What follows belongs to an exercise in optimizing a design on an open flow for small area, a short achievable clock period and few clock cycles per item; a production flow would make more cautious choices. In this exercise RTL edits were held to simulation tests only and were not proved equivalent to the original. The series may have gaps, and a smaller design here may also do less where the tests do not look. No activity file was given, so power comes from the tool's default toggle rates.

[run.sh]
#!/bin/bash
# synth_recipe.tcl (not shown) runs the flow's synth.tcl, then flattens the netlist and writes it again
# the make line also repeats each setting of config.mk as NAME=value (left out here)
make -C /OpenROAD-flow-scripts/flow DESIGN_CONFIG=/design/flow/config.mk WORK_HOME=/design/flow/orfs CLKGATE_MAP_FILE= SYNTH_SCRIPT=/design/flow/synth_recipe.tcl finish
[config.mk]
export PLATFORM = sky130hd
export DESIGN_NAME = gan_v3
export DESIGN_NICKNAME = gan_v3
export VERILOG_FILES = /design/flow/design.v
export SDC_FILE = /design/flow/constraint.sdc
export NUM_CORES = 4
export LEC_CHECK = 0
export CAP_MARGIN = 20
export CORE_MARGIN = 2
export CORE_UTILIZATION = 40
export SLEW_MARGIN = 20
[constraint.sdc]
create_clock -name core_clock -period 10.0 [get_ports {clk}]
set_input_delay 2.0000 -clock core_clock [delete_from_list [all_inputs] [get_ports {clk}]]
set_output_delay 2.0000 -clock core_clock [all_outputs]
set_load 0.01 [all_outputs]
[design.v]
module gan_v3 #(parameter WIDTH=32)
(
    input wire clk,
    input wire rst,
    input wire signed [WIDTH-1:0] data_in,
    input wire [7:0] addr,
    input wire we,
    input wire start,
    output reg signed [WIDTH-1:0] data_out,
    output reg data_valid
);
    reg signed [WIDTH-1:0] X1, X2, X3, X4;
    reg signed [WIDTH-1:0] Y [0:3];
    reg signed [WIDTH-1:0] W1, W2, W3, W4;
    reg signed [WIDTH-1:0] B;
    reg signed [WIDTH-1:0] mult_result [0:3];
    reg [2:0] y_key;
    reg [4:0] neuron_key;
    reg [2:0] output_key;
    reg signed [WIDTH-1:0] temp, temp_add1, temp_add2;
     parameter n_x = 4;
    parameter n_w = 54;
    parameter n_b = 19;
    reg signed [WIDTH-1:0] x [0: n_x-1];
    reg signed [WIDTH-1:0] w [0: n_w-1];
    reg signed [WIDTH-1:0] b [0: n_b-1];
    reg done_loading;
    reg [3:0] STATE;
    parameter LOAD_DATA = 4'b0001, ASSIGN   = 4'b0010,
              MULTIPLY = 4'b0011, ADD_1      = 4'b0111, ADD_2      = 4'b1000,
                ADD_BIAS = 4'b0100, RELU       = 4'b0101, FINISH     = 4'b0110;
    always @(posedge clk ) begin
    if (rst) begin
        X1 <= 0; X2 <= 0; X3 <= 0; X4 <= 0;
        Y[0] <= 0; Y[1] <= 0; Y[2] <= 0; Y[3] <= 0;
        W1 <= 0; W2 <= 0; W3 <= 0; W4 <= 0;
        B <= 0;
        done_loading <= 1'b0;
        data_valid <= 1'b0;
        STATE <= LOAD_DATA;
    end  
    else begin
        case (STATE)
            LOAD_DATA : begin
                if (we) begin
                    if (addr < n_x) begin
                        x[addr] <= data_in;
                    end  
                    else if (addr < n_x + n_w) begin
                        w[addr - n_x] <= data_in;
                    end  
                    else if (addr < n_x + n_w + n_b ) begin
                        b[addr - n_x - n_w] <= data_in;
                    end  
                    if (addr == n_x + n_w + n_b - 1) begin
                        STATE <= ASSIGN;
                        done_loading <= 1'b1;
                        neuron_key <= 0;
                    end
                end  
            end  
            ASSIGN : begin
                case (neuron_key) 
                    0: begin
                        X1 <= x[0];
                        X2 <= x[1];
                        X3 <= x[2];
                        X4 <= x[3];
                        W1 <= w[0];
                        W2 <= w[1];
                        W3 <= w[2];
                        W4 <= w[3];
                        B  <= b[0];
                        y_key <= 0;
                        neuron_key <= neuron_key + 1;
                    end  
                    1: begin
                        W1 <= w[4];
                        W2 <= w[5];
                        W3 <= w[6];
                        W4 <= w[7];
                        B  <= b[1];
                        y_key <= 1;
                        neuron_key <= neuron_key + 1;
                    end  
                    2: begin
                        W1 <= w[8];
                        W2 <= w[9];
                        W3 <= w[10];
                        W4 <= w[11];
                        B  <= b[2];
                        y_key <= 2;
                        neuron_key <= neuron_key + 1;
                    end  
                    3: begin
                        W1 <= w[12];
                        W2 <= w[13];
                        W3 <= w[14];
                        W4 <= w[15];
                        B  <= b[3];
                        y_key <= 3;
                        STATE <= MULTIPLY;
                        neuron_key <= neuron_key + 1;
                    end  
                    4 : begin 
                        X1 <= Y[0];
                        X2 <= Y[1];
                        X3 <= Y[2];
                        X4 <= Y[3];
                        W1 <= w[16];
                        W2 <= w[17];
                        W3 <= w[18];
                        W4 <= w[19];
                        B  <= b[4];
                        y_key <= 0;
                        neuron_key <= neuron_key + 1;
                    end  
                    5 : begin 
                        W1 <= w[20];
                        W2 <= w[21];
                        W3 <= w[22];
                        W4 <= w[23];
                        B  <= b[5];
                        y_key <= 1;
                        neuron_key <= neuron_key + 1;
                    end  
                    6 : begin
                        X1 <= Y[0];
                        X2 <= Y[1];
                        X3 <= 0;
                        X4 <= 0;
                        W1 <= w[24];
                        W2 <= w[25];
                        W3 <= 0;
                        W4 <= 0;
                        B  <= b[6];
                        y_key <= 0;
                        neuron_key <= neuron_key + 1;
                    end  
                    7 : begin
                        X1 <= Y[0];
                        X2 <= 0;
                        X3 <= 0;
                        X4 <= 0;
                        W1 <= w[26];
                        W2 <= 0;
                        W3 <= 0;
                        W4 <= 0;
                        B  <= b[7];
                        y_key <= 0;
                        neuron_key <= neuron_key + 1;
                    end  
                    8 : begin
                        X1 <= Y[0];
                        X2 <= 0;
                        X3 <= 0;
                        X4 <= 0;
                        W1 <= w[27];
                        W2 <= 0;
                        W3 <= 0;
                        W4 <= 0;
                        B  <= b[8];
                        y_key <= 0;
                        neuron_key <= neuron_key + 1;
                    end  
                    9 : begin
                        X1 <= Y[0];
                        X2 <= 0;
                        X3 <= 0;
                        X4 <= 0;
                        W1 <= w[28];
                        W2 <= 0;
                        W3 <= 0;
                        W4 <= 0;
                        B  <= b[9];
                        y_key <= 0;
                        neuron_key <= neuron_key + 1;
                    end  
                    10 : begin
                        W1 <= w[29];
                        W2 <= 0;
                        W3 <= 0;
                        W4 <= 0;
                        B  <= b[10];
                        y_key <= 1;
                        neuron_key <= neuron_key + 1;
                    end  
                    11 : begin
                        X1 <= Y[0];
                        X2 <= Y[1];
                        X3 <= 0;
                        X4 <= 0;
                        W1 <= w[30];
                        W2 <= w[31];
                        W3 <= 0;
                        W4 <= 0;
                        B  <= b[11];
                        y_key <= 0;
                        neuron_key <= neuron_key + 1;
                    end  
                    12 : begin
                        W1 <= w[32];
                        W2 <= w[33];
                        W3 <= 0;
                        W4 <= 0;
                        B  <= b[12];
                        y_key <= 1;
                        neuron_key <= neuron_key + 1;
                    end  
                    13 : begin
                        W1 <= w[34];
                        W2 <= w[35];
                        W3 <= 0;
                        W4 <= 0;
                        B  <= b[13];
                        y_key <= 2;
                        neuron_key <= neuron_key + 1;
                    end  
                    14 : begin
                        W1 <= w[36];
                        W2 <= w[37];
                        W3 <= 0;
                        W4 <= 0;
                        B  <= b[14];
                        y_key <= 3;
                        neuron_key <= neuron_key + 1;
                    end  
                    15 : begin
                        X1 <= Y[0];
                        X2 <= Y[1];
                        X3 <= Y[2];
                        X4 <= Y[3];
                        W1 <= w[38];
                        W2 <= w[39];
                        W3 <= w[40];
                        W4 <= w[41];
                        B  <= b[15];
                        y_key <= 0;
                        neuron_key <= neuron_key + 1;
                    end  
                    16 : begin
                        W1 <= w[42];
                        W2 <= w[43];
                        W3 <= w[44];
                        W4 <= w[45];
                        B  <= b[16];
                        y_key <= 1;
                        neuron_key <= neuron_key + 1;
                    end  
                    17 : begin
                        W1 <= w[46];
                        W2 <= w[47];
                        W3 <= w[48];
                        W4 <= w[49];
                        B  <= b[17];
                        y_key <= 2;
                        neuron_key <= neuron_key + 1;
                    end  
                    18 : begin
                        W1 <= w[50];
                        W2 <= w[51];
                        W3 <= w[52];
                        W4 <= w[53];
                        B  <= b[18];
                        y_key <= 3;
                        neuron_key <= neuron_key + 1;
                    end  
                    default: ;
                endcase  
                STATE <= MULTIPLY;
                end  
            MULTIPLY : begin
                mult_result[0] <= X1*W1;
                mult_result[1] <= X2*W2;
                mult_result[2] <= X3*W3;
                mult_result[3] <= X4*W4;
                STATE <= ADD_1;
            end  
            ADD_1 : begin
                temp_add1 <= mult_result[0] + mult_result[1];
                temp_add2 <= mult_result[2] + mult_result[3];
                STATE <= ADD_2;
            end  
            ADD_2 : begin
                Y[y_key] <= temp_add1 + temp_add2;
                STATE <= ADD_BIAS;
            end  
            ADD_BIAS : begin
                Y[y_key] <= Y[y_key] + B;
                STATE <= RELU;
            end  
            RELU : begin
                temp = Y[y_key];
                if (temp < 0)
                    Y[y_key] <= 0;
                else
                    Y[y_key] <= temp;
                if (neuron_key < 19) begin
                    STATE <= ASSIGN;
                end else begin
                    STATE <= FINISH;
                    output_key <= 0;
                end
            end  
            FINISH : begin
                case (output_key)
                    0: begin
                        data_out <= Y[0];
                        output_key <= output_key + 1;
                    end
                    1: begin
                        data_out <= Y[1];
                        output_key <= output_key + 1;
                    end
                    2: begin
                        data_out <= Y[2];
                        output_key <= output_key + 1;
                    end
                    3: begin
                        data_out <= Y[3];
                        output_key <= output_key + 1;
                        data_valid <= 1'b1;
                    end
                    default: ;
                endcase  
            end  
            default: ;
        endcase  
    end  
    end  
endmodule
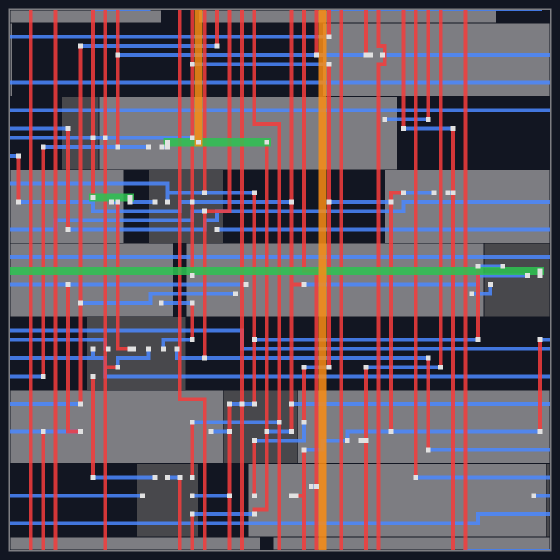
Fig. 1. Close-up of the layout (run 1).
Window x 160 to 180, y 500 to 520 µm. Cells in grey, sequential cells in the stronger grey; small squares are vias.
Key: red = met2; blue = met1; green = met3; orange = met4
14 logic cells have their middle in the window. Most frequent: edfxtp_1 (8), o211ai_1 (3). Sequential cells in the window: 8. Netlist names of flops here include w (8).

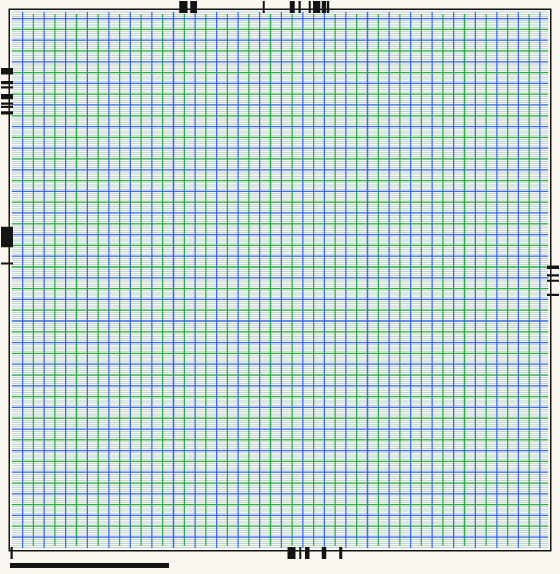
Fig. 2. Power grid (run 1).
Scale bar: 200 µm. Pins as bars on the die edge.
Key: blue = VSS; green = VDD
249 met1 rails follow the rows. 49 straps on met4.

==> out/results.tsv, run 1 <==
stage	metric	value	unit
floorplan	die_x	680	µm
floorplan	die_h	680	µm
timing	hold_viol_final	0	
global_routing	grt_max_degree	161	
placed_design	dp_slack	1.82	ns
global_routing	antenna_found_initial	56	
finish	nNetsFinal	16800	
routing	wl_per_cell	27.3	µm
power	power_frac_comb	14.9	%
critical_path	worstSetupStartpointType	flop	
global_routing	met2_usage	38.4	%
global_routing	grtUsageMet3	3.79	%
global_routing	grtUsageMet1	33.6	%
routing	viasPerCell	5.70	
logic_synthesis	synth_top_area_share	46.4	%
clocking	h-tree-depth	5	
placed_design	io_buffers	75	
power	p_leak	0.0772	µW
finish	final_cell_mix	edfxtp_1 (2826), inv_1 (1809), fa_1 (1636), and2_1 (1392), nand2_1 (970)	
clocking	clkLatencyLatePin	0.96	ns
logic_synthesis	synth_cell_type_count	74	
power	total_power	31500	µW
global_routing	top_usage_layer	met2	
logic_synthesis	synth_async_sr_flop_share	0	%
finish	multi_input_area	0.0828	mm²
finish	drive_above_1_share	6.76	%
clocking	cts_buffer_depth	4	
logic_synthesis	synthFlopType	edfxtp_1	
timing	min_period	8.05	ns
routing	drt_iter0_markers	14300	
finish	final_cell_count_no_fill	20700	
timing	clock_skew	0.0680	ns
power	swShare	28.8	%
clocking	cts_made_buffers	317	
timing	slew_viol_final	0	
finish	syn_to_final_growth	10.3	%
outcome	outcome	complete, no violations	
global_routing	grt_pass1_wl	822000	µm
floorplan	io-pin-count	77	
power	ir_drop	0.234	mV
power	p_int	22400	µW
Testbench counts for the RTL of run 1, summed over its fixed seeds: cycles 18,816, inferences 96.
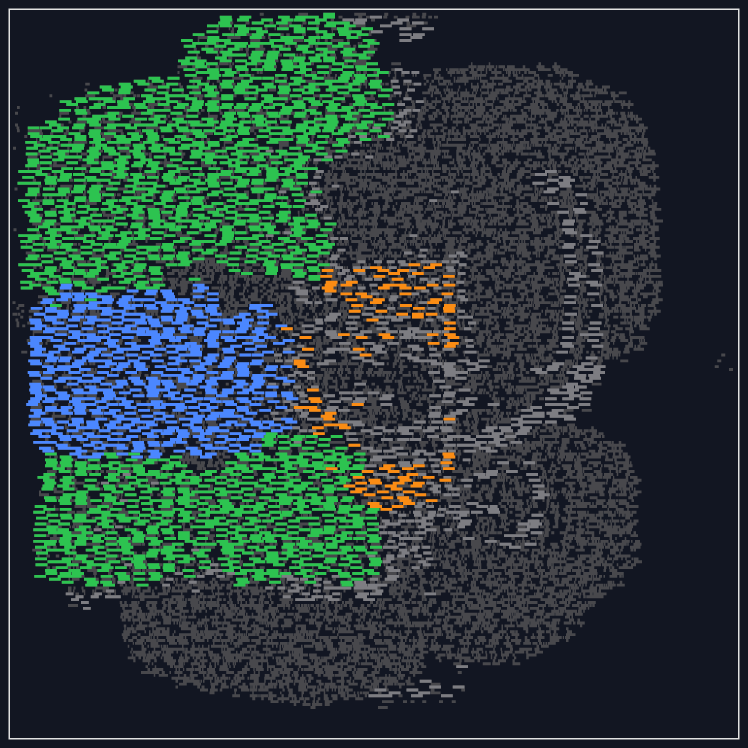
Fig. 3. Register map, names as in the netlist (run 1).
Other sequential cells in the stronger grey, the rest of the logic in the fainter grey.
Key: orange = x [flops 128, where centre]; green = w [flops 1728]; blue = b [flops 608, where west]
sequential cell area: 0.0908 mm²
Power Sequential: 15000 µW
Seq area share: 45.1%

[run 1: kinds of logic after synthesis]
kind of cell               Yosys count  share of synthesized area (%)
buffers and inverters             2631                           5.44
adders and majority gates         2376                           23.0
muxes                               74                          0.621
xor gates and xnor gates           447                           2.14
DFF                               3121                           49.7
and+or+nand+nor                   3751                           10.4
AOI/OAI and AO/OA                 2114                           8.76
[run 1: registers in the layout, indices dropped and copies added, names as in the netlist, 32 cells and up, named ones only]
name	count
temp_add2	32
b	608
X3	32
W4	32
B	32
W3	32
X2	32
X1	32
mult_result	128
W1	32
X4	32
w	1728
W2	32
Y	128
temp_add1	32
data_out	32
x	128
[run 1: layout make-up]
cell class | instances | area share, %
clock inverters | 162 | 0.774
repair buffers | 397 | 1.64
inverters | 1809 | 3.37
multi-input cells | 8762 | 41.1
clock buffers | 417 | 4.30
diodes | 28 | 0.0348
well taps | 6000 | 3.73
flip-flops and latches | 3121 | 45.1
[run 1: power groups by stage]
stage	logic [µW]	registers [µW]	clock network (µW)
2_1_floorplan	2600	14900	0
3_3_place_gp	4530	15200	0
3_5_place_dp	4570	15200	0
4_1_cts	4580	15000	11900
5_1_grt	4920	15000	12400
6_report	4680	15000	11800
[run 1: path summary, 6_finish.rpt]
path                  startpoint                           end  slack, ns  cells after the start
max          X3[12]$_SDFFE_PP0P_  mult_result[2][30]$_DFFE_PP_       1.95                     24
min          W2[30]$_SDFFE_PP0P_           W2[30]$_SDFFE_PP0P_       0.48                      2
max reg2reg  X3[12]$_SDFFE_PP0P_  mult_result[2][30]$_DFFE_PP_       1.95                     24
min reg2reg  W2[30]$_SDFFE_PP0P_           W2[30]$_SDFFE_PP0P_       0.48                      2
[run 1: worst max-delay path: stages, from the launching register on]
cell and delay [ns]:
dfxtp_1 0.75, buf_4 0.35, and2_1 0.18, fa_1 0.44, fa_1 0.49, fa_1 0.51
inv_1 0.05, fa_1 0.47, inv_1 0.05, fa_1 0.49, inv_1 0.05, fa_1 0.53
inv_1 0.05, fa_1 0.51, fa_1 0.42, ha_1 0.38, nand4_1 0.18, or3_1 0.40
nor3_1 0.33, o2111ai_1 0.18, o21ai_0 0.20, nor4_1 0.12, o31ai_1 0.38, o41a_1 0.19
xor2_1 0.18
[run 1: per-layer routing]
layer  up-vias  wire length (µm)
met5         -               126
met4        20             23800
met3       863             52000
met2      5676            259000
met1     61000            229000
li1      50300                 -
Fig. 4: run 1, met2 routing
Scale bar: 200 µm.
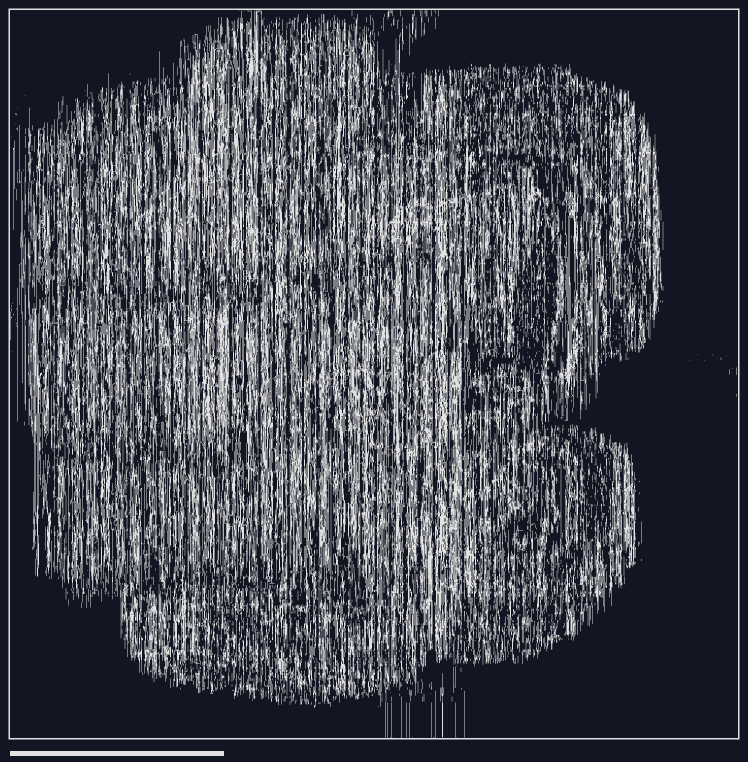

--- run 2 (changed files replaced; the others as in run 1) ---
removed: run.sh
==> design.v <==
module gan_v3 #(parameter WIDTH=32)
(
    input wire clk,
    input wire rst,
    input wire signed [WIDTH-1:0] data_in,
    input wire [7:0] addr,
    input wire we,
    input wire start,
    output reg signed [WIDTH-1:0] data_out,
    output reg data_valid
);
    reg        r_we;
    reg [7:0]  r_addr;
    reg [31:0] r_data;
    reg        r_rst;
    reg        loading;       
    reg        running;       
    reg [6:0]  step;
    reg [31:0] x [0:3];
    reg [31:0] w [0:53];
    reg [31:0] b [0:18];      
    reg        c0_v, c0_first, c0_last, c0_f0; reg [53:0] c0_wsel; reg [4:0] c0_src; reg [4:0] c0_b; reg [2:0] c0_oc;
    reg        c1_v, c1_first, c1_last; reg [4:0] c1_b; reg [2:0] c1_oc;
    reg        c2_first, c2_last; reg [4:0] c2_b; reg [2:0] c2_oc;
    reg        c3_last; reg [4:0] c3_b; reg [2:0] c3_oc;
    reg [31:0] opa;
    reg [31:0] br1;
    reg [31:0] acc_s, acc_c;
    wire [31:0] acc = acc_s + acc_c;
    wire [31:0] yfwd = acc[31] ? 32'd0 : acc;
    reg        m_v, m_first, m_last, m_f0; reg [5:0] m_w; reg [4:0] m_src; reg [4:0] m_b; reg [2:0] m_oc;
    always @(*) begin
        {m_v, m_w, m_src, m_f0, m_first, m_last, m_b, m_oc} = 0;
        case (step)
            7'd0: {m_v, m_w, m_src, m_f0, m_first, m_last, m_b, m_oc} = {1'b1, 6'd0, 5'd12, 1'b0, 1'b1, 1'b0, 5'd0, 3'd0};
            7'd1: {m_v, m_w, m_src, m_f0, m_first, m_last, m_b, m_oc} = {1'b1, 6'd1, 5'd13, 1'b0, 1'b0, 1'b0, 5'd0, 3'd0};
            7'd2: {m_v, m_w, m_src, m_f0, m_first, m_last, m_b, m_oc} = {1'b1, 6'd2, 5'd14, 1'b0, 1'b0, 1'b0, 5'd0, 3'd0};
            7'd3: {m_v, m_w, m_src, m_f0, m_first, m_last, m_b, m_oc} = {1'b1, 6'd3, 5'd15, 1'b0, 1'b0, 1'b1, 5'd0, 3'd0};
            7'd4: {m_v, m_w, m_src, m_f0, m_first, m_last, m_b, m_oc} = {1'b1, 6'd4, 5'd12, 1'b0, 1'b1, 1'b0, 5'd1, 3'd0};
            7'd5: {m_v, m_w, m_src, m_f0, m_first, m_last, m_b, m_oc} = {1'b1, 6'd5, 5'd13, 1'b0, 1'b0, 1'b0, 5'd1, 3'd0};
            7'd6: {m_v, m_w, m_src, m_f0, m_first, m_last, m_b, m_oc} = {1'b1, 6'd6, 5'd14, 1'b0, 1'b0, 1'b0, 5'd1, 3'd0};
            7'd7: {m_v, m_w, m_src, m_f0, m_first, m_last, m_b, m_oc} = {1'b1, 6'd7, 5'd15, 1'b0, 1'b0, 1'b1, 5'd1, 3'd0};
            7'd8: {m_v, m_w, m_src, m_f0, m_first, m_last, m_b, m_oc} = {1'b1, 6'd8, 5'd12, 1'b0, 1'b1, 1'b0, 5'd2, 3'd0};
            7'd9: {m_v, m_w, m_src, m_f0, m_first, m_last, m_b, m_oc} = {1'b1, 6'd9, 5'd13, 1'b0, 1'b0, 1'b0, 5'd2, 3'd0};
            7'd10: {m_v, m_w, m_src, m_f0, m_first, m_last, m_b, m_oc} = {1'b1, 6'd10, 5'd14, 1'b0, 1'b0, 1'b0, 5'd2, 3'd0};
            7'd11: {m_v, m_w, m_src, m_f0, m_first, m_last, m_b, m_oc} = {1'b1, 6'd11, 5'd15, 1'b0, 1'b0, 1'b1, 5'd2, 3'd0};
            7'd12: {m_v, m_w, m_src, m_f0, m_first, m_last, m_b, m_oc} = {1'b1, 6'd12, 5'd12, 1'b0, 1'b1, 1'b0, 5'd3, 3'd0};
            7'd13: {m_v, m_w, m_src, m_f0, m_first, m_last, m_b, m_oc} = {1'b1, 6'd13, 5'd13, 1'b0, 1'b0, 1'b0, 5'd3, 3'd0};
            7'd14: {m_v, m_w, m_src, m_f0, m_first, m_last, m_b, m_oc} = {1'b1, 6'd14, 5'd14, 1'b0, 1'b0, 1'b0, 5'd3, 3'd0};
            7'd15: {m_v, m_w, m_src, m_f0, m_first, m_last, m_b, m_oc} = {1'b1, 6'd15, 5'd15, 1'b0, 1'b0, 1'b1, 5'd3, 3'd0};
            7'd16: {m_v, m_w, m_src, m_f0, m_first, m_last, m_b, m_oc} = {1'b1, 6'd16, 5'd0, 1'b0, 1'b1, 1'b0, 5'd4, 3'd0};
            7'd17: {m_v, m_w, m_src, m_f0, m_first, m_last, m_b, m_oc} = {1'b1, 6'd17, 5'd1, 1'b0, 1'b0, 1'b0, 5'd4, 3'd0};
            7'd18: {m_v, m_w, m_src, m_f0, m_first, m_last, m_b, m_oc} = {1'b1, 6'd18, 5'd2, 1'b0, 1'b0, 1'b0, 5'd4, 3'd0};
            7'd19: {m_v, m_w, m_src, m_f0, m_first, m_last, m_b, m_oc} = {1'b1, 6'd19, 5'd11, 1'b0, 1'b0, 1'b1, 5'd4, 3'd0};
            7'd20: {m_v, m_w, m_src, m_f0, m_first, m_last, m_b, m_oc} = {1'b1, 6'd20, 5'd0, 1'b0, 1'b1, 1'b0, 5'd5, 3'd0};
            7'd21: {m_v, m_w, m_src, m_f0, m_first, m_last, m_b, m_oc} = {1'b1, 6'd21, 5'd1, 1'b0, 1'b0, 1'b0, 5'd5, 3'd0};
            7'd22: {m_v, m_w, m_src, m_f0, m_first, m_last, m_b, m_oc} = {1'b1, 6'd22, 5'd2, 1'b0, 1'b0, 1'b0, 5'd5, 3'd0};
            7'd23: {m_v, m_w, m_src, m_f0, m_first, m_last, m_b, m_oc} = {1'b1, 6'd23, 5'd3, 1'b0, 1'b0, 1'b1, 5'd5, 3'd0};
            7'd24: {m_v, m_w, m_src, m_f0, m_first, m_last, m_b, m_oc} = {1'b1, 6'd24, 5'd4, 1'b0, 1'b1, 1'b0, 5'd6, 3'd0};
            7'd26: {m_v, m_w, m_src, m_f0, m_first, m_last, m_b, m_oc} = {1'b1, 6'd25, 5'd0, 1'b1, 1'b0, 1'b1, 5'd6, 3'd0};
            7'd29: {m_v, m_w, m_src, m_f0, m_first, m_last, m_b, m_oc} = {1'b1, 6'd26, 5'd0, 1'b1, 1'b1, 1'b1, 5'd7, 3'd0};
            7'd32: {m_v, m_w, m_src, m_f0, m_first, m_last, m_b, m_oc} = {1'b1, 6'd27, 5'd0, 1'b1, 1'b1, 1'b1, 5'd8, 3'd0};
            7'd35: {m_v, m_w, m_src, m_f0, m_first, m_last, m_b, m_oc} = {1'b1, 6'd28, 5'd0, 1'b1, 1'b1, 1'b1, 5'd9, 3'd0};
            7'd36: {m_v, m_w, m_src, m_f0, m_first, m_last, m_b, m_oc} = {1'b1, 6'd29, 5'd11, 1'b0, 1'b1, 1'b1, 5'd10, 3'd0};
            7'd38: {m_v, m_w, m_src, m_f0, m_first, m_last, m_b, m_oc} = {1'b1, 6'd30, 5'd0, 1'b1, 1'b1, 1'b0, 5'd11, 3'd0};
            7'd39: {m_v, m_w, m_src, m_f0, m_first, m_last, m_b, m_oc} = {1'b1, 6'd31, 5'd0, 1'b1, 1'b0, 1'b1, 5'd11, 3'd0};
            7'd40: {m_v, m_w, m_src, m_f0, m_first, m_last, m_b, m_oc} = {1'b1, 6'd32, 5'd5, 1'b0, 1'b1, 1'b0, 5'd12, 3'd0};
            7'd41: {m_v, m_w, m_src, m_f0, m_first, m_last, m_b, m_oc} = {1'b1, 6'd33, 5'd6, 1'b0, 1'b0, 1'b1, 5'd12, 3'd0};
            7'd42: {m_v, m_w, m_src, m_f0, m_first, m_last, m_b, m_oc} = {1'b1, 6'd34, 5'd5, 1'b0, 1'b1, 1'b0, 5'd13, 3'd0};
            7'd43: {m_v, m_w, m_src, m_f0, m_first, m_last, m_b, m_oc} = {1'b1, 6'd35, 5'd6, 1'b0, 1'b0, 1'b1, 5'd13, 3'd0};
            7'd44: {m_v, m_w, m_src, m_f0, m_first, m_last, m_b, m_oc} = {1'b1, 6'd36, 5'd5, 1'b0, 1'b1, 1'b0, 5'd14, 3'd0};
            7'd45: {m_v, m_w, m_src, m_f0, m_first, m_last, m_b, m_oc} = {1'b1, 6'd37, 5'd6, 1'b0, 1'b0, 1'b1, 5'd14, 3'd0};
            7'd46: {m_v, m_w, m_src, m_f0, m_first, m_last, m_b, m_oc} = {1'b1, 6'd38, 5'd7, 1'b0, 1'b1, 1'b0, 5'd15, 3'd0};
            7'd47: {m_v, m_w, m_src, m_f0, m_first, m_last, m_b, m_oc} = {1'b1, 6'd39, 5'd8, 1'b0, 1'b0, 1'b0, 5'd15, 3'd0};
            7'd48: {m_v, m_w, m_src, m_f0, m_first, m_last, m_b, m_oc} = {1'b1, 6'd40, 5'd9, 1'b0, 1'b0, 1'b0, 5'd15, 3'd0};
            7'd49: {m_v, m_w, m_src, m_f0, m_first, m_last, m_b, m_oc} = {1'b1, 6'd41, 5'd11, 1'b0, 1'b0, 1'b1, 5'd15, 3'd0};
            7'd50: {m_v, m_w, m_src, m_f0, m_first, m_last, m_b, m_oc} = {1'b1, 6'd42, 5'd7, 1'b0, 1'b1, 1'b0, 5'd16, 3'd0};
            7'd51: {m_v, m_w, m_src, m_f0, m_first, m_last, m_b, m_oc} = {1'b1, 6'd43, 5'd8, 1'b0, 1'b0, 1'b0, 5'd16, 3'd0};
            7'd52: {m_v, m_w, m_src, m_f0, m_first, m_last, m_b, m_oc} = {1'b1, 6'd44, 5'd9, 1'b0, 1'b0, 1'b0, 5'd16, 3'd0};
            7'd53: {m_v, m_w, m_src, m_f0, m_first, m_last, m_b, m_oc} = {1'b1, 6'd45, 5'd10, 1'b0, 1'b0, 1'b1, 5'd16, 3'd0};
            7'd54: {m_v, m_w, m_src, m_f0, m_first, m_last, m_b, m_oc} = {1'b1, 6'd46, 5'd7, 1'b0, 1'b1, 1'b0, 5'd17, 3'd0};
            7'd55: {m_v, m_w, m_src, m_f0, m_first, m_last, m_b, m_oc} = {1'b1, 6'd47, 5'd8, 1'b0, 1'b0, 1'b0, 5'd17, 3'd0};
            7'd56: {m_v, m_w, m_src, m_f0, m_first, m_last, m_b, m_oc} = {1'b1, 6'd48, 5'd9, 1'b0, 1'b0, 1'b0, 5'd17, 3'd0};
            7'd57: {m_v, m_w, m_src, m_f0, m_first, m_last, m_b, m_oc} = {1'b1, 6'd49, 5'd10, 1'b0, 1'b0, 1'b1, 5'd17, 3'd0};
            7'd58: {m_v, m_w, m_src, m_f0, m_first, m_last, m_b, m_oc} = {1'b1, 6'd50, 5'd7, 1'b0, 1'b1, 1'b0, 5'd18, 3'd1};
            7'd59: {m_v, m_w, m_src, m_f0, m_first, m_last, m_b, m_oc} = {1'b1, 6'd51, 5'd8, 1'b0, 1'b0, 1'b0, 5'd18, 3'd2};
            7'd60: {m_v, m_w, m_src, m_f0, m_first, m_last, m_b, m_oc} = {1'b1, 6'd52, 5'd9, 1'b0, 1'b0, 1'b0, 5'd18, 3'd3};
            7'd61: {m_v, m_w, m_src, m_f0, m_first, m_last, m_b, m_oc} = {1'b1, 6'd53, 5'd10, 1'b0, 1'b0, 1'b1, 5'd18, 3'd4};
            7'd62: {m_v, m_w, m_src, m_f0, m_first, m_last, m_b, m_oc} = {1'b0, 6'd0, 5'd0, 1'b0, 1'b0, 1'b0, 5'd0, 3'd5};
            default: ;
        endcase
    end
    wire ld = loading | r_rst;
    wire trig = we & ~rst & ld & (addr == 8'd76);
    always @(posedge clk) begin
        r_rst <= rst;
        if (ld) begin
            r_data <= data_in;
            r_addr <= addr;
            r_we <= we & ~rst;
        end else begin
            r_data <= yfwd;
            r_addr <= {3'd0, c3_b} + 8'd58;
            r_we <= c3_last;
        end
        if (rst | r_rst) data_valid <= 1'b0;
        else if (c3_oc == 3'd4) data_valid <= 1'b1;
        {c0_src, c0_f0, c0_first, c0_b} <= {m_src, m_f0, m_first, m_b};
        c0_wsel <= m_v ? (54'd1 << m_w) : 54'd0;    
        {c1_first, c1_b} <= {c0_first, c0_b};
        {c2_first, c2_b} <= {c1_first, c1_b};
        c3_b <= c2_b;
        if (trig) step <= 7'd1;
        else if (rst | r_rst) step <= 7'd0;
        else if (running) step <= step + 7'd1;
        if (trig) begin
            loading <= 1'b0;
            running <= 1'b1;
        end else if (r_rst) begin
            loading <= 1'b1;
            running <= 1'b0;
        end else if (step == 7'd63) begin
            running <= 1'b0;
        end
        if ((running & ~r_rst) | trig) {c0_v, c0_last, c0_oc} <= {m_v, m_last, m_oc};
        else {c0_v, c0_last, c0_oc} <= 5'd0;
        if (r_rst) begin
            c1_v <= 1'b0; c1_last <= 1'b0; c1_oc <= 3'd0;
            c2_last <= 1'b0; c2_oc <= 3'd0;
            c3_last <= 1'b0; c3_oc <= 3'd0;
        end else begin
            {c1_v, c1_last, c1_oc} <= {c0_v, c0_last, c0_oc};
            {c2_last, c2_oc} <= {c1_last, c1_oc};
            {c3_last, c3_oc} <= {c2_last, c2_oc};
        end
    end
    integer i;
    always @(posedge clk) begin
        if (r_we) begin
            for (i = 0; i < 4; i = i + 1) if (r_addr == i) x[i] <= r_data;
            for (i = 0; i < 54; i = i + 1) if (r_addr == i + 4) w[i] <= r_data;
            for (i = 0; i < 19; i = i + 1) if (r_addr == i + 58) b[i] <= r_data;
        end
    end
    reg [31:0] asel, wsel;
    always @(*) begin
        case (c0_src)
            5'd0: asel = b[0];
            5'd1: asel = b[1];
            5'd2: asel = b[2];
            5'd3: asel = b[3];
            5'd4: asel = b[4];
            5'd5: asel = b[9];
            5'd6: asel = b[10];
            5'd7: asel = b[11];
            5'd8: asel = b[12];
            5'd9: asel = b[13];
            5'd10: asel = b[14];
            5'd11: asel = r_data;
            5'd12: asel = x[0];
            5'd13: asel = x[1];
            5'd14: asel = x[2];
            default: asel = x[3];
        endcase
        wsel = 32'd0;
        for (i = 0; i < 54; i = i + 1) wsel = wsel | (w[i] & {32{c0_wsel[i]}});
    end
    reg [15:0] bone, btwo, bneg;
    reg [2:0] dg;
    integer j;
    always @(*) begin
        for (j = 0; j < 16; j = j + 1) begin
            dg = {wsel[2*j+1], wsel[2*j], (j == 0) ? 1'b0 : wsel[2*j-1]};
            bone[j] = dg[1] ^ dg[0];
            btwo[j] = (dg == 3'b011) | (dg == 3'b100);
            bneg[j] = dg[2];
        end
    end
    reg [15:0] op_one, op_two, op_neg;
    always @(posedge clk) begin
        opa <= c0_f0 ? yfwd : asel;
        op_one <= bone;
        op_two <= btwo;
        op_neg <= bneg;
    end
    function [63:0] csa;   
        input [31:0] a, b2, c;
        begin
            csa[31:0]  = a ^ b2 ^ c;
            csa[63:32] = {((a & b2) | (a & c) | (b2 & c)), 1'b0};
        end
    endfunction
    function [63:0] red8to2;   
        input [255:0] r;
        reg [63:0] t0, t1, t2, t3, t4;
        begin
            t0 = csa(r[31:0], r[63:32], r[95:64]);
            t1 = csa(r[127:96], r[159:128], r[191:160]);
            t2 = csa(t0[31:0], t0[63:32], t1[31:0]);
            t3 = csa(t1[63:32], r[223:192], r[255:224]);
            t4 = csa(t2[31:0], t2[63:32], t3[31:0]);
            red8to2 = csa(t4[31:0], t4[63:32], t3[63:32]);
        end
    endfunction
    function [63:0] red8;   
        input [255:0] r;
        reg [63:0] t0, t1, t2, t3, t4;
        begin
            t0 = csa(r[95:64], r[127:96], r[159:128]);
            t1 = csa(r[191:160], r[223:192], r[255:224]);
            t2 = csa(t0[31:0], t0[63:32], t1[31:0]);
            t3 = csa(t1[63:32], r[31:0], r[63:32]);
            t4 = csa(t2[31:0], t2[63:32], t3[31:0]);
            red8 = csa(t4[31:0], t4[63:32], t3[63:32]);
        end
    endfunction
    reg [511:0] brow;
    reg [31:0] a2;
    reg [31:0] sel;
    always @(*) begin
        a2 = opa << 1;
        for (j = 0; j < 16; j = j + 1) begin
            sel = ({32{op_one[j]}} & opa) | ({32{op_two[j]}} & a2);
            if (op_neg[j]) sel = ~sel;
            brow[j*32 +: 32] = sel << (2*j);
        end
    end
    wire [63:0] g0 = red8to2(brow[255:0]);
    wire [63:0] g1 = red8to2(brow[511:256]);
    reg [63:0] s1a;           
    reg [31:0] s1b;           
    reg [15:0] s1n;           
    always @(posedge clk) begin
        s1a <= g0;
        s1b <= {g1[63:48], g1[31:16]};
        s1n <= op_neg;
        br1 <= c1_first ? b[c1_b] : 32'd0;
    end
    reg [31:0] nrow;
    always @(*) begin
        nrow = 32'd0;
        for (j = 0; j < 16; j = j + 1) nrow[2*j] = s1n[j];
    end
    wire [31:0] base_s = c2_first ? 32'd0 : acc_s;
    wire [31:0] base_c = c2_first ? 32'd0 : acc_c;
    wire [63:0] g2 = red8({br1, nrow, {s1b[31:16], 16'd0}, {s1b[15:0], 16'd0}, s1a[63:32], s1a[31:0],
                           base_c, base_s});
    always @(posedge clk) begin
        acc_s <= g2[31:0];
        acc_c <= g2[63:32];
    end
    always @(posedge clk) begin
        case (c3_oc)
            3'd1: data_out <= b[15];
            3'd2: data_out <= b[16];
            3'd3: data_out <= b[17];
            3'd4: data_out <= yfwd;
            3'd5: data_out <= r_data;
            default: data_out <= b[18];
        endcase
    end
endmodule
==> flow/run.sh <==
#!/bin/bash
set -euo pipefail
bash standard.sh SETUP_SLACK_MARGIN=6.6 finish > standard_flow.log 2>&1
==> standard.sh <==
#!/bin/bash
# synth_recipe.tcl (not shown) runs the flow's synth.tcl, then flattens the netlist and writes it again
# the make line also repeats each setting of config.mk as NAME=value (left out here)
make -C /OpenROAD-flow-scripts/flow DESIGN_CONFIG=/design/flow/config.mk WORK_HOME=/design/flow/orfs CLKGATE_MAP_FILE= SYNTH_SCRIPT=/design/flow/synth_recipe.tcl "${@:-finish}"
==> config.mk <==
export PLATFORM = sky130hd
export DESIGN_NAME = gan_v3
export DESIGN_NICKNAME = gan_v3
export VERILOG_FILES = /design/flow/design.v
export SDC_FILE = /design/flow/constraint.sdc
export NUM_CORES = 4
export LEC_CHECK = 0
export ABC_CLOCK_PERIOD_IN_PS = 3000
export CAP_MARGIN = 20
export CORE_MARGIN = 2
export CORE_UTILIZATION = 45
export SETUP_SLACK_MARGIN = 5
export SLEW_MARGIN = 20
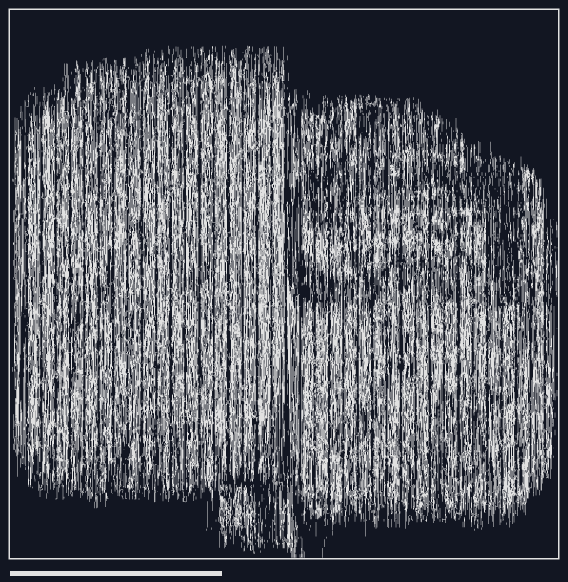
Fig. 5. Met2 routing (run 2).
Scale bar: 200 µm.
7139 nets have wire on it. The layer carries 203 mm of wire.

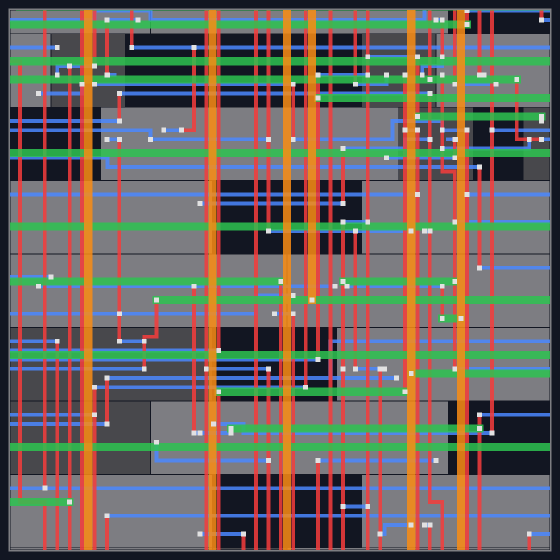
Fig. 6. Close-up of the layout (run 2).
Window x 119 to 139, y 378 to 398 µm. Cells in grey, sequential cells in the stronger grey; small squares are vias.
Key: red = met2; green = met3; orange = met4; blue = met1
Sequential cells in the window: 9. Most frequent: edfxtp_1 (9), a22oi_1 (3), clkbuf_16 (1). Netlist names of flops here include w (9). 13 logic cells have their middle in the window.

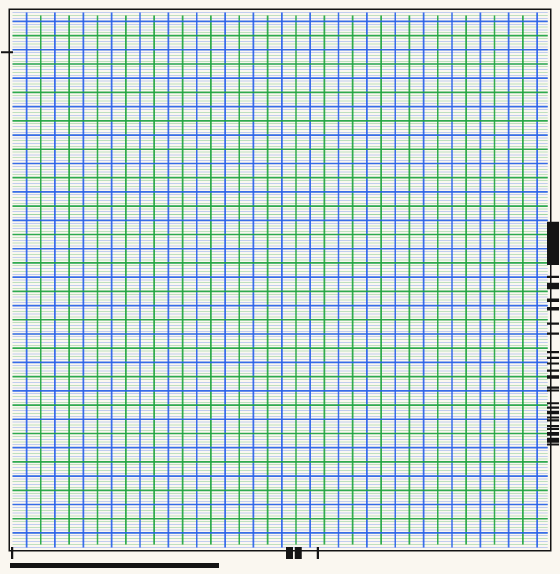
Fig. 7. Power grid (run 2).
Scale bar: 200 µm. Pins as bars on the die edge.
Key: green = VDD; blue = VSS
189 met1 rails follow the rows. The core has 188 rows. 37 straps on met5. 37 straps on met4. 77 signal pins sit on the boundary.

==> run 2 against run 1 <==
Effect of this change: still clean on timing, DRC and antenna; setup slack better by 4.6 ns; total power down 14%; count of clock-buffer cells in the layout down 12; final cell count down 43%; core utilization up 7.7 points; sequential share of layout area up 16 points; maximum frequency up 130%; synthesized cell count down 46%; first-iteration DRC count up 10%; area after synthesis down 35%; critical path type unchanged; highest routed layer unchanged.
==> out/results.tsv, run 2 <==
stage	metric	value	unit	change
global_routing	top_usage_layer	met2		
global_routing	grt_pass1_wl	629000	µm	-24%
logic_synthesis	synth_fa_ha_area_share	6.27	%	-17 points
finish	ff_latch_area	0.0834	mm²	-8.2%
clocking	clkLatencyLatePin	0.90	ns	-0.06 ns
routing	viasPerCell	6.88		+21%
critical_path	cpPeakStageDelay	0.40	ns	-0.35 ns
global_routing	antenna_found_initial	28		-50%
power	swShare	24.2	%	-4.6 points
finish	final_cell_count_no_fill	11800		-43%
timing	clock_skew	0.0804	ns	+0.0124 ns
routing	drt_iter0_markers	15800		+10%
floorplan	die_x	517	µm	-24%
logic_synthesis	synthFlopType	edfxtp_1		
critical_path	worstSetupStartpointType	flop		
outcome	outcome	complete, no violations		
power	p_int	20600	µW	-8.2%
finish	top_regs	w: 1728 flops, b: 608 flops, x: 128 flops		
logic_synthesis	synth_top_family_by_area	compound AO/OA/AOI/OAI gates		
timing	hold_viol_final	0		unchanged
logic_synthesis	synth_cell_type_count	69		-6.8%
finish	syn_to_final_growth	15.1	%	
logic_synthesis	synth_top_area_share	62.5	%	+16 points
clocking	cts_made_buffers	306		-3.5%
logic_synthesis	synth_compound_area_share	12.9	%	+4.2 points
floorplan	io-pin-count	77		unchanged
global_routing	met2_usage	51.5	%	+13 points
placed_design	io_buffers	75		unchanged
power	ir_drop	0.165	mV	-29%
critical_path	worstPathCellList	ha_4, a21o_1, a221oi_4, nor2_2, buf_4, o31ai_4, buf_6, o21ai_4, nor3b_4, xnor2_4, buf_6, buf_8, or3_4, a31oi_4		
Testbench counts for the RTL of run 2, summed over its fixed seeds: cycles 13,728, inferences 96.
## run 2: path summary, 6_finish.rpt
path	start	endpoint	slack [ns]	depth (start not counted)
max	acc_c[9]$_DFF_P_	data_out[20]$_DFF_P_	6.52	14
min	c2_b[3]$_DFF_P_	c3_b[3]$_DFF_P_	0.33	0
max reg2reg	acc_c[9]$_DFF_P_	data_out[20]$_DFF_P_	6.52	14
min reg2reg	c2_b[3]$_DFF_P_	c3_b[3]$_DFF_P_	0.33	0
## run 2: layout make-up
class | instances | area share, %
repair buffers | 425 | 2.84
multi-input cells | 4126 | 24.9
well taps | 3515 | 3.23
inverters | 271 | 0.747
flip-flops and latches | 2920 | 61.2
clock inverters | 148 | 0.883
clock buffers | 405 | 6.15
diodes | 24 | 0.0441
## run 2: logic make-up (layout without fill, tap and decap cells)
family	count (synthesis)	count (layout)
AOI/OAI and AO/OA	2079	2079
buffers and inverters	777	1249
xor gates and xnor gates	355	355
adders and majority gates	421	421
other	0	24
and+or+nand+nor	1258	1259
muxes	12	12
DFF	2920	2920
## run 2: what timing repair did
action                     4_1_cts  5_1_grt
pin swaps                       28       36
cloned                           4        6
buffers inserted                28       27
setup endpoints to repair      249      155
resized for setup              284      141
## run 2: per-layer routing
| metal | wire length, µm | vias to the layer above |
|---|---|---|
| met5 | 82 | - |
| met4 | 37700 | 12 |
| met3 | 70200 | 1852 |
| met2 | 203000 | 7471 |
| met1 | 157000 | 40900 |
| li1 | - | 31200 |
## run 2: critical path, delay by kind of cell, from the launching register on
family	cells	cell delay, ns
DFF	1	0.33
adders and majority gates	1	0.25
xor gates and xnor gates	1	0.18
and+or+nand+nor	3	0.77
buffers and inverters	4	0.65
AOI/OAI and AO/OA	5	1.18
## run 2: per-stage QoR
stage	worst slack (ns)	total power [µW]	utilization, %	cell area, µm²
global placement	5.02	15600	47.6	125000
finish	6.52	27100	52.0	136000
global route	6.43	27700	52.0	136000
floorplan	6.63	14800	-	118000
CTS	6.48	26900	51.6	135000
detailed placement	5.05	15600	47.6	125000
## run 2: power groups by stage
stage	combinational (µW)	sequential, µW	clock [µW]
after floorplan	1060	13700	0
after global placement	1920	13700	0
after detailed placement	1950	13700	0
after CTS	2380	13400	11100
after global routing	2710	13400	11600
final	2590	13400	11100
Fig. 8: run 2, register map, names as in the netlist
Other sequential cells in the stronger grey, the rest of the logic in the fainter grey.
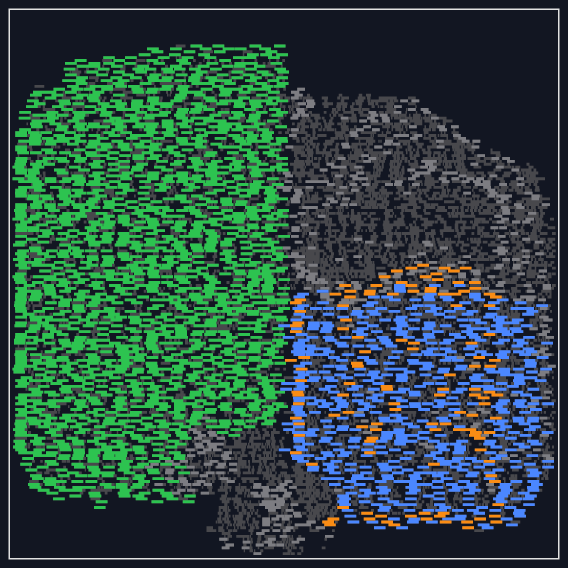

==> inputs of run 3 (changes only) <==
--- a/design.v
+++ b/design.v
@@ -13,3 +13,5 @@
     reg [7:0]  r_addr;
-    reg [31:0] r_data;
+    reg [31:0] r_data;        
+    reg        r_neg;         
+    wire [31:0] r_val = r_neg ? 32'd0 : r_data;
     reg        r_rst;
@@ -98,2 +100,3 @@
             r_data <= data_in;
+            r_neg <= 1'b0;
             r_addr <= addr;
@@ -101,3 +104,4 @@
         end else begin
-            r_data <= yfwd;
+            r_data <= acc;
+            r_neg <= acc[31];
             r_addr <= {3'd0, c3_b} + 8'd58;
@@ -139,5 +143,5 @@
         if (r_we) begin
-            for (i = 0; i < 4; i = i + 1) if (r_addr == i) x[i] <= r_data;
-            for (i = 0; i < 54; i = i + 1) if (r_addr == i + 4) w[i] <= r_data;
-            for (i = 0; i < 19; i = i + 1) if (r_addr == i + 58) b[i] <= r_data;
+            for (i = 0; i < 4; i = i + 1) if (r_addr == i) x[i] <= r_val;
+            for (i = 0; i < 54; i = i + 1) if (r_addr == i + 4) w[i] <= r_val;
+            for (i = 0; i < 19; i = i + 1) if (r_addr == i + 58) b[i] <= r_val;
         end
@@ -158,3 +162,3 @@
             5'd10: asel = b[14];
-            5'd11: asel = r_data;
+            5'd11: asel = r_val;
             5'd12: asel = x[0];
@@ -251,12 +255,15 @@
     end
-    always @(posedge clk) begin
+    reg [31:0] dsel;
+    always @(*) begin
         case (c3_oc)
-            3'd1: data_out <= b[15];
-            3'd2: data_out <= b[16];
-            3'd3: data_out <= b[17];
-            3'd4: data_out <= yfwd;
-            3'd5: data_out <= r_data;
-            default: data_out <= b[18];
+            3'd1: dsel = b[15];
+            3'd2: dsel = b[16];
+            3'd3: dsel = b[17];
+            3'd5: dsel = r_val;
+            default: dsel = b[18];
         endcase
     end
+    always @(posedge clk) begin
+        data_out <= (c3_oc == 3'd4) ? yfwd : dsel;
+    end
 endmodule
--- a/config.mk
+++ b/config.mk
@@ -10,3 +10,3 @@
 export CORE_MARGIN = 2
-export CORE_UTILIZATION = 45
+export CORE_UTILIZATION = 50
 export SETUP_SLACK_MARGIN = 5
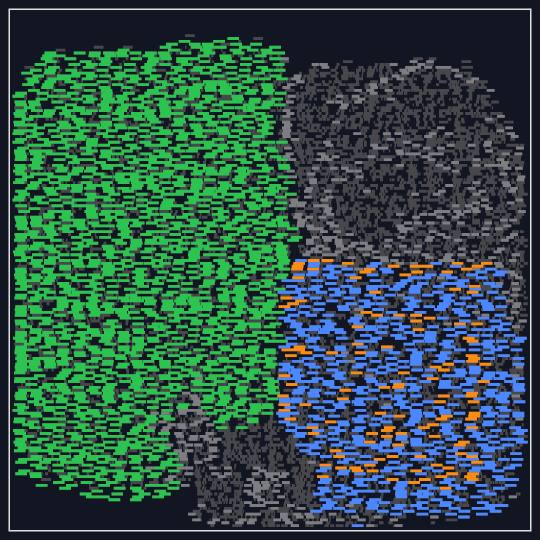
Fig. 9. Register map, names as in the netlist (run 3).
Other sequential cells in the stronger grey, the rest of the logic in the fainter grey.
Key: orange = x [flops 128]; green = w [flops 1728]; blue = b [flops 608]
Another 457 sequential cells are not coloured.
Seq area share: 61.7%
fin util: 57.4%
sequential cell area: 0.0833 mm²
Power Sequential: 13400 µW

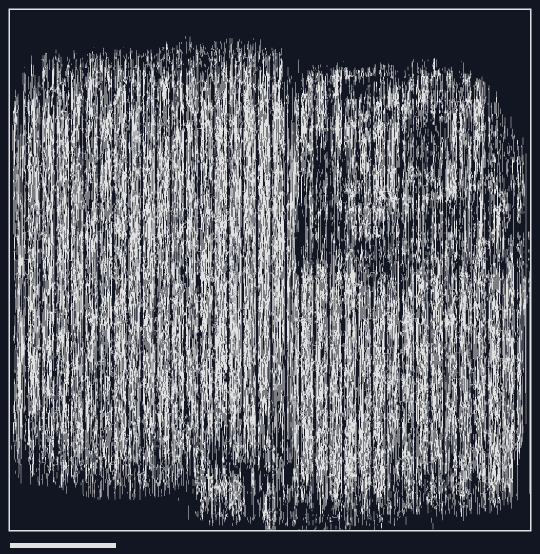
Fig. 10. Met2 routing (run 3).
Scale bar: 100 µm.
The longest straight run is 255 µm. 7050 nets have wire on it. The layer holds 44% of the routed length. The wires run mostly vertical. The layer carries 207 mm of wire.
met2 usage: 57.2%
DR vias: 80900

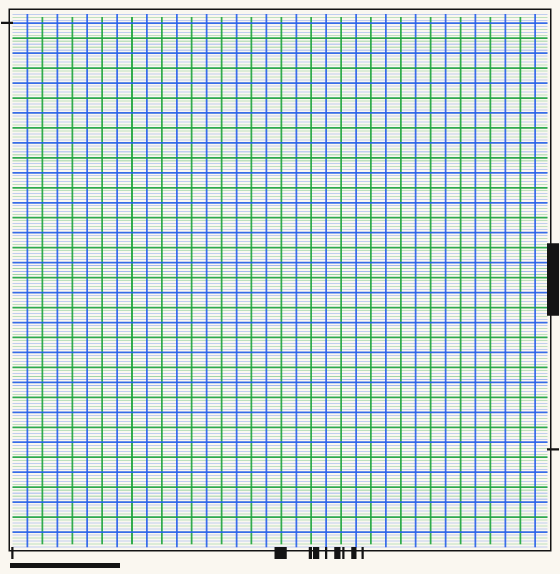
Fig. 11. Power grid (run 3).
Scale bar: 100 µm. Pins as bars on the die edge.
Key: blue = VSS; green = VDD
179 met1 rails follow the rows. 35 straps on met4. The core has 178 rows. 77 signal pins sit on the boundary. 35 straps on met5.

==> run 3 against run 2 <==
Effect of this change: still clean on timing, DRC and antenna; maximum frequency increased by 0.50%; total power is 1.3% lower; synthesized cell count is 0.88% lower; routed wire length increased by 0.13%; setup slack better by 0.017 ns; area after synthesis about the same; flip-flop and latch count rose by 1; critical path type unchanged; highest routed layer unchanged.
==> out/results.tsv, run 3 <==
stage	metric	value	unit	change
outcome	outcome	complete, no violations		
critical_path	r2r-start	c3_oc[0]$_SDFF_PP0_		
min_path	hp-class	reg2reg		
clocking	clkTransAtPathRegs	0.06	ns	
floorplan	io-pin-count	77		unchanged
placed_design	placed_area	0.125	mm²	-0.19%
finish	drive_above_1_share	13.6	%	
critical_path	worstSetupStartpointType	flop		
routing	wl_per_cell	41.3	µm	
floorplan	initial_core_util	50.3	%	
placed_design	placedCellCount	10800		
critical_path	r2r-end	data_out[28]$_DFF_P_		
critical_path	cp_max_fo	13		
timing	worst_pin_slew	1.21	ns	
logic_synthesis	synth_top_area_share	62.5	%	about the same
timing	min_period_over_period	34.6	%	
logic_synthesis	yosysMostFrequentCell	edfxtp_1		
global_routing	grt_pass1_wl	633000	µm	+0.75%
logic_synthesis	avgSynthCellArea	15.3	µm²	
power	swShare	23.1	%	-1.0 points
floorplan	die_x	491	µm	-5.1%
routing	ant_nets	0		
routing	drt_iter0_markers	16300		+3.1%
critical_path	regToRegSetupSlack	6.54	ns	+0.02 ns
clocking	clkLatencyLatePin	0.98	ns	+0.08 ns
logic_synthesis	synthTopCellsByArea	edfxtp_1 (62%), a22oi_1 (8.9%), dfxtp_1 (7.7%), fa_1 (4.8%), ha_1 (1.4%)		
clocking	cts_made_buffers	315		+2.9%
finish	top_regs	w: 1728 flops, b: 608 flops, x: 128 flops		
power	ir_drop	0.178	mV	+7.8%
global_routing	antenna_found_initial	27		-3.6%
routing	viasPerCell	7.12		+3.5%
min_path	hold-path-cell-count	0		unchanged
finish	syn_to_final_growth	14.1	%	
finish	final_cell_count_no_fill	11400		-4.1%
logic_synthesis	synth_cell_type_count	78		+13%
power	p_int	20600	µW	about the same
power	power_frac_comb	7.6	%	
placed_design	io_buffers	75		unchanged
critical_path	reg2regPathDepth	6		-8
global_routing	grt_max_degree	80		
logic_synthesis	synthFlopType	edfxtp_1		
timing	clock_skew	0.0787	ns	-0.00170 ns
logic_synthesis	yosysSeqAreaShare	70.2	%	
timing	worst_slack	6.54	ns	+0.0174 ns
finish	final_area	0.135	mm²	-0.82%
global_routing	grtUsageTotal	38.2	%	
timing	rsz0062_at_grt	yes		
timing	hold_viol_final	0		unchanged
finish	largest-register	w		
min_path	holdPathEnd	c3_b[1]$_DFF_P_		
power	total_power	26800	µW	-1.3%
global_routing	grt-ovfl-total	0		
placed_design	dp_slack	5.80	ns	+0.751 ns
min_path	worstHoldStart	c2_b[1]$_DFF_P_		
Testbench counts for the RTL of run 3, summed over its fixed seeds: cycles 13,728, inferences 96.
[run 3: timing repair]
| action | 4_1_cts | 5_1_grt |
|---|---|---|
| endpoints found under the setup margin | 234 | 179 |
| hold buffers | 0 | 0 |
| pin swaps | 7 | 11 |
| resized for setup | 248 | 79 |
| buffers inserted | 12 | 6 |
[run 3: worst max-delay path, stage by stage, from the launching register on]
cell	delay [ns]
dfxtp_2	0.67
inv_1	0.40
nor2_2	0.92
buf_4	0.52
a21oi_1	0.14
o221ai_1	0.39
a31o_2	0.29
[run 3: logic make-up (layout without fill, tap and decap cells)]
family	Yosys count	count (layout)	synth area share, %
buffers and inverters	747	1171	2.39
adder cells (fa/ha/maj)	421	421	6.26
flip-flops	2921	2921	70.2
other	0	27	0
AO/OA/AOI/OAI	2075	2075	12.9
XOR/XNOR	347	347	2.57
multiplexers	48	48	0.628
AND/OR/NAND/NOR	1194	1194	5.05
[run 3: power groups by stage]
stage          Clock [µW]  Combinational (µW)  Sequential, µW
6_report            11300                2030           13400
4_1_cts             11300                1980           13400
5_1_grt             11800                2180           13400
2_1_floorplan           0                1130           13700
3_5_place_dp            0                1860           13700
3_3_place_gp            0                1830           13700
[run 3: worst max path at each step]
stage | from | to | slack, ns | cells past startpoint
floorplan | op_neg[1]$_DFF_P_ | s1a[17]$_DFF_P_ | 6.60 | 10
global placement | acc_s[3]$_DFF_P_ | data_out[22]$_DFF_P_ | 5.82 | 12
detailed placement | acc_s[20]$_DFF_P_ | data_out[25]$_DFF_P_ | 5.80 | 11
CTS | data_out[11]$_DFF_P_ | data_out[11] | 6.53 | 1
global route | data_out[27]$_DFF_P_ | data_out[27] | 6.52 | 1
finish | c3_oc[0]$_SDFF_PP0_ | data_out[28]$_DFF_P_ | 6.54 | 6
[run 3: cell type report]
class / count / area [µm²] / area share, %
Sequential cell: 2921 / 83300 / 61.7
Multi-Input combinational cell: 4085 / 33900 / 25.1
Clock buffer: 410 / 8470 / 6.27
Tap cell: 3150 / 3940 / 2.92
Timing Repair Buffer: 368 / 3170 / 2.35
Clock inverter: 143 / 1320 / 0.980
Inverter: 250 / 938 / 0.695
Antenna cell: 27 / 67.6 / 0.0500
[run 3: layer usage]
layer / vias up / GRT usage, % / share of wire (%)
met4: 6 / 26.2 / 8.2
met5: - / 0 / 0.0070
met2: 7280 / 57.2 / 44
met1: 40900 / 49.4 / 34
li1: 30900 / - / -
met3: 1806 / 9.02 / 14
Fig. 12: run 3, close-up of the layout
Window x 113 to 133, y 358 to 378 µm. Cells in grey, sequential cells in the stronger grey; small squares are vias.
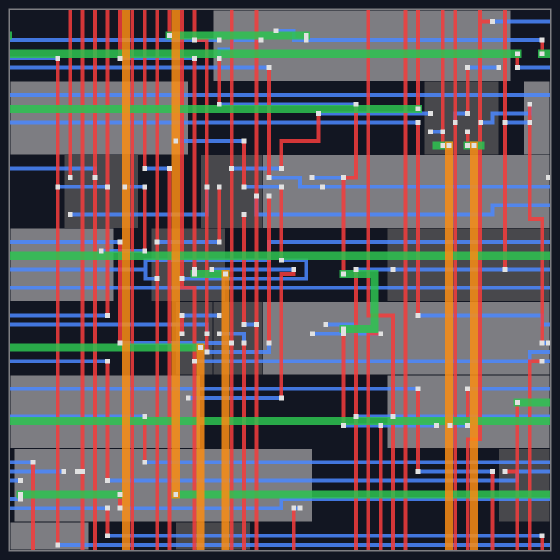

==> inputs of run 4 (changes only) <==
--- a/config.mk
+++ b/config.mk
@@ -10,3 +10,5 @@
 export CORE_MARGIN = 2
-export CORE_UTILIZATION = 50
+export CORE_UTILIZATION = 55
+export CTS_CLUSTER_DIAMETER = 60
+export CTS_CLUSTER_SIZE = 20
 export SETUP_SLACK_MARGIN = 5
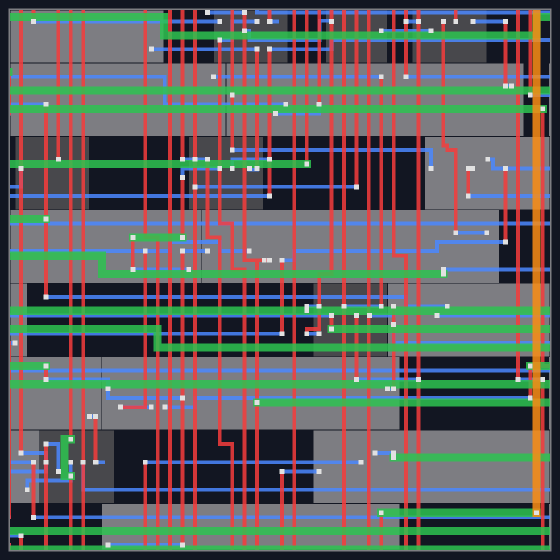
Fig. 13. Close-up of the layout (run 4).
Window x 107 to 127, y 341 to 361 µm. Cells in grey, sequential cells in the stronger grey; small squares are vias.
Key: green = met3; orange = met4; blue = met1; red = met2
16 logic cells have their middle in the window. Most frequent: edfxtp_1 (9), a22oi_1 (5). Netlist names of flops here include w (9). Sequential cells in the window: 9.

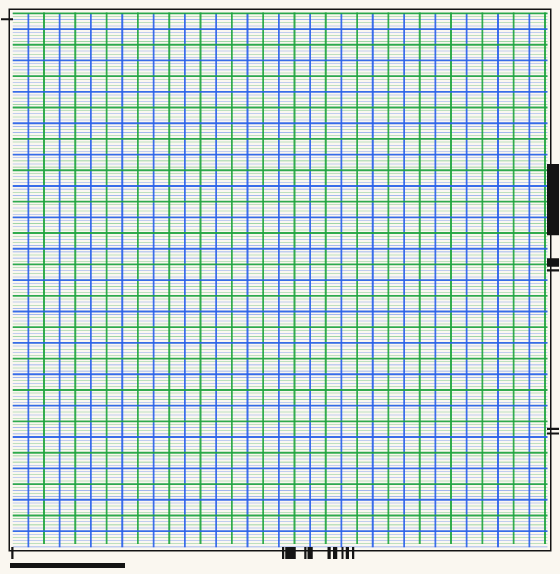
Fig. 14. Power grid (run 4).
Scale bar: 100 µm. Pins as bars on the die edge.
Key: blue = VSS; green = VDD
34 straps on met4. 171 met1 rails follow the rows. 34 straps on met5. 77 signal pins sit on the boundary. The core has 170 rows.
core area: 0.214 mm²
peak supply drop: 0.215 mV
chip width: 468 µm
Die Y: 468 µm

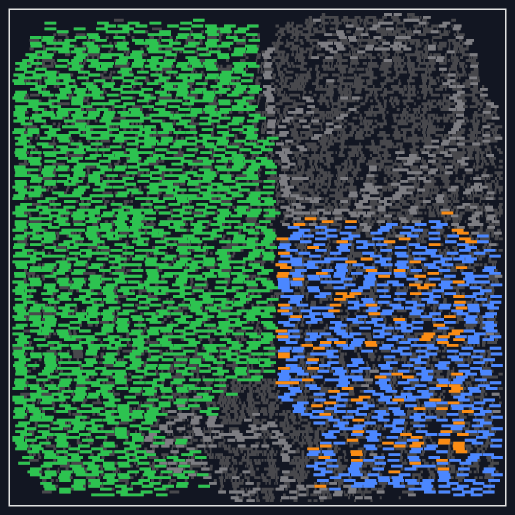
Fig. 15. Register map, names as in the netlist (run 4).
Other sequential cells in the stronger grey, the rest of the logic in the fainter grey.
Key: green = w [flops 1728]; orange = x [flops 128]; blue = b [flops 608]
Another 457 sequential cells are not coloured.

==> run 4 against run 3 <==
Effect of this change: flip-flop and latch count unchanged; count of clock-buffer cells in the layout decreased by 179; sequential power barely moved; clock power fell by 27%; die area fell by 9.0%; area after synthesis is the same; non-clock buffer count increased by 12; total power shrank 11%; maximum frequency about the same; clock skew decreased by 0.024 ns; setup slack about the same; hold slack better by 0.0083 ns; critical endpoint is now br1[22]$_SDFF_PN0_; largest cell class unchanged; highest routed layer unchanged.
==> out/results.tsv, run 4 <==
stage	metric	value	unit	change
outcome	outcome	complete, no violations		
critical_path	crit_family	simple AND/OR/NAND/NOR gates		
finish	drive_above_1_share	12.6	%	-0.92 points
timing	worst_slack	6.54	ns	+0.000370 ns
finish	largest-register	w		
routing	ant_nets	0		unchanged
global_routing	grtUsageMet3	11.1	%	+2.0 points
logic_synthesis	synth_cell_type_count	78		unchanged
min_path	hp-class	reg2reg		
clocking	clkLatencyLatePin	0.89	ns	-0.09 ns
critical_path	endpoint	br1[22]$_SDFF_PN0_		
placed_design	io_buffers	75		unchanged
finish	top_regs	w: 1728 flops, b: 608 flops, x: 128 flops		
critical_path	cpPeakStageDelay	0.73	ns	-0.19 ns
critical_path	cp_max_fo	25		+12
critical_path	worst_path_max_delay_cell	a21oi_1		
clocking	clkTransAtPathRegs	0.08	ns	+0.02 ns
power	power_frac_comb	9.2	%	+1.6 points
routing	viasPerCell	7.38		+3.6%
global_routing	antenna_found_initial	19		-30%
finish	syn_to_final_growth	11.2	%	
clocking	ctsHoldBuffers	0		unchanged
global_routing	grt_max_degree	80		unchanged
timing	hold_viol_final	0		unchanged
floorplan	io-pin-count	77		unchanged
routing	vias	80000		-1.1%
placed_design	placedCellCount	10400		-3.0%
logic_synthesis	synthTopCellsByArea	edfxtp_1 (62%), a22oi_1 (8.9%), dfxtp_1 (7.7%), fa_1 (4.8%), ha_1 (1.4%)		
routing	drt_iter0_markers	15500		-4.7%
logic_synthesis	yosysMostFrequentCell	edfxtp_1		
power	p_int	18000	µW	-13%
logic_synthesis	synthFlopType	edfxtp_1		
routing	highest_layer	met5		
## run 4: changes by cell type in the layout (fill, tap and decap cells not counted), sizes merged
cell and change:
clkinv -71, bufbuf +1, clkbuf -173, clkinvlp +7
inv +23, a21oi +1, diode +18, bufinv -13
buf +5
## run 4: logic make-up after synthesis
logic type | after synthesis | synth area share [%]
multiplexers | 48 | 0.628
flip-flops | 2921 | 70.2
adder cells (fa/ha/maj) | 421 | 6.26
XOR/XNOR | 347 | 2.57
buffers and inverters | 747 | 2.39
AND/OR/NAND/NOR | 1194 | 5.05
AO/OA/AOI/OAI | 2075 | 12.9
## run 4: power groups by stage
stage | sequential (µW) | clock [µW] | combinational, µW
2_1_floorplan | 13700 | 0 | 1130
3_3_place_gp | 13700 | 0 | 1850
3_5_place_dp | 13700 | 0 | 1890
4_1_cts | 13400 | 8270 | 2020
5_1_grt | 13400 | 8700 | 2340
6_report | 13400 | 8300 | 2200
## run 4: what timing repair did
item,CTS,global route
gates cloned,2,8
pin swaps,20,23
endpoints found under the setup margin,319,235
setup buffers,22,14
resized for setup,285,98
## run 4: layout make-up
| type | count | area, µm² | share of cell area [%] |
|---|---|---|---|
| repair buffers | 380 | 3550 | 2.70 |
| clock inverters | 89 | 1060 | 0.806 |
| well taps | 2838 | 3550 | 2.70 |
| multi-input cells | 4086 | 34000 | 25.8 |
| diodes | 45 | 113 | 0.0855 |
| inverters | 250 | 938 | 0.713 |
| clock buffers | 231 | 5090 | 3.86 |
| flip-flops and latches | 2921 | 83400 | 63.3 |
## run 4: per-stage QoR
stage	cell area, µm²	total power (µW)
after floorplan	118000	14800
after global placement	124000	15500
after detailed placement	124000	15600
after CTS	131000	23700
after global routing	132000	24500
final	132000	23900
## run 4: worst min-delay path by stage
| stage | startpoint | to | cells after the start |
|---|---|---|---|
| after detailed placement | c0_b[1]$_SDFF_PP0_ | c1_b[1]$_DFF_P_ | 0 |
| after CTS | c2_b[1]$_DFF_P_ | c3_b[1]$_DFF_P_ | 0 |
| after global routing | c2_b[3]$_DFF_P_ | c3_b[3]$_DFF_P_ | 0 |
| final | c2_b[1]$_DFF_P_ | c3_b[1]$_DFF_P_ | 0 |
| after floorplan | c0_b[0]$_SDFF_PP0_ | c1_b[0]$_DFF_P_ | 0 |
| after global placement | c0_b[4]$_SDFF_PP0_ | c1_b[4]$_DFF_P_ | 0 |
Fig. 16: run 4, met2 routing
Scale bar: 100 µm.
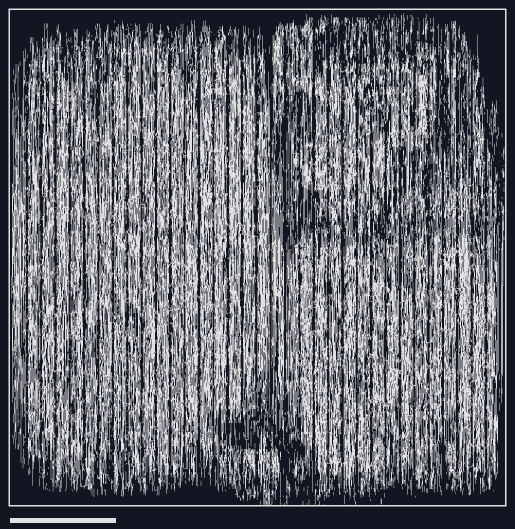

==> inputs of run 5 (changes only) <==
==> flow/run.sh (replaced) <==
#!/bin/bash
set -euo pipefail
bash standard.sh SETUP_SLACK_MARGIN=6.7 finish > standard_flow.log 2>&1
--- a/config.mk
+++ b/config.mk
@@ -10,5 +10,5 @@
 export CORE_MARGIN = 2
-export CORE_UTILIZATION = 55
+export CORE_UTILIZATION = 60
 export CTS_CLUSTER_DIAMETER = 60
-export CTS_CLUSTER_SIZE = 20
+export CTS_CLUSTER_SIZE = 26
 export SETUP_SLACK_MARGIN = 5
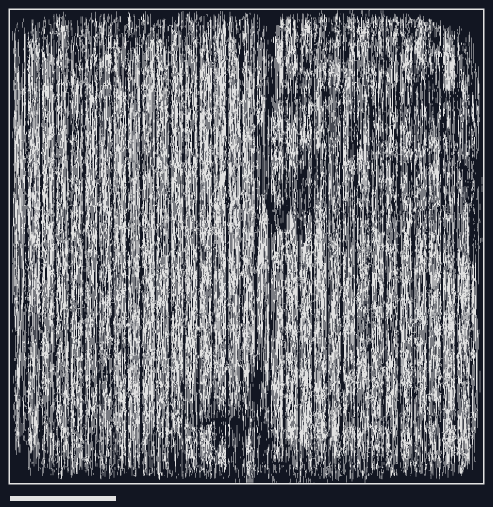
Fig. 17. Met2 routing (run 5).
Scale bar: 100 µm.
The layer holds 44% of the routed length. 6949 nets have wire on it. The longest straight run is 141 µm.

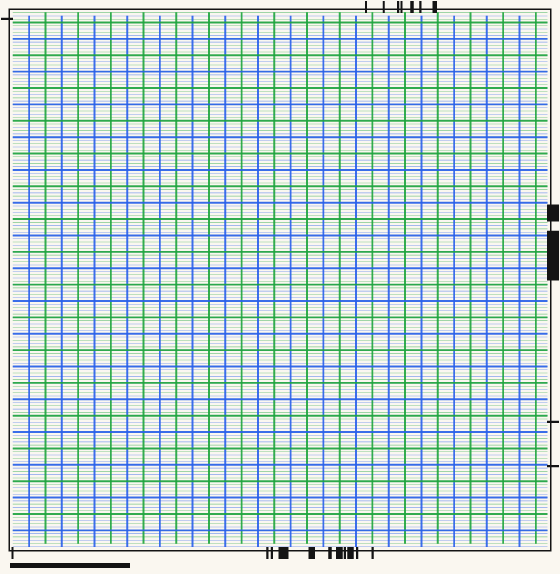
Fig. 18. Power grid (run 5).
Scale bar: 100 µm. Pins as bars on the die edge.
Key: blue = VSS; green = VDD
164 met1 rails follow the rows. 32 straps on met5. 77 signal pins sit on the boundary. 32 straps on met4. The core has 163 rows.

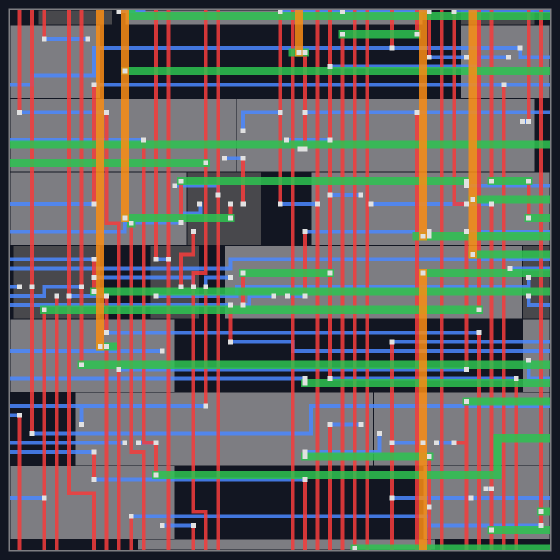
Fig. 19. Close-up of the layout (run 5).
Window x 102 to 122, y 326 to 346 µm. Cells in grey, sequential cells in the stronger grey; small squares are vias.
Key: red = met2; green = met3; orange = met4; blue = met1
Netlist names of flops here include w (9). Most frequent: edfxtp_1 (9). Sequential cells in the window: 9. 12 logic cells have their middle in the window.

==> run 5 against run 4 <==
Effect of this change: clock skew rose by 0.0072 ns; via count increased by 0.38%; routed wire length is 1.7% lower; critical path type unchanged; maximum frequency is 1.7% lower; flip-flop and latch count unchanged; final cell count fell by 1.9%; global-route usage is 3.2 points higher; critical endpoint is now br1[18]$_SDFF_PN0_; largest power group unchanged.
==> out/results.tsv, run 5 <==
stage	metric	value	unit	change
floorplan	io-pin-count	77		unchanged
floorplan	core_area	0.197	mm²	-8.2%
global_routing	grt_max_degree	80		unchanged
floorplan	die_x	448	µm	-4.2%
power	p_sw	5980	µW	
global_routing	antenna_found_initial	30		+11
placed_design	io_buffers	75		unchanged
routing	wl	461000	µm	
critical_path	crit_family	compound AO/OA/AOI/OAI gates		
clocking	clkLatencyLatePin	0.90	ns	about the same
timing	hold_viol_final	0		unchanged
logic_synthesis	synthFlopType	edfxtp_1		
placed_design	dp_hpwl	241000	µm	
floorplan	die_h	448	µm	-4.2%
routing	drt_iter0_markers	15900		+2.1%
finish	largest-register	w		
clocking	cts_buffer_depth	3		
min_path	hp-class	reg2reg		
critical_path	worst_path_max_delay_cell	a21oi_1		
critical_path	cp_max_fo	32		+28%
outcome	outcome	complete, no violations		
critical_path	cpPeakStageDelay	0.94	ns	+0.21 ns
timing	worst_slack	6.48	ns	-0.0590 ns
logic_synthesis	synth_cell_type_count	78		unchanged
power	power_frac_comb	8.7	%	-0.5 points
finish	syn_to_final_growth	10.8	%	
logic_synthesis	synthTopCellsByArea	edfxtp_1 (62%), a22oi_1 (8.9%), dfxtp_1 (7.7%), fa_1 (4.8%), ha_1 (1.4%)		
routing	ant_nets	0		unchanged
logic_synthesis	yosysMostFrequentCell	edfxtp_1		
finish	top_regs	w: 1728 flops, b: 608 flops, x: 128 flops		
clocking	root_buffer	clkbuf_16		
power	p_int	17600	µW	-2.1%
logic_synthesis	avgSynthCellArea	15.3	µm²	
power	ir_drop	0.222	mV	+3.0%
routing	vias	80300		+0.38%
## run 5: cell counts after synthesis
Identical to the previous run, type by type.
## run 5: cell families after synthesis
kind of cell / count (synthesis) / share of synthesized area [%]
muxes: 48 / 0.628
and+or+nand+nor: 1194 / 5.05
adders and majority gates: 421 / 6.26
buffers and inverters: 747 / 2.39
AOI/OAI and AO/OA: 2075 / 12.9
DFF: 2921 / 70.2
xor gates and xnor gates: 347 / 2.57
## run 5: what timing repair did
action,CTS,global route
setup buffers,8,15
hold buffers,0,0
resized for setup,282,117
endpoints found under the hold margin,0,0
endpoints found under the setup margin,255,203
cloned,1,8
pin swaps,9,20
## run 5: metal layers
layer,routed length (µm),track usage [%]
met1,150000,58.5
met2,202000,67.1
met3,69900,12.7
met4,39800,31.9
met5,113,0
## run 5: power by group through the flow
| stage | clock network [µW] | logic (µW) | registers, µW |
|---|---|---|---|
| global route | 8530 | 2170 | 13400 |
| floorplan | 0 | 1130 | 13700 |
| CTS | 8100 | 1870 | 13400 |
| detailed placement | 0 | 1790 | 13700 |
| global placement | 0 | 1760 | 13700 |
| finish | 8150 | 2040 | 13400 |
## run 5: layout make-up
cell class	instances	area (µm²)	share of cell area (%)
multi-input combinational	4085	33900	25.9
sequential	2921	83400	63.5
clock inverter	132	1440	1.10
antenna	35	87.6	0.0667
inverter	250	938	0.715
clock buffer	191	4610	3.51
tap	2640	3300	2.52
timing repair buffer	385	3560	2.71
## run 5: stage by stage
| step | cell area [µm²] | instances | util, % | total power, µW |
|---|---|---|---|---|
| final | 131000 | 10600 | 66.7 | 23600 |
| after global routing | 131000 | 10600 | 66.7 | 24100 |
| after CTS | 130000 | 10600 | 66.3 | 23400 |
| after detailed placement | 124000 | 10200 | 62.9 | 15500 |
| after global placement | 124000 | 10200 | 62.9 | 15500 |
| after floorplan | 118000 | 7753 | - | 14800 |
## run 5: path summary, 6_finish.rpt
check,startpoint,to,slack [ns],cells after the start
max,c1_b[0]$_DFF_P_,br1[18]$_SDFF_PN0_,6.48,8
min,c0_b[4]$_SDFF_PP0_,c1_b[4]$_DFF_P_,0.32,0
min reg2reg,c0_b[4]$_SDFF_PP0_,c1_b[4]$_DFF_P_,0.32,0
max reg2reg,c1_b[0]$_DFF_P_,br1[18]$_SDFF_PN0_,6.48,8

[port drivers added, routing unchanged]
The results above use ideal ports. As a check the final layouts listed here were re-extracted and re-timed, cells and wires unchanged. Step 1 sets driving cells, clkbuf_16 on the clock port and buf_2 on the other inputs (assumed; they add their load-dependent delay and slew). Step 2, shift: input delay + t, output delay - t, t = (earliest + latest rising clock arrival at the registers) / 2. This alone moves slack from input paths to output paths. Slacks: ideal / step 1 / step 2; pairs: ideal / step 1.
| run | t (ns) | setup slack, ns | slew at the worst register clock pin (ns) |
|---|---|---|---|
| run 1 | 1.018 | 1.948 / 1.948 / 1.948 | 0.07 / 0.07 |
| run 2 | 0.962 | 6.520 / 6.488 / 6.050 | 0.08 / 0.08 |
| run 3 | 1.040 | 6.537 / 6.450 / 5.958 | 0.07 / 0.07 |
| run 4 | 0.960 | 6.538 / 6.457 / 6.055 | 0.09 / 0.09 |
| run 5 | 0.967 | 6.479 / 6.436 / 6.082 | 0.11 / 0.11 |
After both steps every run listed still meets setup and hold. The setup slack of run 3, which loses most, moves by -0.087 ns with the drivers and by -0.579 ns with both steps.
